Source: an optimization exercise on an open RTL-to-GDS flow (aim: small area, a short achievable clock period and few clock cycles). Production flows keep margins and buffers that such runs may drop. At most, simulation tests tie the RTL to the original design; equivalence was not proved. Some runs may be left out. An edit can pass the tests and still lose a function that they never use. For runs 5 to 7, only the layout was checked, not whether the RTL still works. Power figures rest on the tool's default switching activity, not on a simulated workload.

===== design.v =====
`timescale 1ns / 1ps
module R(
    input [15:0] in_bus,
    input Read,
    input Write,
    input clk,
    input rst,
    output reg [15:0] out_bus
    );
    reg [15:0] register;
    always@(posedge clk)
            begin
                if (rst) begin
                    register <= 16'b0;
                    out_bus <= 16'b0;
                end else begin
                if (Read) begin
                    out_bus <= register;
                end else begin
                    out_bus <= 16'b0;
                end
                if (Write) begin
                    register <= in_bus;
                end
                end
            end
endmodule
`timescale 1ns / 1ps
module PC(
input [15:0] in_bus,
input fetch,
input Ins_Con,
input Write,
input clk,
input rst,
input PC1,
input [7:0] TR_PC,
input [7:0] MBR_PC,
output reg [15:0] out_bus,
output reg finish_signal
);
always@(posedge clk)
    begin
    if (rst) begin
        out_bus <= 16'b0;
        finish_signal <= 1'b0;
    end else begin
        if (Ins_Con) begin
            out_bus[15:8] <= TR_PC;
            out_bus[7:0] <= MBR_PC;
        end
        if (Write) begin
            out_bus <= in_bus;
        end
        if (PC1) begin
            out_bus <= out_bus + 1;
        end
    if (out_bus==333) begin
        finish_signal <= 1;
    end
    end
    end
endmodule
`timescale 1ns / 1ps
module IR(
input [15:0] in_bus,
input Decode,
input Write,
input clk,
input rst,
output reg [7:0] out_bus
);
always@(posedge clk)
        begin
            if (rst) begin
                out_bus <= 8'b0;
            end else if (Write) begin
                out_bus <= in_bus[7:0];
            end
        end 
endmodule
`timescale 1ns / 1ps
module MBR(
input [7:0] in_bus,
input Read,
input fetch,
input clk,
input rst,
output reg [7:0] AR_PC_MBR,
output reg [15:0] out_bus
);
reg [7:0] register;
always@(posedge clk)
        begin
            if (rst) begin
                register <= 8'b0;
                AR_PC_MBR <= 8'b0;
                out_bus <= 16'b0;
            end else begin
            if (Read) begin
                out_bus[15:8] <= 8'b0;
                out_bus[7:0] <= register;
            end else begin
                out_bus <= 16'b0;
            end
            if (fetch) begin
                register <= in_bus;
                AR_PC_MBR <= in_bus;
            end
            end
        end
endmodule
`timescale 1ns / 1ps
module TR(
input [15:0] in_bus,
input Read,
input Write,
input clk,
input rst,
output reg [7:0] AR_PC_TR,
output reg [15:0] out_bus
);
reg [7:0] register;
always@(posedge clk)
        begin
            if (rst) begin
                register <= 8'b0;
                AR_PC_TR <= 8'b0;
                out_bus <= 16'b0;
            end else begin
            if (Read) begin
                out_bus[15:8] <= 8'b0;
                out_bus[7:0] <= register;
            end else begin
                out_bus <= 16'b0;
            end
            if (Write) begin
                register <= in_bus[7:0];
                AR_PC_TR <= in_bus[7:0];
            end
            end
        end
endmodule
`timescale 1ns / 1ps
module DR(
input [15:0] in_bus,
input Read,
input Write,
input clk,
input rst,
input Mem_Read,
input Mem_Write,
input [7:0] memory_out,
output reg [7:0] memory_in,
output reg [15:0] out_bus
);
reg [7:0] register;
always@(posedge clk)
        begin
            if (rst) begin
                register <= 8'b0;
                memory_in <= 8'b0;
                out_bus <= 16'b0;
            end else begin
            if (Read) begin
                out_bus[15:8] <= 8'b0;
                out_bus[7:0] <= register;
            end else begin
                out_bus <= 16'b0;
            end
            if (Write) begin
                register <= in_bus[7:0];
                memory_in <= in_bus[7:0];
            end
            if (Mem_Read) begin
                register <= memory_out;
                memory_in <= memory_out;
            end
            end
        end
endmodule
`timescale 1ns / 1ps
module AR(
input [15:0] in_bus,
input Write,
input Mem_Read,
input Mem_Write,
input clk,
input rst,
input Ins_Con,
input [7:0] TR_AR,
input [7:0] MBR_AR,
output reg [15:0] out_bus
);
always@(posedge clk)
        begin
            if (rst) begin
                out_bus <= 16'b0;
            end else begin
            if (Ins_Con) begin
                    out_bus[15:8] <= TR_AR;
                    out_bus[7:0] <= MBR_AR;
                end
            if (Write) begin
                out_bus <= in_bus;
            end
            end
        end
endmodule
`timescale 1ns / 1ps
module ALU(
input [15:0] A_bus,
input [15:0] B_bus,
input [2:0] operation,
input [3:0] shift,
input clk,
input rst,
output reg [15:0] C_bus,
output reg z_flag
);
parameter ADD = 3'b001;
parameter SUB = 3'b010;
parameter INC = 3'b011;
parameter DEC = 3'b100;
parameter LSHIFT = 3'b101;
parameter RSHIFT = 3'b110;
parameter RESET = 3'b111;
wire [15:0] diff = A_bus - B_bus;
wire [15:0] decr = A_bus + B_bus - 1;
always@(posedge clk)
    begin
    if (rst) begin
        C_bus <= 16'b0;
        z_flag <= 1'b0;
    end else begin
    case(operation)
        ADD : C_bus <= A_bus + B_bus;
        SUB : begin
        C_bus <= diff;
        z_flag <= (diff == 16'b0) ? 1'b1 : 1'b0;
        end
        INC : C_bus <= A_bus + B_bus + 1;
        DEC : begin
        C_bus <= decr;
        z_flag <= (decr == 16'b0) ? 1'b1 : 1'b0;
        end
        RSHIFT : C_bus <= A_bus >> shift;
        LSHIFT : C_bus <= A_bus << shift;
        RESET : C_bus <= 16'b0;
        default : C_bus <= C_bus;
    endcase 
    end
    end
endmodule
`timescale 1ns / 1ps
module Control_Store(
input clk,
input rst,
input z_flag,
input Decode,
input [7:0] Dec_IN,
input [5:0] next_address_micro,
output reg [55:0] signal
);
reg [55:0] ROM_data;
reg [5:0] next_address;
reg [5:0] old_address;
reg [15:0] Read_LUT_data;
reg [17:0] Write_LUT_data;
parameter LOADACI   = 4'b0000;
parameter LOADAC    = 4'b0001;
parameter WRITEAC   = 4'b0010;
parameter TRFR2AC   = 4'b0011;
parameter LOADR     = 4'b0100;
parameter JPNZ      = 4'b0101;
parameter ADD       = 4'b0110;
parameter SUB       = 4'b0111;
parameter ADDI      = 4'b1000;
parameter SUBI      = 4'b1001;
parameter INCRMNT   = 4'b1010;
parameter DCRMNT    = 4'b1011;
parameter LSHIFT    = 4'b1100;
parameter RSHIFT    = 4'b1101;
parameter CLAC      = 4'b1110;
parameter Fetch     = 4'b1111;
wire [55:0] signal_wire;
wire [55:0] signal_wire_temp;
wire [5:0] ROM_address_decode;
wire [5:0] ROM_address_micro;
wire [5:0] ROM_address;
assign ROM_address_decode[5] = next_address[5]&z_flag;
assign ROM_address_decode[4:0] = next_address[4:0];
assign ROM_address_micro[5] = next_address_micro[5]&z_flag;
assign ROM_address_micro[4:0] = next_address_micro[4:0];
assign ROM_address = Decode? ROM_address_decode:ROM_address_micro;
assign signal_wire_temp = ROM_data;
assign signal_wire[55:45] = signal_wire_temp[55:45];
assign signal_wire[40:39] = signal_wire_temp[40:39];
assign signal_wire[22] = signal_wire_temp[22];
assign signal_wire[3:0] = signal_wire_temp[3:0];
assign signal_wire[44:41] = Dec_IN[3:0];
assign signal_wire[38:23] = signal_wire_temp[39]? Read_LUT_data: signal_wire_temp[38:23];
assign signal_wire[21:4] = signal_wire_temp[22]? Write_LUT_data: signal_wire_temp[21:4];
reg [1:0] state;
always@(posedge clk)
	begin
        if (rst) begin
            state <= 2'b00;
        end else begin
        case(state)
            2'b00 : state <= 2'b01;
            2'b01 : state <= 2'b10;
            2'b10 : state <= 2'b11;
            2'b11 : state <= 2'b00;
            default : state <= state;
        endcase
        end
	end
always@(posedge clk)
    begin
        if (rst) begin
            signal <= 56'b0;
            old_address <= 6'b0;
        end else begin
        case(state)
            2'b00 :begin
                signal[55]<=0;  
                signal[54]<=signal_wire[54];  
                signal[53:48]<=ROM_address;  
                signal[47:45]<=3'b0;         
                signal[44:41]<=signal_wire[44:41]; 
                signal[40]<=signal_wire[40];  
                signal[39]<=signal_wire[39]; 
                signal[38:23]<=signal_wire[38:23]; 
                signal[22]<=signal_wire[22]; 
                signal[21:4]<=18'b0;  
                signal[3:0]<=signal_wire[3:0];  
                old_address<=ROM_address;
            end
            2'b01 :begin
                signal[55]<=0;  
                signal[54]<=0;  
                signal[53:48]<=old_address;  
                signal[47:45]<=signal_wire[47:45];  
                signal[44:41]<=signal_wire[44:41]; 
                signal[40]<=0;  
                signal[39]<=signal_wire[39]; 
                signal[38:23]<=16'b0; 
                signal[22]<=signal_wire[22]; 
                signal[21:4]<=18'b0;  
                signal[3:0]<=signal_wire[3:0];  
            end
            2'b10 :begin
                signal[55]<=0;  
                signal[54]<=0;  
                signal[53:48]<=old_address;  
                signal[47:45]<=3'b0;         
                signal[44:41]<=signal_wire[44:41]; 
                signal[40]<=0;  
                signal[39]<=signal_wire[39]; 
                signal[38:23]<=16'b0; 
                signal[22]<=signal_wire[22]; 
                signal[21:4]<=signal_wire[21:4];  
                signal[3:0]<=signal_wire[3:0];  
            end
            2'b11 :begin
                signal[55]<=signal_wire[55];  
                signal[54]<=0;  
                signal[53:48]<=signal_wire[53:48];  
                signal[47:45]<=3'b0;         
                signal[44:41]<=signal_wire[44:41]; 
                signal[40]<=0;  
                signal[39]<=0; 
                signal[38:23]<=16'b0; 
                signal[22]<=0; 
                signal[21:4]<=18'b0;  
                signal[3:0]<=4'b0;  
            end
        endcase
        end
    end
always@(*) begin
case (Dec_IN[3:0])
4'd0:  Read_LUT_data = 16'b1000000000000000;
4'd1:  Read_LUT_data = 16'b0000000000000001;
4'd2:  Read_LUT_data = 16'b0000000000000010;
4'd3:  Read_LUT_data = 16'b0000000000000100;
4'd4:  Read_LUT_data = 16'b0000000000001000;
4'd5:  Read_LUT_data = 16'b0000000000010000;
4'd6:  Read_LUT_data = 16'b0000000000100000;
4'd7:  Read_LUT_data = 16'b0000000001000000;
4'd8:  Read_LUT_data = 16'b0000000010000000;
4'd9:  Read_LUT_data = 16'b0000000100000000;
4'd10: Read_LUT_data = 16'b0000001000000000;
4'd11: Read_LUT_data = 16'b0000010000000000;
4'd12: Read_LUT_data = 16'b0000100000000000;
default: Read_LUT_data = 16'b0;
endcase
end
always@(*) begin
case (Dec_IN[3:0])
4'd0:  Write_LUT_data = 18'b000000000000000001;
4'd1:  Write_LUT_data = 18'b000000000000000010;
4'd2:  Write_LUT_data = 18'b000000000000000100;
4'd3:  Write_LUT_data = 18'b000000000000001000;
4'd4:  Write_LUT_data = 18'b000000000000010000;
4'd5:  Write_LUT_data = 18'b000000000000100000;
4'd6:  Write_LUT_data = 18'b000000000001000000;
4'd7:  Write_LUT_data = 18'b000000000010000000;
4'd8:  Write_LUT_data = 18'b000000000100000000;
4'd9:  Write_LUT_data = 18'b000000001000000000;
4'd10: Write_LUT_data = 18'b000000010000000000;
4'd11: Write_LUT_data = 18'b000000100000000000;
4'd12: Write_LUT_data = 18'b000001000000000000;
default: Write_LUT_data = 18'b0;
endcase
end
always@(*) begin
case (Dec_IN[7:4])
LOADACI: next_address = 6'b000011;
LOADAC:  next_address = 6'b001001;
WRITEAC: next_address = 6'b001100;
TRFR2AC: next_address = 6'b001111;
LOADR:   next_address = 6'b010000;
JPNZ:    next_address = 6'b110001;
ADD:     next_address = 6'b010101;
SUB:     next_address = 6'b010110;
ADDI:    next_address = 6'b010111;
SUBI:    next_address = 6'b011001;
INCRMNT: next_address = 6'b011011;
DCRMNT:  next_address = 6'b011100;
LSHIFT:  next_address = 6'b011101;
RSHIFT:  next_address = 6'b011110;
CLAC:    next_address = 6'b011111;
default: next_address = 6'b000000;
endcase
end
always@(*) begin
case (ROM_address)
6'd0: ROM_data = 56'b0_1_0_00001_000_0000_0_0_0_000000000000000_0_000000000000000000_00_0_0;  
6'd1: ROM_data = 56'b0_0_0_00010_001_0000_1_0_0_001000000000000_0_000100000000000000_00_0_0;  
6'd2: ROM_data = 56'b1_0_0_00000_000_0000_0_0_0_000000000000000_0_000000000000000000_00_0_0;  
6'd3: ROM_data = 56'b0_1_0_00100_000_0000_1_0_0_000000000000000_0_000000000000000000_00_0_0;  
6'd4: ROM_data = 56'b0_0_0_00101_001_0000_0_0_0_001000000000000_0_001000000000000000_00_0_0;  
6'd5: ROM_data = 56'b0_1_0_00110_000_0000_1_0_0_000000000000000_0_000000000000000000_00_0_0;  
6'd6: ROM_data = 56'b0_0_0_00111_000_0000_0_0_0_000000000000000_0_000000000000000000_01_0_0;  
6'd7: ROM_data = 56'b0_0_0_01000_000_0000_0_0_0_000000000000000_0_000000000000000000_00_1_0;  
6'd8: ROM_data = 56'b0_0_0_00000_001_0000_0_0_0_100000000000000_0_000000000000000001_00_0_0;  
6'd9: ROM_data = 56'b0_0_0_01010_001_0000_0_1_0_000000000000000_0_100000000000000000_00_0_0;  
6'd10: ROM_data = 56'b0_0_0_01011_000_0000_0_0_0_000000000000000_0_000000000000000000_00_1_0;  
6'd11: ROM_data = 56'b0_0_0_00000_001_0000_0_0_0_100000000000000_0_000000000000000001_00_0_0;  
6'd12: ROM_data = 56'b0_0_0_1101_001_0000_0_0_1_000000000000000_0_010000000000000000_00_0_0;  
6'd13: ROM_data = 56'b0_0_0_1110_001_0000_0_0_0_000000000000001_0_100000000000000000_00_0_0;  
6'd14: ROM_data = 56'b0_0_0_0000_000_0000_0_0_0_000000000000000_0_000000000000000000_00_0_1;  
6'd15: ROM_data = 56'b0_0_0_00000_001_0000_0_1_0_000000000000000_0_000000000000000001_00_0_0;  
6'd16: ROM_data = 56'b0_0_0_00000_001_0000_0_0_1_000000000000000_1_000000000000000000_00_0_0;  
6'd17: ROM_data = 56'b0_1_0_10010_000_0000_1_0_0_000000000000000_0_000000000000000000_00_0_0;  
6'd18: ROM_data = 56'b0_0_0_10011_001_0000_0_0_0_001000000000000_0_001000000000000000_00_0_0;  
6'd19: ROM_data = 56'b0_1_0_10100_000_0000_1_0_0_000000000000000_0_000000000000000000_00_0_0;  
6'd20: ROM_data = 56'b0_0_0_00000_000_0000_0_0_0_000000000000000_0_000000000000000000_10_0_0;  
6'd21: ROM_data = 56'b0_0_0_00000_001_0000_0_0_1_000000000000001_0_000000000000000001_00_0_0;  
6'd22: ROM_data = 56'b0_0_0_00000_010_0000_0_0_1_000000000000001_0_000000000000000001_00_0_0;  
6'd23: ROM_data = 56'b0_1_0_11000_000_0000_1_0_0_000000000000000_0_000000000000000000_00_0_0;  
6'd24: ROM_data = 56'b0_0_0_00000_001_0000_0_0_1_001000000000000_0_000000000000000001_00_0_0;  
6'd25: ROM_data = 56'b0_1_0_11010_000_0000_1_0_0_000000000000000_0_000000000000000000_00_0_0;  
6'd26: ROM_data = 56'b0_0_0_00000_010_0000_0_0_1_001000000000000_0_000000000000000001_00_0_0;  
6'd27: ROM_data = 56'b0_0_0_00000_011_0000_0_1_0_000000000000000_1_000000000000000000_00_0_0;  
6'd28: ROM_data = 56'b0_0_0_00000_100_0000_0_1_0_000000000000000_1_000000000000000000_00_0_0;  
6'd29: ROM_data = 56'b0_0_0_00000_101_0000_0_0_1_000000000000000_0_000000000000000001_00_0_0;  
6'd30: ROM_data = 56'b0_0_0_00000_110_0000_0_0_1_000000000000000_0_000000000000000001_00_0_0;  
6'd31: ROM_data = 56'b0_0_0_00000_111_0000_0_0_1_000000000000000_0_000000000000000001_00_0_0;  
6'd49: ROM_data = 56'b0_0_1_10010_000_0000_1_0_0_000000000000000_0_000000000000000000_00_0_0;  
6'd50: ROM_data = 56'b0_0_0_00000_000_0000_1_0_0_000000000000000_0_000000000000000000_00_0_0;  
default: ROM_data = 56'b0;
endcase
end
endmodule
`timescale 1ns / 1ps
module CPU(
input [2:0] Op,
input [3:0] shift,
input clk,
input rst,
input fetch,
input Decode,
input PC1,
input Read_AC,
input [1:0] Ins_Con,
input Mem_Read,
input Mem_Write,
input [14:0] Read_RL,
input [17:0] Write_RL,
input [7:0] IM_OUT,
output wire [7:0] memory_in,
output wire [15:0] address,
input [7:0] memory_out,
output wire[7:0] Dec_IN,
output wire [15:0] IM_IN,
output wire z_flag,
output wire [15:0] C_bus,
output wire [15:0] A_bus, B_bus,
output wire finish_signal
);
wire [15:0] B_0;
wire [15:0] B_1;
wire [15:0] B_2;
wire [15:0] B_3;
wire [15:0] B_4;
wire [15:0] B_5;
wire [15:0] B_6;
wire [15:0] B_7;
wire [15:0] B_8;
wire [15:0] B_9;
wire [15:0] B_10;
wire [15:0] B_11;
wire [15:0] B_12;
wire [15:0] B_13;
wire [15:0] B_14;
wire [7:0] AR_PC_TR;
wire [7:0] AR_PC_MBR;
assign B_bus = B_0|B_1|B_2|B_3|B_4|B_5|B_6|B_7|B_8|B_9|B_10|B_11|B_12|B_13|B_14;
R AC(.in_bus(C_bus), .out_bus(A_bus), .Read(Read_AC), .Write(Write_RL[0]), .clk(clk), .rst(rst));
R R(.in_bus(C_bus), .out_bus(B_0), .Read(Read_RL[0]), .Write(Write_RL[1]), .clk(clk), .rst(rst));
R R1(.in_bus(C_bus), .out_bus(B_1), .Read(Read_RL[1]), .Write(Write_RL[2]), .clk(clk), .rst(rst));
R R2(.in_bus(C_bus), .out_bus(B_2), .Read(Read_RL[2]), .Write(Write_RL[3]), .clk(clk), .rst(rst));
R R3(.in_bus(C_bus), .out_bus(B_3), .Read(Read_RL[3]), .Write(Write_RL[4]), .clk(clk), .rst(rst));
R R4(.in_bus(C_bus), .out_bus(B_4), .Read(Read_RL[4]), .Write(Write_RL[5]), .clk(clk), .rst(rst));
R R5(.in_bus(C_bus), .out_bus(B_5), .Read(Read_RL[5]), .Write(Write_RL[6]), .clk(clk), .rst(rst));
R R6(.in_bus(C_bus), .out_bus(B_6), .Read(Read_RL[6]), .Write(Write_RL[7]), .clk(clk), .rst(rst));
R R7(.in_bus(C_bus), .out_bus(B_7), .Read(Read_RL[7]), .Write(Write_RL[8]), .clk(clk), .rst(rst));
R R8(.in_bus(C_bus), .out_bus(B_8), .Read(Read_RL[8]), .Write(Write_RL[9]), .clk(clk), .rst(rst));
R R9(.in_bus(C_bus), .out_bus(B_9), .Read(Read_RL[9]), .Write(Write_RL[10]), .clk(clk), .rst(rst));
R R10(.in_bus(C_bus), .out_bus(B_10), .Read(Read_RL[10]), .Write(Write_RL[11]), .clk(clk), .rst(rst));
R R11(.in_bus(C_bus), .out_bus(B_11), .Read(Read_RL[11]), .Write(Write_RL[12]), .clk(clk), .rst(rst));
PC PC(.in_bus(C_bus), .out_bus(IM_IN), .fetch(fetch), .Write(Write_RL[13]), .clk(clk), .rst(rst), .PC1(PC1), .Ins_Con(Ins_Con[1]),
.TR_PC(AR_PC_TR), .MBR_PC(AR_PC_MBR), .finish_signal(finish_signal));
IR IR(.in_bus(C_bus), .out_bus(Dec_IN), .Decode(Decode), .Write(Write_RL[14]), .clk(clk), .rst(rst));
MBR MBR(.in_bus(IM_OUT), .out_bus(B_12), .Read(Read_RL[12]), .fetch(fetch), .clk(clk), .rst(rst), .AR_PC_MBR(AR_PC_MBR));
TR TR(.in_bus(C_bus), .out_bus(B_13), .Read(Read_RL[13]), .Write(Write_RL[15]), .clk(clk), .rst(rst), .AR_PC_TR(AR_PC_TR));
DR DR(.in_bus(C_bus), .out_bus(B_14), .Read(Read_RL[14]), .Write(Write_RL[16]), .clk(clk), .rst(rst), .Mem_Read(Mem_Read),
.Mem_Write(Mem_Write), .memory_in(memory_in), .memory_out(memory_out));
AR AR(.in_bus(C_bus), .out_bus(address), .Write(Write_RL[17]), .Mem_Read(Mem_Read), .Mem_Write(Mem_Write), .clk(clk), .rst(rst),
.Ins_Con(Ins_Con[0]), .TR_AR(AR_PC_TR), .MBR_AR(AR_PC_MBR));
ALU alu(.A_bus(A_bus), .B_bus(B_bus), .operation(Op), .clk(clk), .rst(rst), .C_bus(C_bus), .z_flag(z_flag), .shift(shift));  
endmodule
`timescale 1ns / 1ps
module CPU_COMP(
input clk,
input rst,
output wire [15:0] imem_addr,
input [7:0] imem_data,
output wire [15:0] dmem_addr,
output wire [7:0] dmem_wdata,
output wire dmem_we,
input [7:0] dmem_rdata,
output wire done
);
wire z_flag;
wire [15:0] C_bus;
wire [15:0] A_bus, B_bus;
wire [5:0] next_address_micro;
wire [2:0] Op;
wire [3:0] shift;
wire fetch;
wire Decode;
wire PC1;
wire [7:0] Dec_IN;
wire Read_AC;
wire [1:0] Ins_Con;
wire Mem_Read;
wire Mem_Write;
wire [14:0] Read_RL;
wire [17:0] Write_RL;
wire [15:0] IM_IN;
wire [7:0] IM_OUT;
wire [7:0] memory_in;
wire [7:0] memory_out;
wire [15:0] address;
wire [55:0] signal;
wire finish_signal;
assign Mem_Write = signal[0];
assign Mem_Read = signal[1];
assign Ins_Con = signal[3:2];
assign Write_RL = signal[21:4];
assign Read_RL = signal[37:23];
assign Read_AC = signal[38];
assign PC1 = signal[40];
assign shift = signal[44:41];
assign Op = signal[47:45];
assign next_address_micro = signal[53:48];
assign fetch = signal[54];
assign Decode = signal[55];
assign imem_addr = IM_IN;
assign IM_OUT = imem_data;
assign dmem_addr = address;
assign dmem_wdata = memory_in;
assign dmem_we = Mem_Write;
assign memory_out = dmem_rdata;
assign done = finish_signal;
CPU CPU(.Op(Op), .shift(shift), .clk(clk), .rst(rst), .Read_AC(Read_AC), .z_flag(z_flag), .C_bus(C_bus), .Read_RL(Read_RL), .Write_RL(Write_RL), .A_bus(A_bus),
     .B_bus(B_bus), .fetch(fetch), .PC1(PC1), .Decode(Decode), .Mem_Read(Mem_Read), .Mem_Write(Mem_Write), .IM_OUT(IM_OUT),
     .memory_in(memory_in), .address(address), .memory_out(memory_out), .Dec_IN(Dec_IN), .IM_IN(IM_IN), .Ins_Con(Ins_Con), .finish_signal(finish_signal));
Control_Store Control_Store(.z_flag(z_flag), .Dec_IN(Dec_IN), .signal(signal), .Decode(Decode), .next_address_micro(next_address_micro), .clk(clk), .rst(rst));
endmodule

===== run.sh =====
#!/bin/bash
# synth_recipe.tcl (not shown) runs the flow's synth.tcl, then flattens the netlist and writes it again
# the make line also repeats each setting of config.mk as NAME=value (left out here)
make -C /OpenROAD-flow-scripts/flow DESIGN_CONFIG=/design/flow/config.mk WORK_HOME=/design/flow/orfs CLKGATE_MAP_FILE= SYNTH_SCRIPT=/design/flow/synth_recipe.tcl finish

===== config.mk =====
export PLATFORM = sky130hd
export DESIGN_NAME = CPU_COMP
export DESIGN_NICKNAME = CPU_COMP
export VERILOG_FILES = /design/flow/design.v
export SDC_FILE = /design/flow/constraint.sdc
export NUM_CORES = 4
export LEC_CHECK = 0
export CAP_MARGIN = 20
export CORE_MARGIN = 2
export CORE_UTILIZATION = 40
export SLEW_MARGIN = 20

===== constraint.sdc =====
create_clock -name core_clock -period 8.0 [get_ports {clk}]
set_input_delay 1.6000 -clock core_clock [delete_from_list [all_inputs] [get_ports {clk}]]
set_output_delay 1.6000 -clock core_clock [all_outputs]
set_load 0.01 [all_outputs]

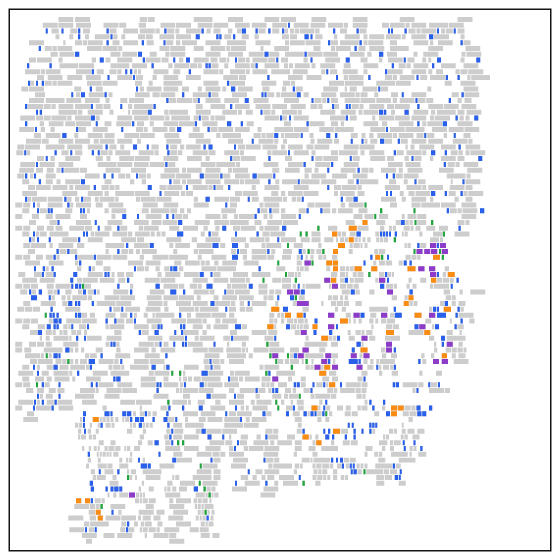
**Above:** run 1 (gate-type map).
colour	family	cells
green	inv cells	55
blue	nor cells	586
purple	xor and xnor cells	42
orange	non-inverting ao/oa cells	47

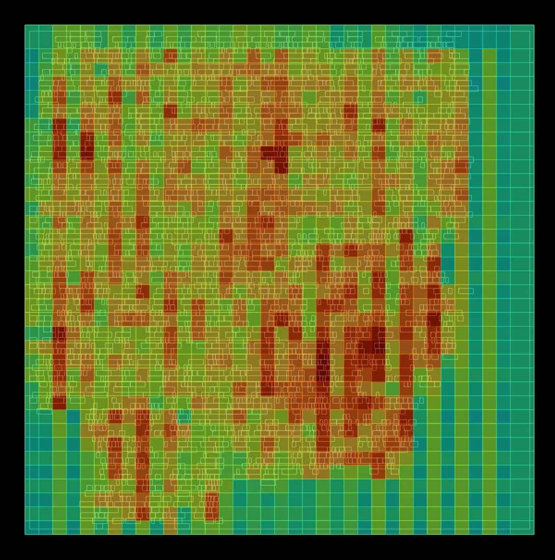
**Above:** run 1 (track usage over the die).
global route hottest layer: met2
grt met2 use: 36.3%
all-layer global routing usage: 22.3%

==> impl_results.html, run 1 <==
<table>
<tr><th>Metric</th><th>Value</th></tr>
<tr><th colspan="2">Setup path</th></tr>
<tr><td>Crit-path slowest cell</td><td>sky130_fd_sc_hd__nor4_1</td></tr>
<tr><td>Instance count on the critical path</td><td>12</td></tr>
<tr><td>Cells traversed along the worst timing path</td><td>nor4_1 -&gt; nand4_1 -&gt; ha_1 -&gt; and2_0 -&gt; o21a_1 -&gt; o21ai_0 -&gt; a31oi_1 -&gt; xor2_1 -&gt; nand2_1 -&gt; nor4_1 -&gt; mux2i_1 -&gt; a21oi_1</td></tr>
<tr><td>Sum of buffers and inverters on the critical path</td><td>0</td></tr>
<tr><td>Arrival time reported for the critical path endpoint</td><td>5120 ps</td></tr>
<tr><td>Count of cells along the worst register-to-register path</td><td>12</td></tr>
<tr><td>Required time of the critical path</td><td>8490 ps</td></tr>
<tr><td>Worst path most repeated cell</td><td>sky130_fd_sc_hd__nor4_1</td></tr>
<tr><td>Crit end category</td><td>flip-flop</td></tr>
<tr><th colspan="2">Place</th></tr>
<tr><td>Post-place instance area</td><td>26100 um^2</td></tr>
<tr><td>Number of instances in the placed design</td><td>3416</td></tr>
<tr><td>Port Buf Inserts</td><td>59</td></tr>
<tr><td>Worst setup timing slack at the placement stage</td><td>3450 ps</td></tr>
<tr><td>Final GP Congestion</td><td>0.942</td></tr>
<tr><th colspan="2">Routing</th></tr>
<tr><td>Top metal layer carrying routed signals</td><td>met4</td></tr>
<tr><td>Vias per cell</td><td>5.41</td></tr>
<tr><td>WL/cell</td><td>20.4 um</td></tr>
<tr><td>Routed met2 length</td><td>32800 um</td></tr>
<tr><td>Met1 layer wirelength in the final routing</td><td>32900 um</td></tr>
<tr><td>Residual DRC</td><td>0</td></tr>
<tr><th colspan="2">Hold path</th></tr>
<tr><td>Hold-critical path depth</td><td>1</td></tr>
<tr><th colspan="2">Layout</th></tr>
<tr><td>Flip-flop and latch area</td><td>12000 um^2</td></tr>
<tr><td>Antenna cells</td><td>0</td></tr>
<tr><td>Seq area share</td><td>42.7%</td></tr>
<tr><td>Count of fill cells added during filler insertion</td><td>5862</td></tr>
<tr><td>Area overhead of the layout relative to synthesis</td><td>12.7%</td></tr>
<tr><td>Number of flip-flops in the largest register</td><td>52</td></tr>
<tr><td>Multi-input gate count</td><td>1825</td></tr>
<tr><td>Multi-input combinational area share</td><td>42.7%</td></tr>
<tr><td>Non-clock buffer share</td><td>3.28%</td></tr>
<tr><td>Cell kind with the greatest summed area</td><td>registers</td></tr>
<tr><td>Top register by number of flip-flops</td><td>Control_Store.signal</td></tr>
<tr><td>Signal buffers</td><td>102</td></tr>
<tr><td>Inverters</td><td>55</td></tr>
<tr><td>Number of nets in the final layout</td><td>2713</td></tr>
<tr><td>Post-Route Utilization</td><td>45.5%</td></tr>
<tr><th colspan="2">Outcome</th></tr>
<tr><td>Outcome</td><td>complete, no violations</td></tr>
<tr><th colspan="2">Power and ir drop</th></tr>
<tr><td>Peak supply drop</td><td>0.000177 V</td></tr>
<tr><td>Static Leakage</td><td>0.0103 uW</td></tr>
<tr><th colspan="2">STA</th></tr>
<tr><td>Transition at the pin with the smallest max-transition slack</td><td>1180 ps</td></tr>
<tr><td>Worst hold slack across all endpoints</td><td>416 ps</td></tr>
<tr><td>Max Slew Vio Count</td><td>0</td></tr>
<tr><td>Min setup slack post-route</td><td>3370 ps</td></tr>
<tr><td>Total negative slack for setup checks</td><td>0 ps</td></tr>
<tr><td>RSZ-0062 raised after global routing</td><td>no</td></tr>
<tr><td>Final worst-path cycle share</td><td>57.9%</td></tr>
<tr><td>Final setup violation count</td><td>0</td></tr>
<tr><td>Min Clock Period, post-route</td><td>4630 ps</td></tr>
<tr><td>Fin. Hold Viols</td><td>0</td></tr>
<tr><th colspan="2">Die</th></tr>
<tr><td>Tap Count</td><td>837</td></tr>
<tr><td>Die outline area</td><td>64200 um^2</td></tr>
<tr><td>Die span in y</td><td>253 um</td></tr>
<tr><th colspan="2">Clocking</th></tr>
<tr><td>Count of hold-fix buffers inserted at cts</td><td>0</td></tr>
<tr><td>CTS max path bufs</td><td>3</td></tr>
<tr><td>H-tree Lvls</td><td>2</td></tr>
<tr><td>Clock input transition at the sequential cells of the worst setup and hold paths</td><td>60 ps</td></tr>
<tr><th colspan="2">Yosys</th></tr>
<tr><td>Total nets after synthesis</td><td>2731</td></tr>
<tr><td>Avg Cell Area, Syn</td><td>9.35 um^2</td></tr>
<tr><td>Yosys cell types</td><td>93</td></tr>
<tr><td>Asr flop ratio synth</td><td>0%</td></tr>
<tr><td>Post-synthesis cell count</td><td>2658</td></tr>
<tr><td>Number of enable flip-flop cells after synthesis</td><td>0</td></tr>
<tr><td>Fraction of the yosys area taken by sequential cells</td><td>48.1%</td></tr>
</table>
Testbench counts for the RTL of run 1, summed over its fixed seeds: cycles 2,833,980.
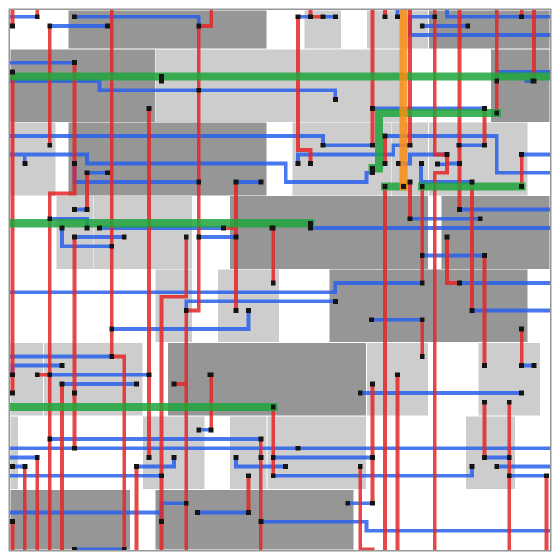
**Above:** run 1 (close-up of the layout).
Region (180, 180) to (200, 200) um. Cells in grey, sequential cells in the stronger grey; small squares are vias.
colour	layer
blue	metal 1
green	metal 3
orange	metal 4
red	metal 2
most frequent	dfxtp_1 (10)
sequential cells in the window	10
cells with their middle in the window	29
netlist names of flops here include	CPU.R5.register (2)

==> run 1: routing by layer <==
| layer | vias to the layer above | global-route usage [%] |
|---|---|---|
| met5 | - | 0 |
| met1 | 9207 | 30.2 |
| li1 | 9107 | - |
| met3 | 118 | 3.15 |
| met2 | 633 | 36.3 |
| met4 | 0 | 7.76 |
==> run 1: cell usage after synthesis (all sizes together) (6+ instances only) <==
library cell / n / area, um^2
a211oi: 27 / 215
and2: 258 / 1620
o22ai: 10 / 62.6
mux2: 10 / 113
xor2: 12 / 105
buf: 32 / 174
a221oi: 18 / 158
nand2b: 20 / 133
mux4: 6 / 135
o31ai: 9 / 67.6
a22oi: 7 / 52.6
nor2b: 26 / 163
dfxtp: 597 / 12000
o21a: 7 / 52.6
xnor2: 30 / 270
nand2: 87 / 327
a21oi: 101 / 513
ha: 53 / 663
o211ai: 9 / 67.6
or4: 8 / 61.3
nand3: 36 / 180
a311oi: 6 / 52.6
o2111ai: 8 / 70.1
nand4: 19 / 119
o21ai: 75 / 375
nor2: 442 / 1660
a21o: 13 / 100
and3: 9 / 58.8
clkbuf: 149 / 609
a22o: 7 / 62.6
or3: 15 / 105
a31oi: 19 / 125
nor3: 38 / 195
or2: 12 / 75.1
mux2i: 284 / 2840
nor4: 76 / 488
inv: 54 / 203
==> run 1: cell families after synthesis <==
group | count (synthesis) | synth area share, %
AO/OA/AOI/OAI | 370 | 9.92
XOR/XNOR | 42 | 1.51
buffers and inverters | 236 | 3.98
adder cells (fa/ha/maj) | 55 | 2.83
flip-flops | 597 | 48.1
AND/OR/NAND/NOR | 1058 | 21.3
multiplexers | 300 | 12.4
==> run 1: report_power, final <==
part | internal [uW] | total [uW] | switching, uW
Combinational | 161 | 466 | 305
Clock | 1520 | 2730 | 1210
Sequential | 3010 | 3080 | 66.7
==> run 1: cell usage in the layout (no fill, tap or decap), types with 11 or more instances in the layout <==
master,instances
sky130_fd_sc_hd__xnor2_1,29
sky130_fd_sc_hd__o21ai_0,73
sky130_fd_sc_hd__clkbuf_8,16
sky130_fd_sc_hd__nand4_1,19
sky130_fd_sc_hd__nand2b_1,19
sky130_fd_sc_hd__clkbuf_16,59
sky130_fd_sc_hd__xor2_1,12
sky130_fd_sc_hd__mux2i_1,284
sky130_fd_sc_hd__buf_4,43
sky130_fd_sc_hd__a221oi_1,18
sky130_fd_sc_hd__nand3_1,36
sky130_fd_sc_hd__nor4_1,74
sky130_fd_sc_hd__a211oi_1,26
sky130_fd_sc_hd__or2_2,11
sky130_fd_sc_hd__clkdlybuf4s50_1,58
sky130_fd_sc_hd__ha_1,53
sky130_fd_sc_hd__a31oi_1,18
sky130_fd_sc_hd__inv_1,53
sky130_fd_sc_hd__and2_1,256
sky130_fd_sc_hd__a21o_1,11
sky130_fd_sc_hd__clkinv_2,13
sky130_fd_sc_hd__a21oi_1,99
sky130_fd_sc_hd__nor3_1,37
sky130_fd_sc_hd__or3_1,12
sky130_fd_sc_hd__nor2_1,440
sky130_fd_sc_hd__nand2_1,87
sky130_fd_sc_hd__nor2b_1,17
sky130_fd_sc_hd__dfxtp_1,594
==> run 1: worst reg2reg max path, cell delays in order (launching register included) <==
cell and delay (ps):
sky130_fd_sc_hd__dfxtp_1 300, sky130_fd_sc_hd__nor4_1 780, sky130_fd_sc_hd__nand4_1 310, sky130_fd_sc_hd__ha_1 610
sky130_fd_sc_hd__and2_0 330, sky130_fd_sc_hd__o21a_1 140, sky130_fd_sc_hd__o21ai_0 100, sky130_fd_sc_hd__a31oi_1 360
sky130_fd_sc_hd__xor2_1 540, sky130_fd_sc_hd__nand2_1 210, sky130_fd_sc_hd__nor4_1 480, sky130_fd_sc_hd__mux2i_1 240
sky130_fd_sc_hd__a21oi_1 80
==> run 1: path summary, 6_finish.rpt <==
kind / start / end / slack, ps
max reg2reg: CPU.R9.out_bus[7]$_SDFF_PP0_ / CPU.alu.C_bus[15]$_SDFFE_PP0P_ / 3370
min reg2reg: CPU.R4.register[1]$_SDFFE_PP0P_ / CPU.R4.out_bus[1]$_SDFF_PP0_ / 420
min: CPU.R4.register[1]$_SDFFE_PP0P_ / CPU.R4.out_bus[1]$_SDFF_PP0_ / 420
max: CPU.R9.out_bus[7]$_SDFF_PP0_ / CPU.alu.C_bus[15]$_SDFFE_PP0P_ / 3370
## Run 2: files that changed since run 1, shown whole
==> design.v <==
`timescale 1ns / 1ps
module CPU_COMP(
input clk,
input rst,
output wire [15:0] imem_addr,
input [7:0] imem_data,
output wire [15:0] dmem_addr,
output wire [7:0] dmem_wdata,
output wire dmem_we,
input [7:0] dmem_rdata,
output wire done
);
localparam ST_NOP  = 3'd0;    
localparam ST_OP   = 3'd1;    
localparam ST_HIL  = 3'd2;    
localparam ST_LOL  = 3'd3;    
localparam ST_HIJ  = 3'd4;    
localparam ST_IMMA = 3'd5;    
localparam ST_IMMS = 3'd6;    
reg [15:0] pc;
reg [7:0]  ir;
reg [2:0]  st;
reg [7:0]  hi;
reg [15:0] ac;
reg [15:0] g [1:12];
reg [12:1] gv;                
reg        z;
reg        done_r;
wire [3:0] op = ir[7:4];
wire [3:0] x  = ir[3:0];
wire is_op = (st == ST_OP);
wire use_g1 = (op == 4'h2) | (op == 4'h6) | (op == 4'h7);
wire [3:0] bsel = use_g1 ? 4'd1 : x;
reg [15:0] b;
integer k;
always @(*) begin
    b = (bsel == 4'd0) ? ac : 16'd0;
    for (k = 1; k <= 12; k = k + 1)
        if (bsel == k && gv[k]) b = b | g[k];
end
wire is_imm  = (st == ST_IMMA) | (st == ST_IMMS);
wire do_sub  = (is_op & (op == 4'h7)) | (st == ST_IMMS);
wire do_inc  = is_op & (op == 4'hA);
wire do_dec  = is_op & (op == 4'hB);
wire [15:0] yraw = is_imm ? {8'd0, ir} : b;
wire [15:0] xa   = do_inc ? 16'd0 : do_dec ? 16'hFFFF : ac;
wire [15:0] ya   = do_sub ? ~yraw : yraw;
wire [15:0] sum  = xa + ya + {15'd0, do_sub | do_inc};
wire [15:0] shl = ac << x;
wire [15:0] shr = ac >> x;
wire is_lol = (st == ST_LOL);
assign dmem_addr  = is_lol ? {hi, ir} : b;
assign dmem_wdata = ac[7:0];
assign dmem_we    = is_op & (op == 4'h2);
wire jpnz  = is_op & (op == 4'h5);
wire skip2 = jpnz & z;
assign imem_addr = pc;
assign done = done_r;
always @(posedge clk) begin
    ir <= imem_data;
    if (st == ST_HIL) hi <= ir;
end
always @(posedge clk) begin
    if (rst) begin
        pc <= 16'd0;
        st <= ST_NOP;
        ac <= 16'd0;
        z <= 1'b0;
        gv <= 12'd0;
        done_r <= 1'b0;
    end else begin
        if (st == ST_HIJ) begin
            pc <= {ir, imem_data};
            st <= ST_NOP;
        end else if (skip2) begin
            pc <= pc + 16'd2;
            st <= ST_NOP;
        end else begin
            pc <= pc + 16'd1;
            if (is_op) begin
                case (op)
                4'h0: st <= ST_HIL;
                4'h5: st <= ST_HIJ;
                4'h8: st <= ST_IMMA;
                4'h9: st <= ST_IMMS;
                default: st <= ST_OP;
                endcase
            end else if (st == ST_HIL) st <= ST_LOL;
            else st <= ST_OP;
        end
        if (pc[15:1] == 15'd166) done_r <= 1'b1;
        if (is_lol) ac <= {8'd0, dmem_rdata};
        else if (is_imm) ac <= sum;
        else if (is_op) begin
            case (op)
            4'h1: ac <= {8'd0, dmem_rdata};
            4'h3: ac <= b;
            4'h6, 4'h7: ac <= sum;
            4'hA, 4'hB: if (x == 4'd0) ac <= sum;
            4'hC: ac <= shl;
            4'hD: ac <= shr;
            4'hE: ac <= 16'd0;
            default: ;
            endcase
        end
        if (st == ST_IMMS) z <= (ac == {8'd0, ir});
        else if (is_op & (op == 4'h7)) z <= (ac == b);
        else if (do_dec) z <= (b == 16'd1);
        for (k = 1; k <= 12; k = k + 1)
            if (is_op & (x == k) & ((op == 4'h4) | (op == 4'hA) | (op == 4'hB)))
                gv[k] <= 1'b1;
    end
end
always @(posedge clk) begin
    for (k = 1; k <= 12; k = k + 1)
        if (is_op & (x == k)) begin
            if (op == 4'h4) g[k] <= ac;
            else if ((op == 4'hA) | (op == 4'hB)) g[k] <= sum;
        end
end
endmodule
==> config.mk <==
export PLATFORM = sky130hd
export DESIGN_NAME = CPU_COMP
export DESIGN_NICKNAME = CPU_COMP
export VERILOG_FILES = /design/flow/design.v
export SDC_FILE = /design/flow/constraint.sdc
export NUM_CORES = 4
export LEC_CHECK = 0
export ABC_CLOCK_PERIOD_IN_PS = 3000
export CAP_MARGIN = 20
export CORE_MARGIN = 2
export CORE_UTILIZATION = 40
export SETUP_SLACK_MARGIN = 4.5
export SLEW_MARGIN = 20
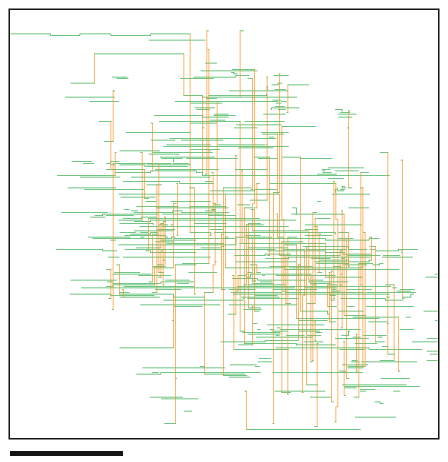
**Above:** run 2 (wiring by layer).
Scale bar: 50 um. Two of the layers only.
colour	layer	wire length
orange	metal 4	3900 um
green	metal 3	5990 um
post-detailed-routing wire length: 55200 um
via total after detailed routing: 12500
WL/cell: 28.0 um
all-layer global routing usage: 29.5%

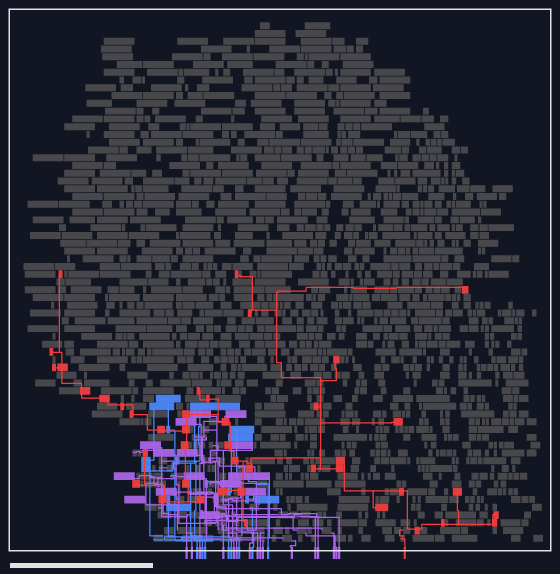
**Above:** run 2 (nets reached from selected ports).
Scale bar: 50 um.
colour	port	direction	edge	end cells	buffers	wire
red	rst	input	bottom	43	2	636 um
purple	imem_addr	output	bottom	16	16	1050 um
blue	imem_data	input	bottom	16	8	485 um
Port Buf Inserts: 59
IO Pins: 60

==> run 2 against run 1 <==
Compared with the run above:
- worst hold slack improved by 54 ps
- synthesized cell count shrank 51%
- flip-flop and latch count decreased by 340
- via count fell by 34%
- cell area down 34%
- highest routed layer unchanged
- combinational power is 6.4% lower
- largest power group unchanged
- clock skew fell by 21 ps
- area after synthesis fell by 45%
- first-iteration DRC count grew 7.8%
- maximum frequency shrank 7.9%
- critical path type unchanged
==> impl_results.html, run 2 <==
<table>
<tr><th>Metric</th><th>Value</th></tr>
<tr><th colspan="2">Yosys</th></tr>
<tr><td>Total of flip-flops plus latches after synthesis</td><td>257 (was 597)</td></tr>
<tr><td>Dominant cell by count in the synthesized netlist</td><td>sky130_fd_sc_hd__edfxtp_1 (was sky130_fd_sc_hd__dfxtp_1)</td></tr>
<tr><td>Syn. warnings</td><td>2 (was 9)</td></tr>
<tr><td>Main flop type after synthesis</td><td>sky130_fd_sc_hd__edfxtp_1 (was sky130_fd_sc_hd__dfxtp_1)</td></tr>
<tr><td>Number of enable flip-flop cells after synthesis</td><td>200 (was 0)</td></tr>
<tr><td>Yosys cell types</td><td>88 (was 93)</td></tr>
<tr><td>Avg Cell Area, Syn</td><td>10.5 um^2 (was 9.35 um^2)</td></tr>
<tr><td>Post-Synthesis Cell Area</td><td>13700 um^2 (was 24900 um^2)</td></tr>
<tr><td>Asr flop ratio synth</td><td>0% (unchanged)</td></tr>
<tr><td>Top cell type's share of synthesized area</td><td>43.8% (was 48.1%)</td></tr>
<tr><td>Total nets after synthesis</td><td>1338 (was 2731)</td></tr>
<tr><td>Cell taking the most area after synthesis</td><td>sky130_fd_sc_hd__edfxtp_1 (was sky130_fd_sc_hd__dfxtp_1)</td></tr>
<tr><td>Most frequent cells after synthesis</td><td>200 x sky130_fd_sc_hd__edfxtp_1, 158 x sky130_fd_sc_hd__nor2_1, 95 x sky130_fd_sc_hd__nand2_1, 83 x sky130_fd_sc_hd__o21ai_0, 67 x sky130_fd_sc_hd__a21oi_1 (was 597 x sky130_fd_sc_hd__dfxtp_1, 440 x sky130_fd_sc_hd__nor2_1, 284 x sky130_fd_sc_hd__mux2i_1, 256 x sky130_fd_sc_hd__and2_1, 144 x sky130_fd_sc_hd__clkbuf_1)</td></tr>
<tr><td>Post-synthesis cell count</td><td>1300 (was 2658)</td></tr>
<tr><td>Fraction of the yosys area taken by sequential cells</td><td>52.2% (was 48.1%)</td></tr>
<tr><td>Cells taking the most area after synthesis</td><td>sky130_fd_sc_hd__edfxtp_1 44%, sky130_fd_sc_hd__dfxtp_1 8.3%, sky130_fd_sc_hd__nor2_1 4.3% (was sky130_fd_sc_hd__dfxtp_1 48%, sky130_fd_sc_hd__mux2i_1 11%, sky130_fd_sc_hd__nor2_1 6.6%)</td></tr>
<tr><th colspan="2">Die</th></tr>
<tr><td>Horiz. Die Dim</td><td>189 um (was 253 um)</td></tr>
<tr><td>Die span in y</td><td>189 um (was 253 um)</td></tr>
<tr><td>Starting density of the core</td><td>40.8% (was 40.4%)</td></tr>
<tr><td>Standard-cell row count</td><td>67 (was 91)</td></tr>
<tr><td>Die outline area</td><td>35800 um^2 (was 64200 um^2)</td></tr>
<tr><td>Floorplan core area</td><td>33600 um^2 (was 61600 um^2)</td></tr>
<tr><th colspan="2">Power and ir drop</th></tr>
<tr><td>Overall power of the completed layout</td><td>3190 uW (was 6280 uW)</td></tr>
<tr><td>Peak supply drop</td><td>0.000129 V (was 0.000177 V)</td></tr>
<tr><td>Static Leakage</td><td>0.00677 uW (was 0.0103 uW)</td></tr>
<tr><td>Total power divided by cell area</td><td>171 nW/um^2 (was 224 nW/um^2)</td></tr>
<tr><th colspan="2">STA</th></tr>
<tr><td>Final setup violation count</td><td>0 (unchanged)</td></tr>
<tr><td>FMAX</td><td>0.199 GHz (was 0.216 GHz)</td></tr>
<tr><td>RSZ-0062 raised after global routing</td><td>yes (was no)</td></tr>
<tr><td>Min Clock Period, post-route</td><td>5030 ps (was 4630 ps)</td></tr>
<tr><td>Total negative slack for setup checks</td><td>0 ps (unchanged)</td></tr>
<tr><td>Slew Limit Headroom</td><td>16.6% (was 21.5%)</td></tr>
<tr><td>Fin. Hold Viols</td><td>0 (unchanged)</td></tr>
<tr><td>Final worst-path cycle share</td><td>62.9% (was 57.9%)</td></tr>
<tr><td>Transition at the pin with the smallest max-transition slack</td><td>1250 ps (was 1180 ps)</td></tr>
<tr><td>Max Slew Vio Count</td><td>0 (unchanged)</td></tr>
<tr><th colspan="2">Setup path</th></tr>
<tr><td>Arrival time reported for the critical path endpoint</td><td>5430 ps (was 5120 ps)</td></tr>
<tr><td>Reg-to-reg critical path startpoint</td><td>ir[4]$_DFF_P_ (was CPU.R9.out_bus[7]$_SDFF_PP0_)</td></tr>
<tr><td>Count of cells along the worst register-to-register path</td><td>21 (was 12)</td></tr>
<tr><td>Worst reg2reg path endpoint</td><td>g[6][14]$_DFFE_PP_ (was CPU.alu.C_bus[15]$_SDFFE_PP0P_)</td></tr>
<tr><td>Worst reg-to-reg setup slack</td><td>2970 ps (was 3370 ps)</td></tr>
<tr><td>Worst setup path class</td><td>flip-flop to flip-flop (unchanged)</td></tr>
<tr><td>Last element of the critical path</td><td>g[6][14]$_DFFE_PP_ (was CPU.alu.C_bus[15]$_SDFFE_PP0P_)</td></tr>
<tr><td>Crit path launch type</td><td>flip-flop (unchanged)</td></tr>
<tr><td>Crit end category</td><td>flip-flop (unchanged)</td></tr>
<tr><td>Required time of the critical path</td><td>8390 ps (was 8490 ps)</td></tr>
<tr><td>Worst setup startpoint</td><td>ir[4]$_DFF_P_ (was CPU.R9.out_bus[7]$_SDFF_PP0_)</td></tr>
<tr><th colspan="2">Layout</th></tr>
<tr><td>Most common cell after layout, fill and taps aside</td><td>sky130_fd_sc_hd__edfxtp_1 (was sky130_fd_sc_hd__dfxtp_1)</td></tr>
<tr><td>Top register by number of flip-flops</td><td>g (was Control_Store.signal)</td></tr>
<tr><td>Largest registers</td><td>g: 192 flops, ac: 16 flops, pc: 16 flops</td></tr>
<tr><td>Number of nets in the final layout</td><td>1537 (was 2713)</td></tr>
<tr><td>Number of flip-flops in the largest register</td><td>192 (was 52)</td></tr>
<tr><td>Antenna cells</td><td>0 (unchanged)</td></tr>
<tr><td>Commonest cells after routing, fill and taps aside</td><td>200 x sky130_fd_sc_hd__edfxtp_1, 141 x sky130_fd_sc_hd__buf_4, 131 x sky130_fd_sc_hd__nor2_1 (was 594 x sky130_fd_sc_hd__dfxtp_1, 440 x sky130_fd_sc_hd__nor2_1, 284 x sky130_fd_sc_hd__mux2i_1)</td></tr>
<tr><td>Cell area after layout</td><td>18600 um^2 (was 28000 um^2)</td></tr>
<tr><td>Area overhead of the layout relative to synthesis</td><td>35.7% (was 12.7%)</td></tr>
<tr><td>Count of fill cells added during filler insertion</td><td>2772 (was 5862)</td></tr>
<tr><th colspan="2">Clocking</th></tr>
<tr><td>H-tree Lvls</td><td>1 (was 2)</td></tr>
<tr><td>Count of hold-fix buffers inserted at cts</td><td>0 (unchanged)</td></tr>
<tr><td>CTS max path bufs</td><td>3 (unchanged)</td></tr>
<tr><td>CTS root buffer</td><td>sky130_fd_sc_hd__clkbuf_16 (unchanged)</td></tr>
<tr><td>Clock input transition at the sequential cells of the worst setup and hold paths</td><td>60 ps (about the same)</td></tr>
<tr><td>Clock tree from TritonCTS</td><td>done (unchanged)</td></tr>
<tr><th colspan="2">Flow run</th></tr>
<tr><td>Max Cap Viol</td><td>0 (unchanged)</td></tr>
<tr><th colspan="2">GRT</th></tr>
<tr><td>Global-route wire length before repair</td><td>78200 um (was 110000 um)</td></tr>
<tr><td>Vias in the first global route</td><td>11900 (was 18300)</td></tr>
<tr><td>Number of antenna violations at the first check in global routing</td><td>0 (was 1)</td></tr>
<tr><td>Largest net degree at the start of global routing</td><td>44 (was 101)</td></tr>
<tr><th colspan="2">Hold path</th></tr>
<tr><td>Class of the tightest hold or removal check</td><td>flip-flop to flip-flop (unchanged)</td></tr>
<tr><th colspan="2">Routing</th></tr>
<tr><td>Router iterations before antenna repair</td><td>6 (unchanged)</td></tr>
<tr><td>Number of design-rule violations left by the first detailed-router iteration</td><td>1683 (was 1561)</td></tr>
<tr><td>Detail Route Antenna Nets</td><td>0 (unchanged)</td></tr>
<tr><td>Vias per cell</td><td>6.35 (was 5.41)</td></tr>
<tr><td>Residual DRC</td><td>0 (unchanged)</td></tr>
<tr><th colspan="2">Place</th></tr>
<tr><td>Post-place instance area</td><td>14900 um^2 (was 26100 um^2)</td></tr>
<tr><td>Final GP Congestion</td><td>0.955 (was 0.942)</td></tr>
<tr><td>Hpwl dp</td><td>32900 um (was 48300 um)</td></tr>
<tr><th colspan="2">Outcome</th></tr>
<tr><td>Outcome</td><td>complete, no violations (unchanged)</td></tr>
</table>
Testbench counts for the RTL of run 2, summed over its fixed seeds: cycles 178,261.
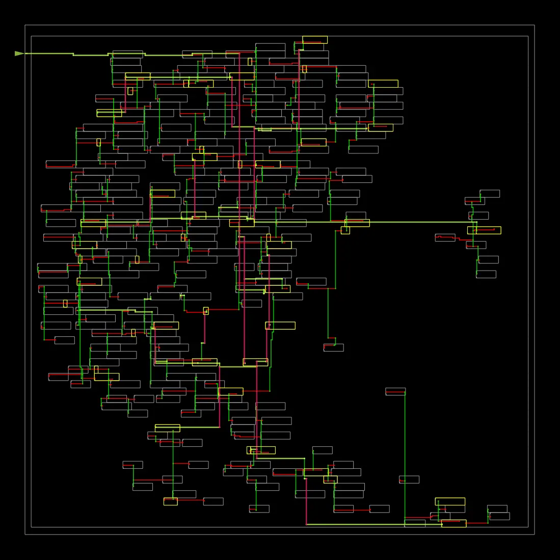
**Above:** run 2 (the clock network).
clock buffer count from CTS: 28
Clk. pwr: 1270 uW
clock latency reported for the late side of the worst-skew pair: 580 ps
setup skew after layout: 22.1 ps
number of sinks on the clock net: 257

==> run 2: critical path, stage by stage, from the launching register on <==
cell and delay [ps]:
sky130_fd_sc_hd__dfxtp_4 350, sky130_fd_sc_hd__buf_12 130, sky130_fd_sc_hd__and2b_4 190, sky130_fd_sc_hd__o2111a_2 330, sky130_fd_sc_hd__buf_12 150, sky130_fd_sc_hd__a222oi_1 430, sky130_fd_sc_hd__nand4_2 290, sky130_fd_sc_hd__o21ai_2 210
sky130_fd_sc_hd__xor2_1 240, sky130_fd_sc_hd__fa_2 270, sky130_fd_sc_hd__inv_2 40, sky130_fd_sc_hd__fa_2 350, sky130_fd_sc_hd__a21o_1 190, sky130_fd_sc_hd__a21oi_2 160, sky130_fd_sc_hd__nor2b_2 80, sky130_fd_sc_hd__o2111ai_2 180
sky130_fd_sc_hd__nand2_2 90, sky130_fd_sc_hd__o41ai_2 390, sky130_fd_sc_hd__o21ai_2 120, sky130_fd_sc_hd__xor2_2 270, sky130_fd_sc_hd__nand2_2 190, sky130_fd_sc_hd__nand2_4 210
==> run 2: layer usage <==
| layer | routed length (um) | track usage [%] |
|---|---|---|
| met5 | 0 | 0 |
| met4 | 3900 | 17.7 |
| met3 | 5990 | 5.71 |
| met2 | 24600 | 45.8 |
| met1 | 20700 | 38.4 |
==> run 2: layout make-up <==
class                   count  area (um^2)  share of cell area [%]
clock buffers              39          762                    4.10
well taps                 448          561                    3.01
clock inverters            12          138                   0.740
repair buffers            272         2730                    14.7
multi-input cells         932         7190                    38.7
inverters                   8         37.5                   0.202
flip-flops and latches    257         7180                    38.6
==> run 2: logic make-up (layout without fill, tap and decap cells) <==
kind of cell | count (synthesis) | count (layout) | synth area share (%)
buffers and inverters | 115 | 331 | 3.83
adder cells (fa/ha/maj) | 20 | 20 | 1.94
AND/OR/NAND/NOR | 428 | 430 | 15.4
multiplexers | 36 | 36 | 3.19
flip-flops | 257 | 257 | 52.2
AO/OA/AOI/OAI | 386 | 388 | 19.8
XOR/XNOR | 58 | 58 | 3.71
==> run 2: where the power goes <==
group          total, uW  switching [uW]  internal, uW
registers           1480            16.7          1470
clock network       1270             538           732
logic                436             257           178
total               3190             812          2380
==> run 2: worst min path at each step <==
stage,from,endpoint,slack (ps),cells after the start
CTS,gv[9]$_SDFFE_PP0P_,gv[9]$_SDFFE_PP0P_,470,2
global placement,gv[7]$_SDFFE_PP0P_,gv[7]$_SDFFE_PP0P_,450,2
global route,gv[4]$_SDFFE_PP0P_,gv[4]$_SDFFE_PP0P_,520,1
finish,gv[11]$_SDFFE_PP0P_,gv[11]$_SDFFE_PP0P_,470,2
floorplan,ir[2]$_DFF_P_,hi[2]$_DFFE_PP_,400,0
detailed placement,gv[9]$_SDFFE_PP0P_,gv[9]$_SDFFE_PP0P_,460,2
==> run 2: metrics by stage <==
| stage | hold slack (ps) | worst slack [ps] | cells | util [%] |
|---|---|---|---|---|
| 4_1_cts | 474 | 3240 | 1925 | 52.8 |
| 6_report | 470 | 2970 | 1968 | 55.3 |
| 2_1_floorplan | 403 | 3540 | 1300 | - |
| 5_1_grt | 519 | 2880 | 1968 | 55.3 |
| 3_3_place_gp | 447 | 2140 | 1742 | 44.2 |
| 3_5_place_dp | 458 | 1970 | 1742 | 44.2 |
==> run 2: timing repair <==
item	in CTS	in global routing
pin swaps	83	68
buffers inserted	123	41
gates cloned	9	2
setup endpoints to repair	227	226
gates resized for setup	229	107
==> run 3: changes to the inputs <==
--- a/config.mk
+++ b/config.mk
@@ -6,8 +6,6 @@
 export NUM_CORES = 4
 export LEC_CHECK = 0
-export ABC_CLOCK_PERIOD_IN_PS = 3000
 export CAP_MARGIN = 20
 export CORE_MARGIN = 2
 export CORE_UTILIZATION = 40
-export SETUP_SLACK_MARGIN = 4.5
 export SLEW_MARGIN = 20
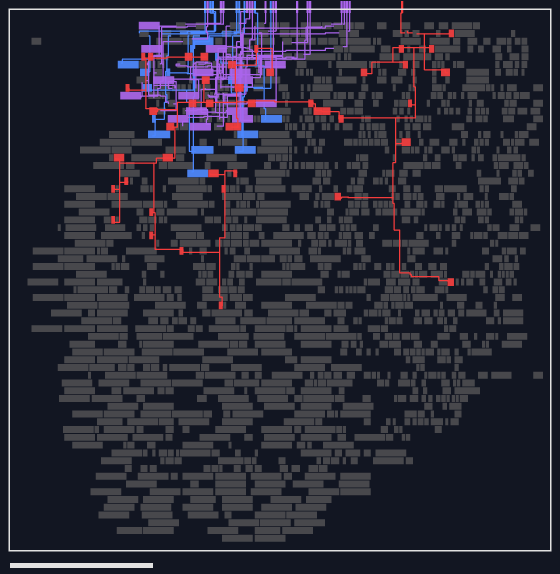
**Above:** run 3 (nets reached from selected ports).
Scale bar: 50 um.
colour	port	direction	edge	end cells	buffers	wire
blue	imem_data	input	top	16	8	500 um
purple	imem_addr	output	top	16	16	1100 um
red	rst	input	top	43	2	614 um

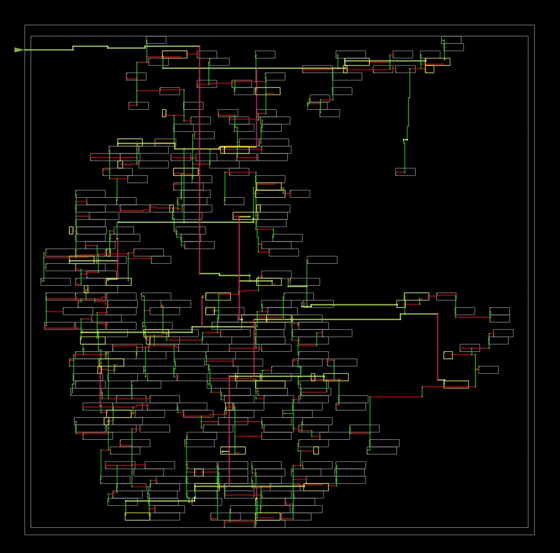
**Above:** run 3 (the clock network).
Seq cells: 257
Clock Buffer Count: 37
clock latency reported for the late side of the worst-skew pair: 570 ps
setup skew after layout: 31.6 ps
Clk. pwr: 1220 uW

==> run 3 against run 2 <==
Compared with the run above:
- die area unchanged
- register-to-register slack got worse by 1400 ps
- first-iteration DRC count decreased by 12%
- sequential share of layout area increased by 7.1 points
- non-clock buffer count decreased by 166
- clock power decreased by 4%
- routed wire length decreased by 13%
- critical path type unchanged
- critical endpoint is now g[8][14]$_DFFE_PP_
- largest cell class is now registers
- largest power group unchanged
==> impl_results.html, run 3 <==
<table>
<tr><th>Metric</th><th>Value</th></tr>
<tr><th colspan="2">Power and ir drop</th></tr>
<tr><td>Peak supply drop</td><td>0.000122 V (was 0.000129 V)</td></tr>
<tr><td>Total power divided by cell area</td><td>193 nW/um^2 (was 171 nW/um^2)</td></tr>
<tr><td>Static Leakage</td><td>0.00539 uW (was 0.00677 uW)</td></tr>
<tr><th colspan="2">Routing</th></tr>
<tr><td>Post-detailed-routing wire length</td><td>48200 um (was 55200 um)</td></tr>
<tr><td>Vias per cell</td><td>6.33 (was 6.35)</td></tr>
<tr><td>Residual DRC</td><td>0 (unchanged)</td></tr>
<tr><td>Router iterations before antenna repair</td><td>8 (was 6)</td></tr>
<tr><td>Number of design-rule violations left by the first detailed-router iteration</td><td>1489 (was 1683)</td></tr>
<tr><td>Via total after detailed routing</td><td>11400 (was 12500)</td></tr>
<tr><td>Detail Route Antenna Nets</td><td>0 (unchanged)</td></tr>
<tr><th colspan="2">Setup path</th></tr>
<tr><td>Worst setup path class</td><td>flip-flop to flip-flop (unchanged)</td></tr>
<tr><td>Crit path launch type</td><td>flip-flop (unchanged)</td></tr>
<tr><td>Required time of the critical path</td><td>8300 ps (was 8390 ps)</td></tr>
<tr><td>Worst path most repeated cell</td><td>sky130_fd_sc_hd__nand2_1</td></tr>
<tr><td>Crit-path slowest cell</td><td>sky130_fd_sc_hd__nor2b_1 (was sky130_fd_sc_hd__a222oi_1)</td></tr>
<tr><td>Reg-to-reg critical path startpoint</td><td>ir[2]$_DFF_P_ (was ir[4]$_DFF_P_)</td></tr>
<tr><td>Arrival time reported for the critical path endpoint</td><td>6740 ps (was 5430 ps)</td></tr>
<tr><td>Sum of buffers and inverters on the critical path</td><td>2 (was 3)</td></tr>
<tr><td>Max incr delay on CP</td><td>850 ps (was 430 ps)</td></tr>
<tr><td>Family with the most delay on the worst path</td><td>compound AO/OA/AOI/OAI gates (unchanged)</td></tr>
<tr><td>Cells traversed along the worst timing path</td><td>buf_4 -&gt; nor2b_1 -&gt; o2111a_1 -&gt; a22oi_1 -&gt; nand4_2 -&gt; o21ai_0 -&gt; xor2_1 -&gt; fa_1 -&gt; inv_1 -&gt; fa_1 -&gt; a21o_1 -&gt; a21oi_1 -&gt; nor2b_1 -&gt; o2111ai_1 -&gt; nand2_1 -&gt; o41ai_1 -&gt; o21ai_0 -&gt; xor2_1 -&gt; nand2_1 -&gt; nand2_1 (was buf_12 -&gt; and2b_4 -&gt; o2111a_2 -&gt; buf_12 -&gt; a222oi_1 -&gt; nand4_2 -&gt; o21ai_2 -&gt; xor2_1 -&gt; fa_2 -&gt; inv_2 -&gt; fa_2 -&gt; a21o_1 -&gt; a21oi_2 -&gt; nor2b_2 -&gt; o2111ai_2 -&gt; nand2_2 -&gt; o41ai_2 -&gt; o21ai_2 -&gt; xor2_2 -&gt; nand2_2 -&gt; nand2_4)</td></tr>
<tr><td>Crit end category</td><td>flip-flop (unchanged)</td></tr>
<tr><th colspan="2">Layout</th></tr>
<tr><td>Number of nets in the final layout</td><td>1367 (was 1537)</td></tr>
<tr><td>Count of fill cells added during filler insertion</td><td>3085 (was 2772)</td></tr>
<tr><td>Most common cell after layout, fill and taps aside</td><td>sky130_fd_sc_hd__edfxtp_1 (unchanged)</td></tr>
<tr><td>Largest registers</td><td>g: 192 flops, ac: 16 flops, pc: 16 flops (unchanged)</td></tr>
<tr><td>Area used by multi-input combinational logic</td><td>6090 um^2 (was 7190 um^2)</td></tr>
<tr><td>Cell area after layout</td><td>15600 um^2 (was 18600 um^2)</td></tr>
<tr><td>Post-route insts no fill</td><td>1797 (was 1968)</td></tr>
<tr><td>Area overhead of the layout relative to synthesis</td><td>14.1% (was 35.7%)</td></tr>
<tr><td>Number of flip-flops in the largest register</td><td>192 (unchanged)</td></tr>
<tr><td>Antenna cells</td><td>0 (unchanged)</td></tr>
<tr><td>Flip-flop and latch area</td><td>7150 um^2 (was 7180 um^2)</td></tr>
<tr><td>Top register by number of flip-flops</td><td>g (unchanged)</td></tr>
<tr><th colspan="2">Place</th></tr>
<tr><td>Post-place instance area</td><td>14800 um^2 (was 14900 um^2)</td></tr>
<tr><td>Final GP Congestion</td><td>0.949 (was 0.955)</td></tr>
<tr><td>Port Buf Inserts</td><td>59 (unchanged)</td></tr>
<tr><td>Hpwl dp</td><td>33400 um (was 32900 um)</td></tr>
<tr><td>Worst setup timing slack at the placement stage</td><td>1770 ps (was 1970 ps)</td></tr>
<tr><td>Number of instances in the placed design</td><td>1747 (was 1742)</td></tr>
<tr><th colspan="2">Die</th></tr>
<tr><td>Die span in y</td><td>189 um (unchanged)</td></tr>
<tr><td>Standard-cell row count</td><td>67 (unchanged)</td></tr>
<tr><td>Floorplan core area</td><td>33600 um^2 (unchanged)</td></tr>
<tr><td>Die outline area</td><td>35800 um^2 (unchanged)</td></tr>
<tr><td>IO Pins</td><td>60 (unchanged)</td></tr>
<tr><td>Starting density of the core</td><td>40.8% (unchanged)</td></tr>
<tr><th colspan="2">GRT</th></tr>
<tr><td>Vias in the first global route</td><td>10900 (was 11900)</td></tr>
<tr><td>Number of antenna violations at the first check in global routing</td><td>0 (unchanged)</td></tr>
<tr><td>M1 GR Usage</td><td>36.3% (was 38.4%)</td></tr>
<tr><td>Global routing met3 resource utilization</td><td>3.74% (was 5.71%)</td></tr>
<tr><td>Grt met2 use</td><td>41.9% (was 45.8%)</td></tr>
<tr><td>Global route hottest layer</td><td>met2 (unchanged)</td></tr>
<tr><td>All-layer global routing usage</td><td>26.6% (was 29.5%)</td></tr>
<tr><td>Global-route wire length before repair</td><td>70900 um (was 78200 um)</td></tr>
<tr><td>Largest net degree at the start of global routing</td><td>48 (was 44)</td></tr>
<tr><th colspan="2">STA</th></tr>
<tr><td>FMAX</td><td>0.155 GHz (was 0.199 GHz)</td></tr>
<tr><td>Total negative slack for setup checks</td><td>0 ps (unchanged)</td></tr>
<tr><td>Min Clock Period, post-route</td><td>6440 ps (was 5030 ps)</td></tr>
<tr><td>RSZ-0062 raised after global routing</td><td>no (was yes)</td></tr>
<tr><td>Transition at the pin with the smallest max-transition slack</td><td>1100 ps (was 1250 ps)</td></tr>
<tr><td>Fin. Hold Viols</td><td>0 (unchanged)</td></tr>
<tr><td>Final setup violation count</td><td>0 (unchanged)</td></tr>
<tr><td>Slew Limit Headroom</td><td>26.2% (was 16.6%)</td></tr>
<tr><td>Final worst-path cycle share</td><td>80.5% (was 62.9%)</td></tr>
<tr><td>Max Slew Vio Count</td><td>0 (unchanged)</td></tr>
<tr><td>Worst hold slack across all endpoints</td><td>464 ps (was 470 ps)</td></tr>
<tr><td>Min setup slack post-route</td><td>1560 ps (was 2970 ps)</td></tr>
<tr><th colspan="2">Hold path</th></tr>
<tr><td>Class of the tightest hold or removal check</td><td>flip-flop to flip-flop (unchanged)</td></tr>
<tr><td>Worst min-delay path startpoint</td><td>gv[7]$_SDFFE_PP0P_ (was gv[11]$_SDFFE_PP0P_)</td></tr>
<tr><th colspan="2">Yosys</th></tr>
<tr><td>Main flop type after synthesis</td><td>sky130_fd_sc_hd__edfxtp_1 (unchanged)</td></tr>
<tr><td>Top cell type's share of synthesized area</td><td>43.8% (unchanged)</td></tr>
<tr><td>Asr flop ratio synth</td><td>0% (unchanged)</td></tr>
<tr><td>Most frequent cells after synthesis</td><td>200 x sky130_fd_sc_hd__edfxtp_1, 158 x sky130_fd_sc_hd__nor2_1, 95 x sky130_fd_sc_hd__nand2_1, 83 x sky130_fd_sc_hd__o21ai_0, 67 x sky130_fd_sc_hd__a21oi_1 (unchanged)</td></tr>
<tr><td>Post-Synthesis Cell Area</td><td>13700 um^2 (unchanged)</td></tr>
<tr><td>Cells taking the most area after synthesis</td><td>sky130_fd_sc_hd__edfxtp_1 44%, sky130_fd_sc_hd__dfxtp_1 8.3%, sky130_fd_sc_hd__nor2_1 4.3% (unchanged)</td></tr>
<tr><td>Total nets after synthesis</td><td>1338 (unchanged)</td></tr>
<tr><td>Yosys cell types</td><td>88 (unchanged)</td></tr>
<tr><td>Post-synthesis cell count</td><td>1300 (unchanged)</td></tr>
<tr><td>Syn. warnings</td><td>2 (unchanged)</td></tr>
<tr><td>Fraction of the yosys area taken by sequential cells</td><td>52.2% (unchanged)</td></tr>
<tr><td>Total of flip-flops plus latches after synthesis</td><td>257 (unchanged)</td></tr>
<tr><th colspan="2">Clocking</th></tr>
<tr><td>Count of hold-fix buffers inserted at cts</td><td>0 (unchanged)</td></tr>
<tr><td>Post-CTS Repair Setup Buffers</td><td>0 (was 123)</td></tr>
<tr><td>H-tree Lvls</td><td>1 (unchanged)</td></tr>
<tr><td>Clock input transition at the sequential cells of the worst setup and hold paths</td><td>60 ps (about the same)</td></tr>
<tr><td>Number of sinks on the clock net</td><td>257 (unchanged)</td></tr>
<tr><td>Post-CTS resize count</td><td>0 (was 229)</td></tr>
<tr><td>Clock tree from TritonCTS</td><td>done (unchanged)</td></tr>
<tr><td>CTS root buffer</td><td>sky130_fd_sc_hd__clkbuf_16 (unchanged)</td></tr>
<tr><td>Clock buffer count from CTS</td><td>28 (unchanged)</td></tr>
<tr><th colspan="2">Flow run</th></tr>
<tr><td>Max Cap Viol</td><td>0 (unchanged)</td></tr>
<tr><th colspan="2">Outcome</th></tr>
<tr><td>Outcome</td><td>complete, no violations (unchanged)</td></tr>
</table>
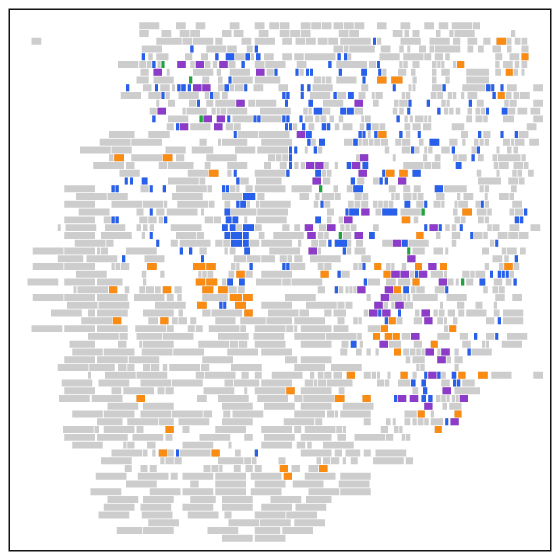
**Above:** run 3 (gate-type map).
colour	family	cells
blue	nor cells	208
purple	xor and xnor cells	58
orange	non-inverting ao/oa cells	66
green	inv cells	8

## run 3: final cells by class
class | count | area share, %
tap | 448 | 3.58
multi-input combinational | 928 | 39.0
sequential | 257 | 45.7
clock buffer | 37 | 4.70
inverter | 8 | 0.192
clock inverter | 13 | 0.856
timing repair buffer | 106 | 6.00
## run 3: report_power, final
part	internal (uW)	switching [uW]	total, uW
Sequential	1470	18.0	1490
Combinational	106	207	313
Clock	686	539	1220
## run 3: worst paths after layout
| check | endpoint | slack [ps] | cells past startpoint |
|---|---|---|---|
| min | gv[7]$_SDFFE_PP0P_ | 460 | 2 |
| max reg2reg | g[8][14]$_DFFE_PP_ | 1560 | 20 |
| min reg2reg | gv[7]$_SDFFE_PP0P_ | 460 | 2 |
| max | g[8][14]$_DFFE_PP_ | 1560 | 20 |
## run 3: through the flow
step	util, %	total power, uW
after detailed placement	43.9	1820
after floorplan	-	1690
final	46.5	3020
after CTS	46.5	3030
after global routing	46.5	3100
after global placement	43.9	1820
## run 3: worst min-delay path, cell delays in order (launching register included)
cell and delay, ps:
sky130_fd_sc_hd__dfxtp_1 320, sky130_fd_sc_hd__nor2_1 40, sky130_fd_sc_hd__nor2_1 70
## run 3: metal layers
| metal | vias to the layer above | share of wire, % | wire length (um) |
|---|---|---|---|
| li1 | 4995 | - | - |
| met1 | 5537 | 41 | 19600 |
| met2 | 698 | 45 | 21800 |
| met3 | 150 | 9.1 | 4380 |
| met4 | 0 | 4.9 | 2370 |
| met5 | - | 0 | 0 |
## run 3: cell families after synthesis
group           after synthesis  share of synthesized area (%)
mux                          36                           3.19
flops                       257                           52.2
xor+xnor                     58                           3.71
buf+inv                     115                           3.83
compound gates              386                           19.8
simple gates                428                           15.4
fa+ha+maj                    20                           1.94
==> run 4: changes to the inputs <==
--- a/config.mk
+++ b/config.mk
@@ -8,4 +8,5 @@
 export CAP_MARGIN = 20
 export CORE_MARGIN = 2
-export CORE_UTILIZATION = 40
+export CORE_UTILIZATION = 55
+export SETUP_SLACK_MARGIN = 3.5
 export SLEW_MARGIN = 20
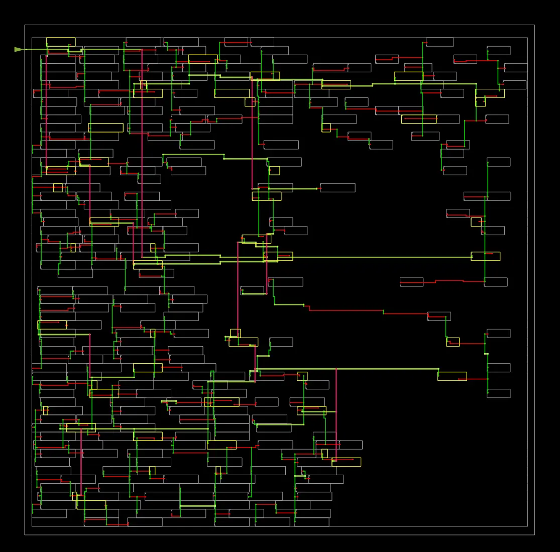
**Above:** run 4 (the clock network).
Clock Buffer Count: 28
clock buffer count from CTS: 27

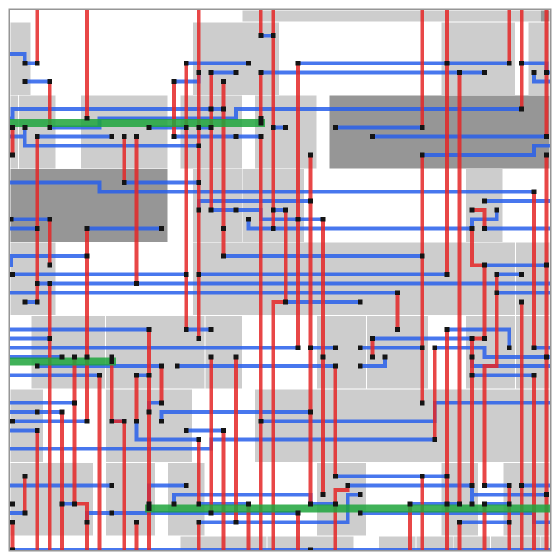
**Above:** run 4 (close-up of the layout).
Region (111, 111) to (131, 131) um. Cells in grey, sequential cells in the stronger grey; small squares are vias.
colour	layer
red	metal 2
blue	metal 1
green	metal 3
cells with their middle in the window	30
netlist names of flops here include	ir (1), st (1)
sequential cells in the window	2

==> run 4 against run 3 <==
Compared with the run above:
- total power up 3.8%
- setup slack improved by 1500 ps
- critical path type unchanged
- first-iteration DRC count up 26%
- still clean
==> impl_results.html, run 4 <==
<table>
<tr><th>Metric</th><th>Value</th></tr>
<tr><th colspan="2">Routing</th></tr>
<tr><td>Routed wl met3</td><td>6770 um (was 4380 um)</td></tr>
<tr><td>Met1 layer wirelength in the final routing</td><td>19000 um (was 19600 um)</td></tr>
<tr><td>Number of design-rule violations left by the first detailed-router iteration</td><td>1875 (was 1489)</td></tr>
<tr><td>Vias per cell</td><td>6.90 (was 6.33)</td></tr>
<tr><td>Top metal layer carrying routed signals</td><td>met4 (unchanged)</td></tr>
<tr><td>Detail Route Antenna Nets</td><td>0 (unchanged)</td></tr>
<tr><td>WL/cell</td><td>28.8 um (was 26.8 um)</td></tr>
<tr><td>Via total after detailed routing</td><td>12700 (was 11400)</td></tr>
<tr><td>Router iterations before antenna repair</td><td>6 (was 8)</td></tr>
<tr><td>Post-detailed-routing wire length</td><td>53100 um (was 48200 um)</td></tr>
<tr><th colspan="2">Power and ir drop</th></tr>
<tr><td>Sequential cell fraction of total power</td><td>47.3% (was 49.1%)</td></tr>
<tr><td>Peak supply drop</td><td>0.000195 V (was 0.000122 V)</td></tr>
<tr><td>Power share of the clock group</td><td>40.7% (was 40.5%)</td></tr>
<tr><td>Switch Pwr</td><td>806 uW (was 764 uW)</td></tr>
<tr><td>Static Leakage</td><td>0.00662 uW (was 0.00539 uW)</td></tr>
<tr><td>Internal cell power</td><td>2330 uW (was 2260 uW)</td></tr>
<tr><td>Total power divided by cell area</td><td>176 nW/um^2 (was 193 nW/um^2)</td></tr>
<tr><th colspan="2">STA</th></tr>
<tr><td>Fin. Hold Viols</td><td>0 (unchanged)</td></tr>
<tr><td>Transition at the pin with the smallest max-transition slack</td><td>1120 ps (was 1100 ps)</td></tr>
<tr><td>Worst hold slack across all endpoints</td><td>472 ps (was 464 ps)</td></tr>
<tr><td>Final worst-path cycle share</td><td>61.7% (was 80.5%)</td></tr>
<tr><td>Total negative slack for setup checks</td><td>0 ps (unchanged)</td></tr>
<tr><td>RSZ-0062 raised after global routing</td><td>yes (was no)</td></tr>
<tr><td>Max Slew Vio Count</td><td>0 (unchanged)</td></tr>
<tr><td>Min Clock Period, post-route</td><td>4940 ps (was 6440 ps)</td></tr>
<tr><td>Slew Limit Headroom</td><td>25.4% (was 26.2%)</td></tr>
<tr><td>Setup skew after layout</td><td>30.9 ps (was 31.6 ps)</td></tr>
<tr><td>Min setup slack post-route</td><td>3060 ps (was 1560 ps)</td></tr>
<tr><td>Final setup violation count</td><td>0 (unchanged)</td></tr>
<tr><th colspan="2">Yosys</th></tr>
<tr><td>Yosys cell types</td><td>88 (unchanged)</td></tr>
<tr><td>Number of enable flip-flop cells after synthesis</td><td>200 (unchanged)</td></tr>
<tr><td>Cell taking the most area after synthesis</td><td>sky130_fd_sc_hd__edfxtp_1 (unchanged)</td></tr>
<tr><td>Avg Cell Area, Syn</td><td>10.5 um^2 (unchanged)</td></tr>
<tr><td>Top cell type's share of synthesized area</td><td>43.8% (unchanged)</td></tr>
<tr><td>Syn. warnings</td><td>2 (unchanged)</td></tr>
<tr><td>Dominant cell by count in the synthesized netlist</td><td>sky130_fd_sc_hd__edfxtp_1 (unchanged)</td></tr>
<tr><td>Total nets after synthesis</td><td>1338 (unchanged)</td></tr>
<tr><td>Main flop type after synthesis</td><td>sky130_fd_sc_hd__edfxtp_1 (unchanged)</td></tr>
<tr><td>Cells taking the most area after synthesis</td><td>sky130_fd_sc_hd__edfxtp_1 44%, sky130_fd_sc_hd__dfxtp_1 8.3%, sky130_fd_sc_hd__nor2_1 4.3% (unchanged)</td></tr>
<tr><td>Post-Synthesis Cell Area</td><td>13700 um^2 (unchanged)</td></tr>
<tr><td>Total of flip-flops plus latches after synthesis</td><td>257 (unchanged)</td></tr>
<tr><th colspan="2">Layout</th></tr>
<tr><td>Number of flip-flops in the largest register</td><td>192 (unchanged)</td></tr>
<tr><td>Largest registers</td><td>g: 192 flops, ac: 16 flops, pc: 16 flops (unchanged)</td></tr>
<tr><td>Top register by number of flip-flops</td><td>g (unchanged)</td></tr>
<tr><td>Area overhead of the layout relative to synthesis</td><td>30.0% (was 14.1%)</td></tr>
<tr><td>Count of fill cells added during filler insertion</td><td>1730 (was 3085)</td></tr>
<tr><td>Antenna cells</td><td>0 (unchanged)</td></tr>
<tr><th colspan="2">Outcome</th></tr>
<tr><td>Outcome</td><td>complete, no violations (unchanged)</td></tr>
<tr><th colspan="2">GRT</th></tr>
<tr><td>Number of antenna violations at the first check in global routing</td><td>0 (unchanged)</td></tr>
<tr><td>Largest net degree at the start of global routing</td><td>48 (unchanged)</td></tr>
<tr><td>All-layer global routing usage</td><td>39.4% (was 26.6%)</td></tr>
<tr><td>Vias in the first global route</td><td>12100 (was 10900)</td></tr>
<tr><th colspan="2">Setup path</th></tr>
<tr><td>Count of cells along the worst register-to-register path</td><td>21 (was 20)</td></tr>
<tr><td>Cells traversed along the worst timing path</td><td>buf_12 -&gt; nand2b_4 -&gt; o2111a_2 -&gt; buf_12 -&gt; o2bb2ai_1 -&gt; a221oi_4 -&gt; nand3_4 -&gt; mux2i_2 -&gt; xnor2_2 -&gt; ha_1 -&gt; nor2b_1 -&gt; o2111ai_2 -&gt; nand4b_1 -&gt; a311oi_2 -&gt; nor3_2 -&gt; nor3_1 -&gt; nor3_1 -&gt; xnor2_1 -&gt; xnor2_1 -&gt; o21ai_4 -&gt; buf_12 (was buf_4 -&gt; nor2b_1 -&gt; o2111a_1 -&gt; a22oi_1 -&gt; nand4_2 -&gt; o21ai_0 -&gt; xor2_1 -&gt; fa_1 -&gt; inv_1 -&gt; fa_1 -&gt; a21o_1 -&gt; a21oi_1 -&gt; nor2b_1 -&gt; o2111ai_1 -&gt; nand2_1 -&gt; o41ai_1 -&gt; o21ai_0 -&gt; xor2_1 -&gt; nand2_1 -&gt; nand2_1)</td></tr>
<tr><td>Worst path most repeated cell</td><td>sky130_fd_sc_hd__buf_12 (was sky130_fd_sc_hd__nand2_1)</td></tr>
<tr><td>Max incr delay on CP</td><td>410 ps (was 850 ps)</td></tr>
<tr><td>Required time of the critical path</td><td>8310 ps (was 8300 ps)</td></tr>
<tr><td>Crit-path slowest cell</td><td>sky130_fd_sc_hd__a311oi_2 (was sky130_fd_sc_hd__nor2b_1)</td></tr>
<tr><td>Crit path launch type</td><td>flip-flop (unchanged)</td></tr>
<tr><th colspan="2">Clocking</th></tr>
<tr><td>CTS root buffer</td><td>sky130_fd_sc_hd__clkbuf_16 (unchanged)</td></tr>
<tr><td>CTS max path bufs</td><td>3 (unchanged)</td></tr>
<tr><td>H-tree Lvls</td><td>1 (unchanged)</td></tr>
<tr><td>Count of hold-fix buffers inserted at cts</td><td>0 (unchanged)</td></tr>
<tr><td>Clock tree from TritonCTS</td><td>done (unchanged)</td></tr>
<tr><th colspan="2">Place</th></tr>
<tr><td>Number of instances in the placed design</td><td>1628 (was 1747)</td></tr>
<tr><td>Hpwl dp</td><td>32500 um (was 33400 um)</td></tr>
<tr><td>Worst setup timing slack at the placement stage</td><td>1950 ps (was 1770 ps)</td></tr>
<tr><td>Port Buf Inserts</td><td>59 (unchanged)</td></tr>
<tr><td>Final GP Congestion</td><td>1.01 (was 0.949)</td></tr>
<tr><th colspan="2">Die</th></tr>
<tr><td>Starting density of the core</td><td>56.2% (was 40.8%)</td></tr>
<tr><td>Die span in y</td><td>162 um (was 189 um)</td></tr>
<tr><td>Standard-cell row count</td><td>57 (was 67)</td></tr>
<tr><td>Die outline area</td><td>26200 um^2 (was 35800 um^2)</td></tr>
<tr><td>Horiz. Die Dim</td><td>162 um (was 189 um)</td></tr>
<tr><td>IO Pins</td><td>60 (unchanged)</td></tr>
<tr><th colspan="2">Hold path</th></tr>
<tr><td>Class of the tightest hold or removal check</td><td>flip-flop to flip-flop (unchanged)</td></tr>
<tr><td>Hold-critical path depth</td><td>2 (unchanged)</td></tr>
<tr><th colspan="2">Flow run</th></tr>
<tr><td>Max Cap Viol</td><td>0 (unchanged)</td></tr>
</table>
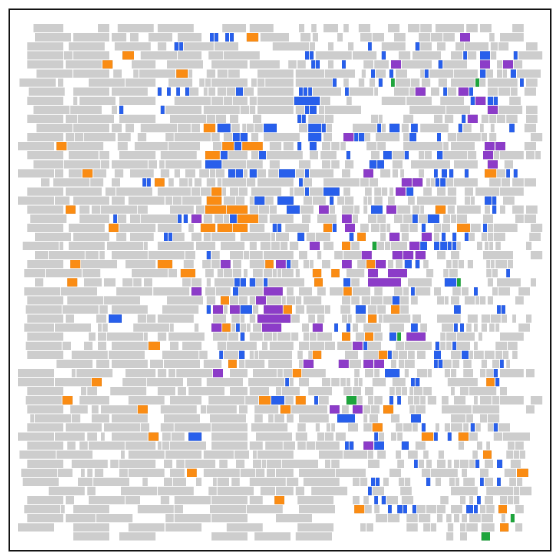
**Above:** run 4 (gate-type map).
colour	family	cells
blue	nor cells	208
green	inv cells	8
purple	xor and xnor cells	58
orange	non-inverting ao/oa cells	68
post-route insts no fill: 1841
most common cell after layout, fill and taps aside: sky130_fd_sc_hd__edfxtp_1
multi-input combinational area share: 38.3%

==> run 4: changes by cell type in the layout (fill, tap and decap cells not counted), sizes merged, moves of 2 or more <==
cell           delta
bufbuf            +3
dlygate4sd2       +2
o2111a            +2
buf             +163
clkinvlp          +2
clkinv            +3
clkdlybuf4s50    -16
bufinv            +2
inv               +2
==> run 4: repair_timing <==
item,CTS,global route
cloned,9,3
setup endpoints to repair,223,145
resized for setup,187,64
pin swaps,73,48
buffers inserted,120,31
==> run 4: path summary, 6_finish.rpt <==
kind	slack, ps	from	to
worst max-delay path	3060	ir[7]$_DFF_P_	g[11][15]$_DFFE_PP_
worst min-delay path	470	done_r$_SDFFE_PP0N_	done_r$_SDFFE_PP0N_
worst min register to register	470	done_r$_SDFFE_PP0N_	done_r$_SDFFE_PP0N_
worst max register to register	3060	ir[7]$_DFF_P_	g[11][15]$_DFFE_PP_
==> run 4: final cells by class <==
type,instances,area [um^2],area share (%)
clock inverter,22,213,1.19
timing repair buffer,268,2490,14.0
tap,324,405,2.28
multi-input combinational,934,6820,38.3
sequential,257,7170,40.3
inverter,8,38.8,0.218
clock buffer,28,679,3.81
==> run 4: power by group through the flow <==
stage / logic [uW] / clock network (uW) / registers [uW]
2_1_floorplan: 188 / 0 / 1510
3_3_place_gp: 301 / 0 / 1510
3_5_place_dp: 302 / 0 / 1510
4_1_cts: 342 / 1270 / 1480
5_1_grt: 394 / 1340 / 1480
6_report: 377 / 1280 / 1480
==> run 4: per-stage QoR <==
stage | instance area [um^2] | total power (uW) | util (%)
after global routing | 17800 | 3220 | 73.1
final | 17800 | 3140 | 73.1
after global placement | 14700 | 1810 | 60.1
after detailed placement | 14700 | 1810 | 60.1
after CTS | 17300 | 3100 | 70.9
after floorplan | 13700 | 1690 | -
==> run 4: per-layer routing <==
metal	up-vias	track usage [%]
met1	6046	51.1
met4	0	21.2
met2	1039	62.0
met3	278	8.78
li1	5347	-
met5	-	0
==> run 4: cell families after synthesis <==
| logic type | after synthesis | synth area share (%) |
|---|---|---|
| mux | 36 | 3.19 |
| xor+xnor | 58 | 3.71 |
| buf+inv | 115 | 3.83 |
| flops | 257 | 52.2 |
| compound gates | 386 | 19.8 |
| simple gates | 428 | 15.4 |
| fa+ha+maj | 20 | 1.94 |
==> run 4: critical path: cells and delay by family (launching register included) <==
family / cells / cell delay (ps)
flip-flops: 1 / 330
AND/OR/NAND/NOR: 7 / 1040
adder cells (fa/ha/maj): 1 / 260
multiplexers: 1 / 260
XOR/XNOR: 3 / 720
AO/OA/AOI/OAI: 6 / 1600
buffers and inverters: 3 / 460
==> run 5: changes to the inputs <==
==> design.v (replaced) <==
`timescale 1ns / 1ps
module CPU_COMP(
input clk,
input rst,
output wire [15:0] imem_addr,
input [7:0] imem_data,
output wire [15:0] dmem_addr,
output wire [7:0] dmem_wdata,
output wire dmem_we,
input [7:0] dmem_rdata,
output wire done
);
reg [15:0] pc;
reg [7:0]  ir;                
reg [7:0]  ir2;               
reg        t_op;              
reg        t_hil;             
reg        t_lol;             
reg        t_hij;             
reg        t_imm;             
reg [13:0] bsel;              
reg [15:0] ac;
reg [15:0] g [1:12];
reg [12:1] gv;                
reg        z;
reg        done_r;
wire [3:0] op = ir[7:4];
wire [3:0] x  = ir[3:0];
wire o_ldac = t_op & (op == 4'h1);
wire o_wr   = t_op & (op == 4'h2);
wire o_tr   = t_op & (op == 4'h3);
wire o_ldr  = t_op & (op == 4'h4);
wire o_jp   = t_op & (op == 4'h5);
wire o_add  = t_op & (op == 4'h6);
wire o_sub  = t_op & (op == 4'h7);
wire o_inc  = t_op & (op == 4'hA);
wire o_dec  = t_op & (op == 4'hB);
wire o_shl  = t_op & (op == 4'hC);
wire o_shr  = t_op & (op == 4'hD);
wire o_clac = t_op & (op == 4'hE);
wire o_two  = t_op & ((op == 4'h0) | (op == 4'h5) | (op == 4'h8) | (op == 4'h9));
wire subi   = t_imm & ir2[4];
integer k;
reg [15:0] b;
always @(*) begin
    b = bsel[0] ? ac : 16'd0;
    for (k = 1; k <= 12; k = k + 1)
        if (bsel[k] & gv[k]) b = b | g[k];
    if (bsel[13]) b = b | {t_lol ? ir2 : 8'd0, ir};
end
wire inv = o_sub | subi;
wire [15:0] xa = (o_tr | o_inc) ? 16'd0 : o_dec ? 16'hFFFF : ac;
wire [15:0] sum = xa + (b ^ {16{inv}}) + {15'd0, inv | o_inc};
wire [15:0] shl = ac << x;
wire [15:0] shr = ac >> x;
wire wg = o_ldr | o_inc | o_dec;
wire [15:0] gdata = ir[7] ? sum : ac;
assign dmem_addr  = b;
assign dmem_wdata = ac[7:0];
assign dmem_we    = o_wr;
assign imem_addr  = pc;
assign done       = done_r;
wire skip = o_jp & z;
wire n_op  = ~(t_hil | t_hij | o_two);
wire n_hil = t_op & (op == 4'h0);
wire n_hij = o_jp & ~z;
wire n_imm = t_op & ((op == 4'h8) | (op == 4'h9));
wire n_lol = t_hil;
wire [3:0] nop_ = imem_data[7:4];
wire [3:0] nx   = imem_data[3:0];
wire use_g1 = (nop_ == 4'h2) | (nop_ == 4'h6) | (nop_ == 4'h7);
wire [3:0] nsel = use_g1 ? 4'd1 : nx;
always @(posedge clk) begin
    ir  <= imem_data;
    ir2 <= ir;
end
always @(posedge clk) begin
    if (rst) begin
        pc <= 16'd0;
        t_op <= 1'b0;
        t_hil <= 1'b0;
        t_lol <= 1'b0;
        t_hij <= 1'b0;
        t_imm <= 1'b0;
        bsel <= 14'd0;
        ac <= 16'd0;
        z <= 1'b0;
        gv <= 12'd0;
        done_r <= 1'b0;
    end else begin
        if (t_hij) pc <= {ir, imem_data};
        else pc <= pc + {14'd0, skip, ~skip};
        if (pc[15:1] == 15'd166) done_r <= 1'b1;
        t_op  <= n_op;
        t_hil <= n_hil;
        t_lol <= n_lol;
        t_hij <= n_hij;
        t_imm <= n_imm;
        for (k = 0; k <= 12; k = k + 1)
            bsel[k] <= n_op & (nsel == k);
        bsel[13] <= n_imm | n_lol;
        if (t_lol | o_ldac) ac <= {8'd0, dmem_rdata};
        else if (t_imm | o_tr | o_add | o_sub | ((o_inc | o_dec) & bsel[0])) ac <= sum;
        else if (o_shl) ac <= shl;
        else if (o_shr) ac <= shr;
        else if (o_clac) ac <= 16'd0;
        if (o_sub | subi | o_dec) z <= (sum == 16'd0);
        for (k = 1; k <= 12; k = k + 1)
            if (wg & bsel[k]) gv[k] <= 1'b1;
    end
end
always @(posedge clk) begin
    for (k = 1; k <= 12; k = k + 1)
        if (wg & bsel[k]) g[k] <= gdata;
end
endmodule
--- a/config.mk
+++ b/config.mk
@@ -6,7 +6,8 @@
 export NUM_CORES = 4
 export LEC_CHECK = 0
+export ABC_CLOCK_PERIOD_IN_PS = 3000
 export CAP_MARGIN = 20
 export CORE_MARGIN = 2
-export CORE_UTILIZATION = 55
-export SETUP_SLACK_MARGIN = 3.5
+export CORE_UTILIZATION = 40
+export SETUP_SLACK_MARGIN = 5
 export SLEW_MARGIN = 20
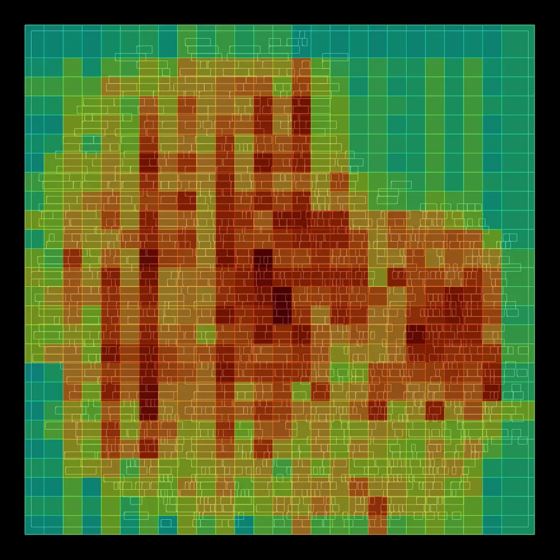
**Above:** run 5 (track usage over the die).
all-layer global routing usage: 27.9%
Post-Route Utilization: 54.8%
M1 GR Usage: 38.5%
grt met2 use: 42.9%

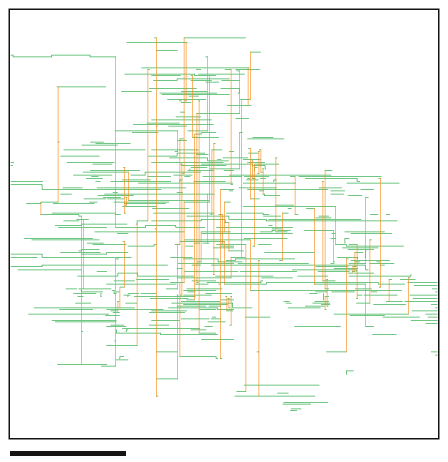
**Above:** run 5 (wiring by layer).
Scale bar: 50 um. Two of the layers only.
colour	layer	wire length
orange	metal 4	2450 um
green	metal 3	5170 um
via total after detailed routing: 11000
WL/cell: 27.9 um
post-detailed-routing wire length: 48900 um

==> run 5 against run 4 <==
Compared with the run above:
- count of clock-buffer cells in the layout increased by 3
- global-route usage decreased by 11 points
- final cell count decreased by 5.0%
- cell area decreased by 0.72%
- maximum frequency increased by 22%
- die area increased by 30%
- combinational power increased by 4%
==> impl_results.html, run 5 <==
<table>
<tr><th>Metric</th><th>Value</th></tr>
<tr><th colspan="2">Setup path</th></tr>
<tr><td>Required time of the critical path</td><td>8300 ps (was 8310 ps)</td></tr>
<tr><td>Worst setup path class</td><td>flip-flop to flip-flop (unchanged)</td></tr>
<tr><td>Arrival time reported for the critical path endpoint</td><td>4350 ps (was 5250 ps)</td></tr>
<tr><td>Count of cells along the worst register-to-register path</td><td>14 (was 21)</td></tr>
<tr><td>Crit path launch type</td><td>flip-flop (unchanged)</td></tr>
<tr><td>Worst reg2reg path endpoint</td><td>g[12][15]$_DFFE_PP_ (was g[11][15]$_DFFE_PP_)</td></tr>
<tr><td>Crit-path slowest cell</td><td>sky130_fd_sc_hd__a222oi_1 (was sky130_fd_sc_hd__a311oi_2)</td></tr>
<tr><th colspan="2">Layout</th></tr>
<tr><td>Commonest cells after routing, fill and taps aside</td><td>192 x sky130_fd_sc_hd__edfxtp_1, 103 x sky130_fd_sc_hd__buf_4, 101 x sky130_fd_sc_hd__nor2_1 (was 200 x sky130_fd_sc_hd__edfxtp_1, 165 x sky130_fd_sc_hd__buf_4, 134 x sky130_fd_sc_hd__nor2_1)</td></tr>
<tr><td>Top register by number of flip-flops</td><td>g (unchanged)</td></tr>
<tr><td>Number of nets in the final layout</td><td>1320 (was 1534)</td></tr>
<tr><td>Most common cell after layout, fill and taps aside</td><td>sky130_fd_sc_hd__edfxtp_1 (unchanged)</td></tr>
<tr><th colspan="2">Place</th></tr>
<tr><td>Hpwl dp</td><td>26900 um (was 32500 um)</td></tr>
<tr><td>Final GP Congestion</td><td>0.947 (was 1.01)</td></tr>
<tr><th colspan="2">Yosys</th></tr>
<tr><td>Cells taking the most area after synthesis</td><td>sky130_fd_sc_hd__edfxtp_1 44%, sky130_fd_sc_hd__dfxtp_1 12%, sky130_fd_sc_hd__nor2_1 3.1% (was sky130_fd_sc_hd__edfxtp_1 44%, sky130_fd_sc_hd__dfxtp_1 8.3%, sky130_fd_sc_hd__nor2_1 4.3%)</td></tr>
<tr><td>Post-Synthesis Cell Area</td><td>13000 um^2 (was 13700 um^2)</td></tr>
<tr><td>Total nets after synthesis</td><td>1158 (was 1338)</td></tr>
<tr><td>Top cell type's share of synthesized area</td><td>44.3% (was 43.8%)</td></tr>
<tr><td>Post-synthesis cell count</td><td>1121 (was 1300)</td></tr>
<tr><td>Main flop type after synthesis</td><td>sky130_fd_sc_hd__edfxtp_1 (unchanged)</td></tr>
<tr><td>Syn. warnings</td><td>2 (unchanged)</td></tr>
<tr><td>Fraction of the yosys area taken by sequential cells</td><td>56.8% (was 52.2%)</td></tr>
<tr><td>Asr flop ratio synth</td><td>0% (unchanged)</td></tr>
<tr><td>Most frequent cells after synthesis</td><td>192 x sky130_fd_sc_hd__edfxtp_1, 106 x sky130_fd_sc_hd__nor2_1, 81 x sky130_fd_sc_hd__dfxtp_1, 66 x sky130_fd_sc_hd__nand2_1, 65 x sky130_fd_sc_hd__clkbuf_1 (was 200 x sky130_fd_sc_hd__edfxtp_1, 158 x sky130_fd_sc_hd__nor2_1, 95 x sky130_fd_sc_hd__nand2_1, 83 x sky130_fd_sc_hd__o21ai_0, 67 x sky130_fd_sc_hd__a21oi_1)</td></tr>
<tr><th colspan="2">Outcome</th></tr>
<tr><td>Outcome</td><td>complete, no violations (unchanged)</td></tr>
<tr><th colspan="2">STA</th></tr>
<tr><td>Setup skew after layout</td><td>43.6 ps (was 30.9 ps)</td></tr>
<tr><td>Total negative slack for setup checks</td><td>0 ps (unchanged)</td></tr>
<tr><td>Final setup violation count</td><td>0 (unchanged)</td></tr>
<tr><td>Min Clock Period, post-route</td><td>4060 ps (was 4940 ps)</td></tr>
<tr><td>FMAX</td><td>0.247 GHz (was 0.203 GHz)</td></tr>
<tr><td>Slew Limit Headroom</td><td>32.4% (was 25.4%)</td></tr>
<tr><td>Min setup slack post-route</td><td>3940 ps (was 3060 ps)</td></tr>
<tr><td>Transition at the pin with the smallest max-transition slack</td><td>1010 ps (was 1120 ps)</td></tr>
<tr><th colspan="2">Routing</th></tr>
<tr><td>Number of design-rule violations left by the first detailed-router iteration</td><td>1604 (was 1875)</td></tr>
<tr><td>Vias per cell</td><td>6.31 (was 6.90)</td></tr>
<tr><td>Router iterations before antenna repair</td><td>6 (unchanged)</td></tr>
<tr><td>Detail Route Antenna Nets</td><td>0 (unchanged)</td></tr>
<tr><td>Residual DRC</td><td>0 (unchanged)</td></tr>
<tr><th colspan="2">Clocking</th></tr>
<tr><td>CTS max path bufs</td><td>3 (unchanged)</td></tr>
<tr><td>Clock tree from TritonCTS</td><td>done (unchanged)</td></tr>
<tr><td>Clock input transition at the sequential cells of the worst setup and hold paths</td><td>60 ps (about the same)</td></tr>
<tr><td>CTS root buffer</td><td>sky130_fd_sc_hd__clkbuf_16 (unchanged)</td></tr>
<tr><th colspan="2">Power and ir drop</th></tr>
<tr><td>Static Leakage</td><td>0.00670 uW (was 0.00662 uW)</td></tr>
<tr><td>Peak supply drop</td><td>0.000208 V (was 0.000195 V)</td></tr>
<tr><th colspan="2">Die</th></tr>
<tr><td>Die span in y</td><td>184 um (was 162 um)</td></tr>
<tr><td>Standard-cell row count</td><td>66 (was 57)</td></tr>
<tr><td>Die outline area</td><td>34000 um^2 (was 26200 um^2)</td></tr>
<tr><td>Starting density of the core</td><td>40.3% (was 56.2%)</td></tr>
<tr><th colspan="2">GRT</th></tr>
<tr><td>Vias in the first global route</td><td>10400 (was 12100)</td></tr>
<tr><td>Global-route wire length before repair</td><td>69900 um (was 76500 um)</td></tr>
<tr><td>Number of antenna violations at the first check in global routing</td><td>0 (unchanged)</td></tr>
</table>
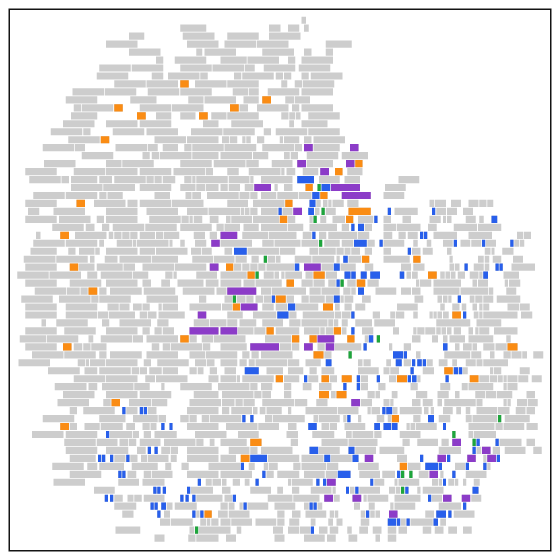
**Above:** run 5 (gate-type map).
colour	family	cells
purple	xor and xnor cells	36
orange	non-inverting ao/oa cells	55
blue	nor cells	150
green	inv cells	17
post-route insts no fill: 1749
multi-input combinational area share: 36.2%

run 5: what timing repair did:
action	in CTS	in global routing
setup endpoints to repair	336	265
gates cloned	18	3
buffers inserted	91	31
resized for setup	339	75
pin swaps	71	55
run 5: final cells by class:
type                            count  area (um^2)
Clock buffer                       31          754
Timing Repair Buffer              211         2050
Fill cell                        2634        14600
Tap cell                          442          553
Inverter                           17         63.8
Clock inverter                     25          400
Multi-Input combinational cell    750         6410
Sequential cell                   273         7460
run 5: per-layer routing:
metal  vias to the layer above  GRT usage, %  part of all wire, %
met1                      5418          38.5                   40
met5                         -             0                    0
li1                       4678             -                    -
met3                       180          5.39                   11
met4                         0          11.8                  5.0
met2                       753          42.9                   44
run 5: worst max-delay path, delay by kind of cell (launching register included):
kind	cells	cell delay [ps]
compound gates	5	1610
simple gates	4	640
fa+ha+maj	1	360
flops	1	350
buf+inv	2	340
mux	1	320
xor+xnor	1	140
run 5: power by group:
part | leakage [uW] | switching (uW) | internal (uW) | total, uW
registers | 0.00246 | 26.7 | 1540 | 1570
clock network | 0.000544 | 613 | 983 | 1600
logic | 0.00370 | 229 | 165 | 393
run 5: logic make-up (layout without fill, tap and decap cells):
family,after synthesis,in the layout,synth area share [%]
AOI/OAI and AO/OA,286,287,16.5
DFF,273,273,56.8
adders and majority gates,19,19,2.00
muxes,67,79,6.27
xor gates and xnor gates,36,36,2.42
buffers and inverters,115,284,3.77
and+or+nand+nor,325,329,12.3
run 5: how the worst min path moves through the flow:
stage	from	endpoint	slack, ps	depth (start not counted)
3_5_place_dp	gv[10]$_SDFFE_PP0P_	gv[10]$_SDFFE_PP0P_	450	2
5_1_grt	ir[6]$_DFF_P_	ir2[6]$_DFF_P_	480	0
6_report	gv[1]$_SDFFE_PP0P_	gv[1]$_SDFFE_PP0P_	470	2
3_3_place_gp	gv[3]$_SDFFE_PP0P_	gv[3]$_SDFFE_PP0P_	440	2
2_1_floorplan	ir[5]$_DFF_P_	ir2[5]$_DFF_P_	330	0
4_1_cts	gv[11]$_SDFFE_PP0P_	gv[11]$_SDFFE_PP0P_	470	2
run 5: per-stage QoR:
stage	instance area (um^2)	utilization [%]
after floorplan	13200	-
after global placement	14000	43.4
final	17700	54.8
after global routing	17700	54.8
after detailed placement	14000	43.4
after CTS	17100	53.0
==> run 6: changes to the inputs <==
--- a/design.v
+++ b/design.v
@@ -52,6 +52,9 @@
 wire [15:0] xa = (o_tr | o_inc) ? 16'd0 : o_dec ? 16'hFFFF : ac;
 wire [15:0] sum = xa + (b ^ {16{inv}}) + {15'd0, inv | o_inc};
-wire [15:0] shl = ac << x;
-wire [15:0] shr = ac >> x;
+wire sh_two = x[3] | x[2] | x[1];
+wire sh_any = sh_two | x[0];
+wire [15:0] shl = sh_two ? {ac[13:0], 2'b0} : {ac[14:0], 1'b0};
+wire [15:0] shr = sh_two ? {2'b0, ac[15:2]} : {1'b0, ac[15:1]};
+wire stall = (o_shl | o_shr) & (x[3] | x[2] | (x[1] & x[0]));    
 wire wg = o_ldr | o_inc | o_dec;
 wire [15:0] gdata = ir[7] ? sum : ac;
@@ -72,5 +75,6 @@
 wire [3:0] nsel = use_g1 ? 4'd1 : nx;
 always @(posedge clk) begin
-    ir  <= imem_data;
+    if (stall) ir[3:0] <= x - 4'd2;       
+    else ir <= imem_data;
     ir2 <= ir;
 end
@@ -90,7 +94,7 @@
     end else begin
         if (t_hij) pc <= {ir, imem_data};
-        else pc <= pc + {14'd0, skip, ~skip};
+        else pc <= pc + {14'd0, skip, ~skip & ~stall};
         if (pc[15:1] == 15'd166) done_r <= 1'b1;
-        t_op  <= n_op;
+        t_op  <= n_op | stall;
         t_hil <= n_hil;
         t_lol <= n_lol;
@@ -102,6 +106,6 @@
         if (t_lol | o_ldac) ac <= {8'd0, dmem_rdata};
         else if (t_imm | o_tr | o_add | o_sub | ((o_inc | o_dec) & bsel[0])) ac <= sum;
-        else if (o_shl) ac <= shl;
-        else if (o_shr) ac <= shr;
+        else if (o_shl & sh_any) ac <= shl;
+        else if (o_shr & sh_any) ac <= shr;
         else if (o_clac) ac <= 16'd0;
         if (o_sub | subi | o_dec) z <= (sum == 16'd0);
--- a/config.mk
+++ b/config.mk
@@ -6,5 +6,4 @@
 export NUM_CORES = 4
 export LEC_CHECK = 0
-export ABC_CLOCK_PERIOD_IN_PS = 3000
 export CAP_MARGIN = 20
 export CORE_MARGIN = 2
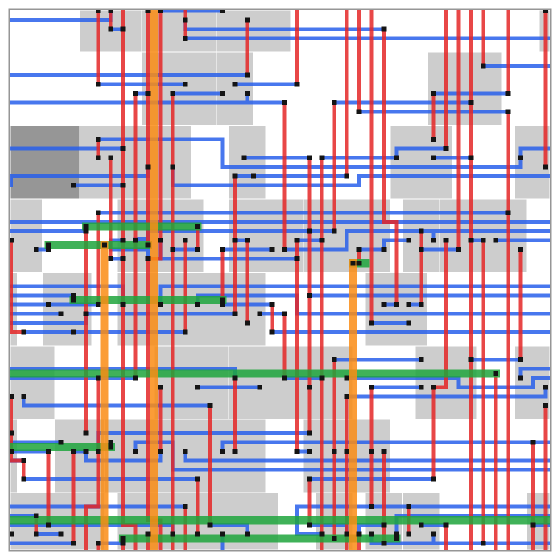
**Above:** run 6 (close-up of the layout).
Region (123, 123) to (143, 143) um. Cells in grey, sequential cells in the stronger grey; small squares are vias.
colour	layer
green	metal 3
red	metal 2
orange	metal 4
blue	metal 1
sequential cells in the window	0
most frequent	buf_4 (7), nor2_1 (3), nor2_2 (3)
cells with their middle in the window	29

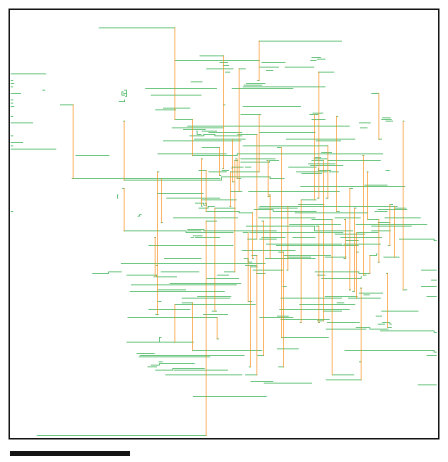
**Above:** run 6 (wiring by layer).
Scale bar: 50 um. Two of the layers only.
colour	layer	wire length
orange	metal 4	1870 um
green	metal 3	3510 um
via total after detailed routing: 9572
all-layer global routing usage: 24.8%
WL/cell: 25.1 um
post-detailed-routing wire length: 39900 um

==> run 6 against run 5 <==
Compared with the run above:
- core utilization down 0.71 points
- flip-flop and latch count unchanged
- sequential power about the same
- via count down 13%
- routed wire length down 18%
- area after synthesis down 7.2%
- setup slack worse by 55 ps
- synthesized cell count down 9.6%
- sequential share of layout area up 4.4 points
- total power down 8.3%
==> impl_results.html, run 6 <==
<table>
<tr><th>Metric</th><th>Value</th></tr>
<tr><th colspan="2">Outcome</th></tr>
<tr><td>Outcome</td><td>complete, no violations (unchanged)</td></tr>
<tr><th colspan="2">Flow run</th></tr>
<tr><td>Max Cap Viol</td><td>0 (unchanged)</td></tr>
<tr><th colspan="2">Setup path</th></tr>
<tr><td>Worst setup path class</td><td>flip-flop to flip-flop (unchanged)</td></tr>
<tr><td>Max Fanout on Critical Path</td><td>6 (unchanged)</td></tr>
<tr><td>Crit end category</td><td>flip-flop (unchanged)</td></tr>
<tr><td>Arrival time reported for the critical path endpoint</td><td>4410 ps (was 4350 ps)</td></tr>
<tr><td>Required time of the critical path</td><td>8300 ps (about the same)</td></tr>
<tr><td>Crit path launch type</td><td>flip-flop (unchanged)</td></tr>
<tr><th colspan="2">GRT</th></tr>
<tr><td>Largest net degree at the start of global routing</td><td>47 (unchanged)</td></tr>
<tr><td>Final global-route overflow total</td><td>0 (unchanged)</td></tr>
<tr><td>Vias in the first global route</td><td>9016 (was 10400)</td></tr>
<tr><td>Global-route wire length before repair</td><td>58300 um (was 69900 um)</td></tr>
<tr><td>Number of antenna violations at the first check in global routing</td><td>1 (was 0)</td></tr>
<tr><th colspan="2">Layout</th></tr>
<tr><td>Number of flip-flops in the largest register</td><td>192 (unchanged)</td></tr>
<tr><td>Most common cell after layout, fill and taps aside</td><td>sky130_fd_sc_hd__edfxtp_1 (unchanged)</td></tr>
<tr><td>Commonest cells after routing, fill and taps aside</td><td>197 x sky130_fd_sc_hd__edfxtp_1, 104 x sky130_fd_sc_hd__buf_4, 84 x sky130_fd_sc_hd__nand2_1 (was 192 x sky130_fd_sc_hd__edfxtp_1, 103 x sky130_fd_sc_hd__buf_4, 101 x sky130_fd_sc_hd__nor2_1)</td></tr>
<tr><td>Number of nets in the final layout</td><td>1217 (was 1320)</td></tr>
<tr><td>Post-route insts no fill</td><td>1592 (was 1749)</td></tr>
<tr><td>Layout cells sized above 1</td><td>31.8% (was 35.0%)</td></tr>
<tr><td>Post-Route Utilization</td><td>54.1% (was 54.8%)</td></tr>
<tr><td>Largest registers</td><td>g: 192 flops, ac: 16 flops, pc: 16 flops (unchanged)</td></tr>
<tr><td>Top register by number of flip-flops</td><td>g (unchanged)</td></tr>
<tr><td>Area overhead of the layout relative to synthesis</td><td>33.0% (was 35.9%)</td></tr>
<tr><th colspan="2">Yosys</th></tr>
<tr><td>Multiplexer share of the synthesized area</td><td>1.29% (was 6.27%)</td></tr>
<tr><td>Yosys cell types</td><td>70 (was 76)</td></tr>
<tr><td>Post-Synthesis Cell Area</td><td>12100 um^2 (was 13000 um^2)</td></tr>
<tr><td>Total nets after synthesis</td><td>1051 (was 1158)</td></tr>
<tr><td>Synth Area in Compound Gates</td><td>15.7% (was 16.5%)</td></tr>
<tr><td>Top cell type's share of synthesized area</td><td>49.0% (was 44.3%)</td></tr>
<tr><td>Fraction of the yosys area taken by sequential cells</td><td>61.6% (was 56.8%)</td></tr>
<tr><td>Avg Cell Area, Syn</td><td>11.9 um^2 (was 11.6 um^2)</td></tr>
<tr><td>Total of flip-flops plus latches after synthesis</td><td>273 (unchanged)</td></tr>
<tr><td>Area share of and/or/nand/nor cells after synthesis</td><td>13.0% (was 12.3%)</td></tr>
<tr><td>Post-synthesis cell count</td><td>1013 (was 1121)</td></tr>
<tr><td>Share of the synthesized netlist area taken by xor and xnor gates</td><td>2.83% (was 2.42%)</td></tr>
<tr><td>Main combinational cell family by area after synthesis</td><td>compound AO/OA/AOI/OAI gates (unchanged)</td></tr>
<tr><td>Number of enable flip-flop cells after synthesis</td><td>197 (was 192)</td></tr>
<tr><td>Dominant cell by count in the synthesized netlist</td><td>sky130_fd_sc_hd__edfxtp_1 (unchanged)</td></tr>
<tr><td>Main flop type after synthesis</td><td>sky130_fd_sc_hd__edfxtp_1 (unchanged)</td></tr>
<tr><td>Cells taking the most area after synthesis</td><td>sky130_fd_sc_hd__edfxtp_1 49%, sky130_fd_sc_hd__dfxtp_1 13%, sky130_fd_sc_hd__nand2_1 2.7% (was sky130_fd_sc_hd__edfxtp_1 44%, sky130_fd_sc_hd__dfxtp_1 12%, sky130_fd_sc_hd__nor2_1 3.1%)</td></tr>
<tr><td>Cell taking the most area after synthesis</td><td>sky130_fd_sc_hd__edfxtp_1 (unchanged)</td></tr>
<tr><td>Syn. warnings</td><td>2 (unchanged)</td></tr>
<tr><td>Asr flop ratio synth</td><td>0% (unchanged)</td></tr>
<tr><td>Most frequent cells after synthesis</td><td>197 x sky130_fd_sc_hd__edfxtp_1, 87 x sky130_fd_sc_hd__nand2_1, 80 x sky130_fd_sc_hd__nor2_1, 76 x sky130_fd_sc_hd__dfxtp_1, 58 x sky130_fd_sc_hd__a21oi_1 (was 192 x sky130_fd_sc_hd__edfxtp_1, 106 x sky130_fd_sc_hd__nor2_1, 81 x sky130_fd_sc_hd__dfxtp_1, 66 x sky130_fd_sc_hd__nand2_1, 65 x sky130_fd_sc_hd__clkbuf_1)</td></tr>
<tr><td>Area share of fa/ha/maj cells after synthesis</td><td>2.26% (was 2.00%)</td></tr>
<tr><th colspan="2">Die</th></tr>
<tr><td>Die span in y</td><td>178 um (was 184 um)</td></tr>
<tr><td>Standard-cell row count</td><td>63 (was 66)</td></tr>
<tr><td>IO Pins</td><td>60 (unchanged)</td></tr>
<tr><td>Die outline area</td><td>31600 um^2 (was 34000 um^2)</td></tr>
<tr><td>Floorplan core area</td><td>29700 um^2 (was 32300 um^2)</td></tr>
<tr><td>Horiz. Die Dim</td><td>178 um (was 184 um)</td></tr>
<tr><td>Starting density of the core</td><td>40.7% (was 40.3%)</td></tr>
<tr><th colspan="2">STA</th></tr>
<tr><td>Min setup slack post-route</td><td>3890 ps (was 3940 ps)</td></tr>
<tr><td>Final setup violation count</td><td>0 (unchanged)</td></tr>
<tr><td>Final worst-path cycle share</td><td>51.4% (was 50.7%)</td></tr>
<tr><td>Slew Limit Headroom</td><td>34.1% (was 32.4%)</td></tr>
<tr><td>FMAX</td><td>0.243 GHz (was 0.247 GHz)</td></tr>
<tr><td>Transition at the pin with the smallest max-transition slack</td><td>983 ps (was 1010 ps)</td></tr>
<tr><td>RSZ-0062 raised after global routing</td><td>yes (unchanged)</td></tr>
<tr><td>Fin. Hold Viols</td><td>0 (unchanged)</td></tr>
<tr><td>Worst hold slack across all endpoints</td><td>459 ps (was 469 ps)</td></tr>
<tr><td>Max Slew Vio Count</td><td>0 (unchanged)</td></tr>
<tr><td>Total negative slack for setup checks</td><td>0 ps (unchanged)</td></tr>
<tr><td>Min Clock Period, post-route</td><td>4110 ps (was 4060 ps)</td></tr>
<tr><td>Setup skew after layout</td><td>11.3 ps (was 43.6 ps)</td></tr>
<tr><th colspan="2">Clocking</th></tr>
<tr><td>Count of hold-fix buffers inserted at cts</td><td>0 (unchanged)</td></tr>
<tr><td>Clock input transition at the sequential cells of the worst setup and hold paths</td><td>60 ps (about the same)</td></tr>
<tr><td>Clock buffer count from CTS</td><td>28 (was 30)</td></tr>
<tr><td>Number of sinks on the clock net</td><td>273 (unchanged)</td></tr>
<tr><td>CTS max path bufs</td><td>3 (unchanged)</td></tr>
<tr><td>Clock latency reported for the late side of the worst-skew pair</td><td>570 ps (was 600 ps)</td></tr>
<tr><td>H-tree Lvls</td><td>1 (unchanged)</td></tr>
<tr><td>Clock tree from TritonCTS</td><td>done (unchanged)</td></tr>
<tr><td>CTS root buffer</td><td>sky130_fd_sc_hd__clkbuf_16 (unchanged)</td></tr>
<tr><th colspan="2">Place</th></tr>
<tr><td>Final GP Congestion</td><td>0.884 (was 0.947)</td></tr>
<tr><td>Port Buf Inserts</td><td>59 (unchanged)</td></tr>
<tr><td>Number of instances in the placed design</td><td>1409 (was 1550)</td></tr>
<tr><td>Hpwl dp</td><td>22600 um (was 26900 um)</td></tr>
<tr><td>Worst setup timing slack at the placement stage</td><td>3570 ps (was 3490 ps)</td></tr>
<tr><th colspan="2">Routing</th></tr>
<tr><td>Vias per cell</td><td>6.01 (was 6.31)</td></tr>
<tr><td>Router iterations before antenna repair</td><td>8 (was 6)</td></tr>
<tr><td>Number of design-rule violations left by the first detailed-router iteration</td><td>1079 (was 1604)</td></tr>
<tr><td>Detail Route Antenna Nets</td><td>0 (unchanged)</td></tr>
<tr><td>Residual DRC</td><td>0 (unchanged)</td></tr>
<tr><th colspan="2">Power and ir drop</th></tr>
<tr><td>Static Leakage</td><td>0.00607 uW (was 0.00670 uW)</td></tr>
<tr><td>Peak supply drop</td><td>0.000147 V (was 0.000208 V)</td></tr>
<tr><td>Total power divided by cell area</td><td>203 nW/um^2 (was 201 nW/um^2)</td></tr>
<tr><th colspan="2">Hold path</th></tr>
<tr><td>Class of the tightest hold or removal check</td><td>flip-flop to flip-flop (unchanged)</td></tr>
</table>
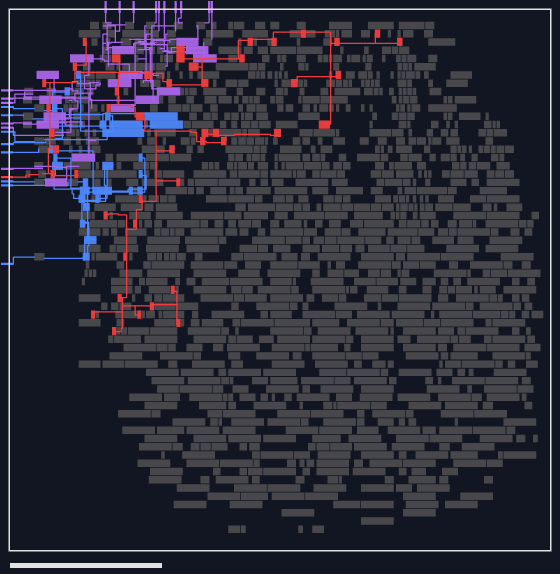
**Above:** run 6 (nets reached from selected ports).
Scale bar: 50 um.
colour	port	direction	edge	end cells	buffers	wire
purple	imem_addr	output	10 top, 6 left	16	16	667 um
red	rst	input	left	46	2	527 um
blue	imem_data	input	left	31	8	534 um

## run 6: report_power, final
part / leakage [uW] / internal [uW] / switching, uW
Clock: 0.000452 / 761 / 553
Combinational: 0.00316 / 148 / 206
Sequential: 0.00246 / 1560 / 32.6
## run 6: cell families (layout without fill, tap and decap cells)
kind of cell             count (synthesis)  count (layout)
AO/OA/AOI/OAI                          259             261
XOR/XNOR                                39              39
adder cells (fa/ha/maj)                 20              20
buffers and inverters                   91             267
flip-flops                             273             273
multiplexers                            14              24
other                                    0               1
AND/OR/NAND/NOR                        317             317
## run 6: worst paths after layout
path	from	endpoint	slack, ps	cells past startpoint
worst max-delay path	bsel[5]$_SDFF_PP0_	g[11][15]$_DFFE_PP_	3890	17
worst min-delay path	gv[6]$_SDFFE_PP0P_	gv[6]$_SDFFE_PP0P_	460	2
worst max register to register	bsel[5]$_SDFF_PP0_	g[11][15]$_DFFE_PP_	3890	17
worst min register to register	gv[6]$_SDFFE_PP0P_	gv[6]$_SDFFE_PP0P_	460	2
## run 6: metrics by stage
| step | total power (uW) | area [um^2] |
|---|---|---|
| floorplan | 1770 | 12200 |
| global placement | 1870 | 13100 |
| detailed placement | 1870 | 13100 |
| CTS | 3240 | 15400 |
| global route | 3360 | 16100 |
| finish | 3260 | 16100 |
## run 6: cell type report
cell class,count,area [um^2]
Clock buffer,41,800
Timing Repair Buffer,199,1900
Multi-Input combinational cell,661,5200
Inverter,16,60.1
Fill cell,2500,13600
Sequential cell,273,7480
Tap cell,390,488
Clock inverter,11,138
Antenna cell,1,2.50
## run 6: timing repair
item                                    in CTS  in global routing
setup buffers                               77                 39
resized for setup                          261                 62
hold endpoints to repair                     0                  0
cloned                                      11                  3
pin swaps                                   66                 54
endpoints found under the setup margin     328                229
## run 6: per-layer routing
metal  vias up  part of all wire [%]  global-route usage [%]
met4         0                   4.7                    9.39
li1       4241                     -                       -
met3       125                   8.8                    3.60
met5         -                     0                       0
met1      4689                    40                    33.4
met2       517                    47                    40.8
## run 6: worst max-delay path: stages (launching register included)
cell                       delay (ps)
sky130_fd_sc_hd__dfxtp_2          310
sky130_fd_sc_hd__and2_4           150
sky130_fd_sc_hd__buf_12           130
sky130_fd_sc_hd__a222oi_1         480
sky130_fd_sc_hd__nand2_1          140
sky130_fd_sc_hd__a221oi_2         230
sky130_fd_sc_hd__nand4_1          180
sky130_fd_sc_hd__buf_4            200
sky130_fd_sc_hd__xor2_1           140
sky130_fd_sc_hd__ha_1             370
sky130_fd_sc_hd__nand3_1          160
sky130_fd_sc_hd__o211ai_4         120
sky130_fd_sc_hd__buf_6            140
sky130_fd_sc_hd__a41o_1           230
sky130_fd_sc_hd__a41oi_2          240
sky130_fd_sc_hd__o21a_1           270
sky130_fd_sc_hd__nor3_4            80
sky130_fd_sc_hd__a21o_2           270
==> run 7: changes to the inputs <==
--- a/config.mk
+++ b/config.mk
@@ -6,4 +6,5 @@
 export NUM_CORES = 4
 export LEC_CHECK = 0
+export ABC_CLOCK_PERIOD_IN_PS = 3000
 export CAP_MARGIN = 20
 export CORE_MARGIN = 2
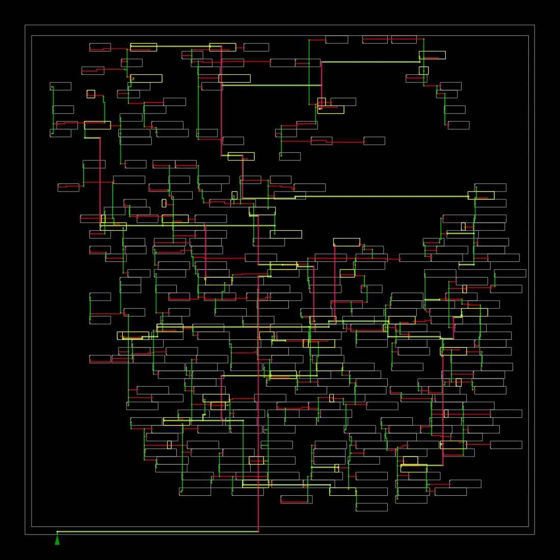
**Above:** run 7 (the clock network).
clock buffer count from CTS: 28
setup skew after layout: 11.3 ps
number of sinks on the clock net: 273
Clk. pwr: 1310 uW

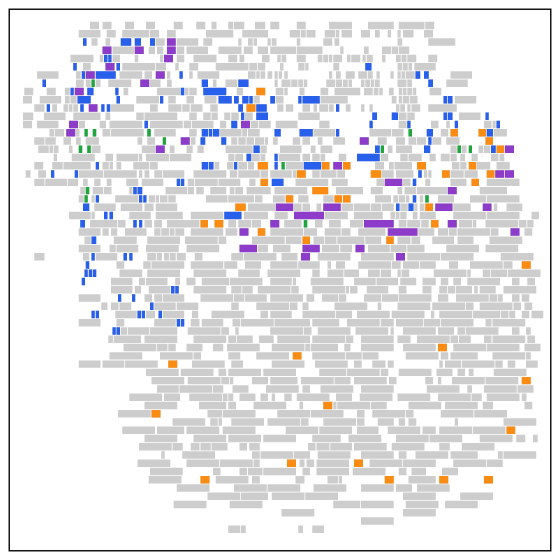
**Above:** run 7 (gate-type map).
colour	family	cells
orange	non-inverting ao/oa cells	43
blue	nor cells	124
purple	xor and xnor cells	39
green	inv cells	16
post-route insts no fill: 1592
multi-input combinational area share: 32.4%

==> run 7 against run 6 <==
Compared with the run above:
- still clean
- routed wire length stayed put
- total power unchanged
- clock power is essentially flat
- worst hold slack is the same
- die area did not move
- sequential share of layout area unchanged
- non-clock buffer count did not move
- sequential power barely moved
- clock skew unchanged
- largest cell class unchanged
- largest power group unchanged
==> impl_results.html, run 7 <==
<table>
<tr><th>Metric</th><th>Value</th></tr>
<tr><th colspan="2">Routing</th></tr>
<tr><td>Detail Route Antenna Nets</td><td>0 (unchanged)</td></tr>
<tr><td>Number of design-rule violations left by the first detailed-router iteration</td><td>1079 (unchanged)</td></tr>
<tr><td>Router iterations before antenna repair</td><td>8 (unchanged)</td></tr>
<tr><th colspan="2">STA</th></tr>
<tr><td>Transition at the pin with the smallest max-transition slack</td><td>983 ps (unchanged)</td></tr>
<tr><td>FMAX</td><td>0.243 GHz (unchanged)</td></tr>
<tr><td>RSZ-0062 raised after global routing</td><td>yes (unchanged)</td></tr>
<tr><td>Final setup violation count</td><td>0 (unchanged)</td></tr>
<tr><td>Worst hold slack across all endpoints</td><td>459 ps (unchanged)</td></tr>
<tr><th colspan="2">Setup path</th></tr>
<tr><td>Max Fanout on Critical Path</td><td>6 (unchanged)</td></tr>
<tr><td>Worst setup path class</td><td>flip-flop to flip-flop (unchanged)</td></tr>
<tr><td>Crit end category</td><td>flip-flop (unchanged)</td></tr>
<tr><td>Arrival time reported for the critical path endpoint</td><td>4410 ps (about the same)</td></tr>
<tr><td>Required time of the critical path</td><td>8300 ps (about the same)</td></tr>
<tr><th colspan="2">Yosys</th></tr>
<tr><td>Syn. warnings</td><td>2 (unchanged)</td></tr>
<tr><td>Total of flip-flops plus latches after synthesis</td><td>273 (unchanged)</td></tr>
<tr><td>Post-Synthesis Cell Area</td><td>12100 um^2 (unchanged)</td></tr>
<tr><td>Cell taking the most area after synthesis</td><td>sky130_fd_sc_hd__edfxtp_1 (unchanged)</td></tr>
<tr><td>Main flop type after synthesis</td><td>sky130_fd_sc_hd__edfxtp_1 (unchanged)</td></tr>
<tr><td>Total nets after synthesis</td><td>1051 (unchanged)</td></tr>
<tr><td>Asr flop ratio synth</td><td>0% (unchanged)</td></tr>
<tr><td>Top cell type's share of synthesized area</td><td>49.0% (unchanged)</td></tr>
<tr><td>Fraction of the yosys area taken by sequential cells</td><td>61.6% (unchanged)</td></tr>
<tr><th colspan="2">Layout</th></tr>
<tr><td>Number of nets in the final layout</td><td>1217 (unchanged)</td></tr>
<tr><td>Largest registers</td><td>g: 192 flops, ac: 16 flops, pc: 16 flops (unchanged)</td></tr>
<tr><td>Top register by number of flip-flops</td><td>g (unchanged)</td></tr>
<tr><td>Flip-flop and latch area</td><td>7480 um^2 (unchanged)</td></tr>
<tr><td>Area overhead of the layout relative to synthesis</td><td>33.0% (unchanged)</td></tr>
<tr><td>Commonest cells after routing, fill and taps aside</td><td>197 x sky130_fd_sc_hd__edfxtp_1, 104 x sky130_fd_sc_hd__buf_4, 84 x sky130_fd_sc_hd__nand2_1 (unchanged)</td></tr>
<tr><td>Count of fill cells added during filler insertion</td><td>2500 (unchanged)</td></tr>
<tr><th colspan="2">Place</th></tr>
<tr><td>Hpwl dp</td><td>22600 um (unchanged)</td></tr>
<tr><td>Final GP Congestion</td><td>0.884 (unchanged)</td></tr>
<tr><th colspan="2">Clocking</th></tr>
<tr><td>CTS root buffer</td><td>sky130_fd_sc_hd__clkbuf_16 (unchanged)</td></tr>
<tr><td>Clock tree from TritonCTS</td><td>done (unchanged)</td></tr>
<tr><th colspan="2">Hold path</th></tr>
<tr><td>Class of the tightest hold or removal check</td><td>flip-flop to flip-flop (unchanged)</td></tr>
<tr><th colspan="2">Power and ir drop</th></tr>
<tr><td>Static Leakage</td><td>0.00607 uW (unchanged)</td></tr>
<tr><td>Overall power of the completed layout</td><td>3260 uW (unchanged)</td></tr>
<tr><td>Peak supply drop</td><td>0.000147 V (unchanged)</td></tr>
<tr><th colspan="2">GRT</th></tr>
<tr><td>Largest net degree at the start of global routing</td><td>47 (unchanged)</td></tr>
<tr><td>All-layer global routing usage</td><td>24.8% (unchanged)</td></tr>
<tr><td>Number of antenna violations at the first check in global routing</td><td>1 (unchanged)</td></tr>
<tr><td>Vias in the first global route</td><td>9016 (unchanged)</td></tr>
<tr><th colspan="2">Die</th></tr>
<tr><td>Horiz. Die Dim</td><td>178 um (unchanged)</td></tr>
<tr><td>Die outline area</td><td>31600 um^2 (unchanged)</td></tr>
<tr><td>Standard-cell row count</td><td>63 (unchanged)</td></tr>
<tr><td>Starting density of the core</td><td>40.7% (unchanged)</td></tr>
<tr><th colspan="2">Outcome</th></tr>
<tr><td>Outcome</td><td>complete, no violations (unchanged)</td></tr>
</table>
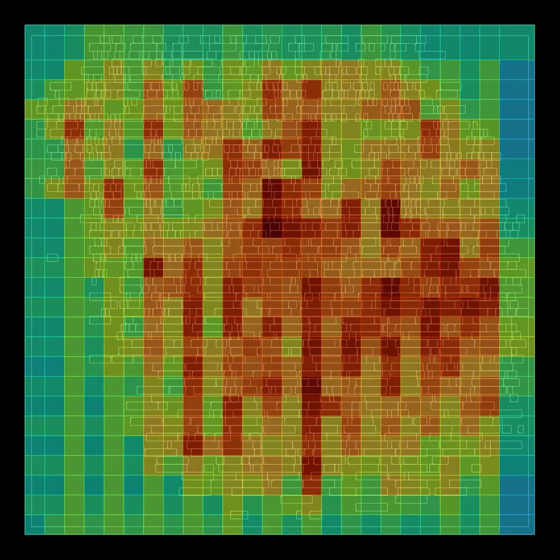
**Above:** run 7 (track usage over the die).
Post-Route Utilization: 54.1%
grt met2 use: 40.8%
global routing met3 resource utilization: 3.60%

==> run 7: cell counts after synthesis <==
No cell type changed its count.
==> run 7: per-stage QoR <==
step	area (um^2)	utilization, %	instances	setup slack [ps]
3_3_place_gp	13100	44.0	1409	3520
3_5_place_dp	13100	44.0	1409	3570
2_1_floorplan	12200	-	1013	4340
4_1_cts	15400	51.9	1549	3980
6_report	16100	54.1	1592	3890
5_1_grt	16100	54.1	1591	3740
==> run 7: cells by family after synthesis <==
logic type | synth area share, %
compound gates | 15.7
xor+xnor | 2.83
fa+ha+maj | 2.26
buf+inv | 3.30
flops | 61.6
mux | 1.29
simple gates | 13.0
==> run 7: routing by layer <==
layer / vias to the layer above / global-route usage, % / wire length (um)
met1: 4689 / 33.4 / 15800
met2: 517 / 40.8 / 18700
met3: 125 / 3.60 / 3510
li1: 4241 / - / -
met4: 0 / 9.39 / 1870
met5: - / 0 / 0
==> run 7: final cells by class <==
class / count / share of cell area [%]
Clock buffer: 41 / 4.97
Clock inverter: 11 / 0.856
Multi-Input combinational cell: 661 / 32.4
Timing Repair Buffer: 199 / 11.8
Inverter: 16 / 0.374
Sequential cell: 273 / 46.6
Antenna cell: 1 / 0.0156
Tap cell: 390 / 3.04
==> run 7: worst max-delay path, cell delays in order, from the launching register on <==
cell and delay (ps):
sky130_fd_sc_hd__dfxtp_2 310, sky130_fd_sc_hd__and2_4 150, sky130_fd_sc_hd__buf_12 130, sky130_fd_sc_hd__a222oi_1 480, sky130_fd_sc_hd__nand2_1 140, sky130_fd_sc_hd__a221oi_2 230, sky130_fd_sc_hd__nand4_1 180, sky130_fd_sc_hd__buf_4 200
sky130_fd_sc_hd__xor2_1 140, sky130_fd_sc_hd__ha_1 370, sky130_fd_sc_hd__nand3_1 160, sky130_fd_sc_hd__o211ai_4 120, sky130_fd_sc_hd__buf_6 140, sky130_fd_sc_hd__a41o_1 230, sky130_fd_sc_hd__a41oi_2 240, sky130_fd_sc_hd__o21a_1 270
sky130_fd_sc_hd__nor3_4 80, sky130_fd_sc_hd__a21o_2 270
==> run 7: path summary, 6_finish.rpt <==
check / from / endpoint / slack (ps) / cells past startpoint
min: gv[6]$_SDFFE_PP0P_ / gv[6]$_SDFFE_PP0P_ / 460 / 2
min reg2reg: gv[6]$_SDFFE_PP0P_ / gv[6]$_SDFFE_PP0P_ / 460 / 2
max reg2reg: bsel[5]$_SDFF_PP0_ / g[11][15]$_DFFE_PP_ / 3890 / 17
max: bsel[5]$_SDFF_PP0_ / g[11][15]$_DFFE_PP_ / 3890 / 17
==> run 7: what timing repair did <==
item                                    CTS  global route
setup buffers                            77            39
gates cloned                             11             3
pin swaps                                66            54
endpoints found under the setup margin  328           229
resized for setup                       261            62
hold endpoints to repair                  0             0
==> run 7: power breakdown <==
part / switching [uW] / total (uW) / internal, uW
Combinational: 206 / 354 / 148
Clock: 553 / 1310 / 761
Sequential: 32.6 / 1590 / 1560

-- separate check: timing with driven ports --
The results above use ideal ports. As a check the final layouts listed here were re-extracted and re-timed, cells and wires unchanged.
Step 1: set_driving_cell puts a clkbuf_16 on clk and a buf_2 on each other input, an assumption about the parent block.
Step 2 adds t to the input delays and takes it off the output delays; t is the mean of the earliest and latest rising clock arrival at the registers after step 1. Input paths then give back, and output paths get back, about the clock's delay inside the block.
Three values: no drivers, after step 1, after step 2; two values: the first two.
run	t (ns)	setup slack, ns	hold slack, ns	cell pins on the clock port's net
run 1	0.676	3.366 / 3.366 / 3.366	0.416 / 0.416 / 0.416	1
run 2	0.616	2.968 / 2.968 / 2.968	0.470 / 0.470 / 0.470	1
run 3	0.611	1.557 / 1.557 / 1.557	0.464 / 0.464 / 0.464	1
run 4	0.601	3.063 / 3.063 / 3.063	0.472 / 0.472 / 0.472	1
run 5	0.629	3.945 / 3.945 / 3.945	0.469 / 0.469 / 0.469	1
run 6	0.608	3.890 / 3.872 / 3.890	0.459 / 0.459 / 0.459	1
run 7	0.608	3.890 / 3.872 / 3.890	0.459 / 0.459 / 0.459	1
After both steps every run listed still meets setup and hold.
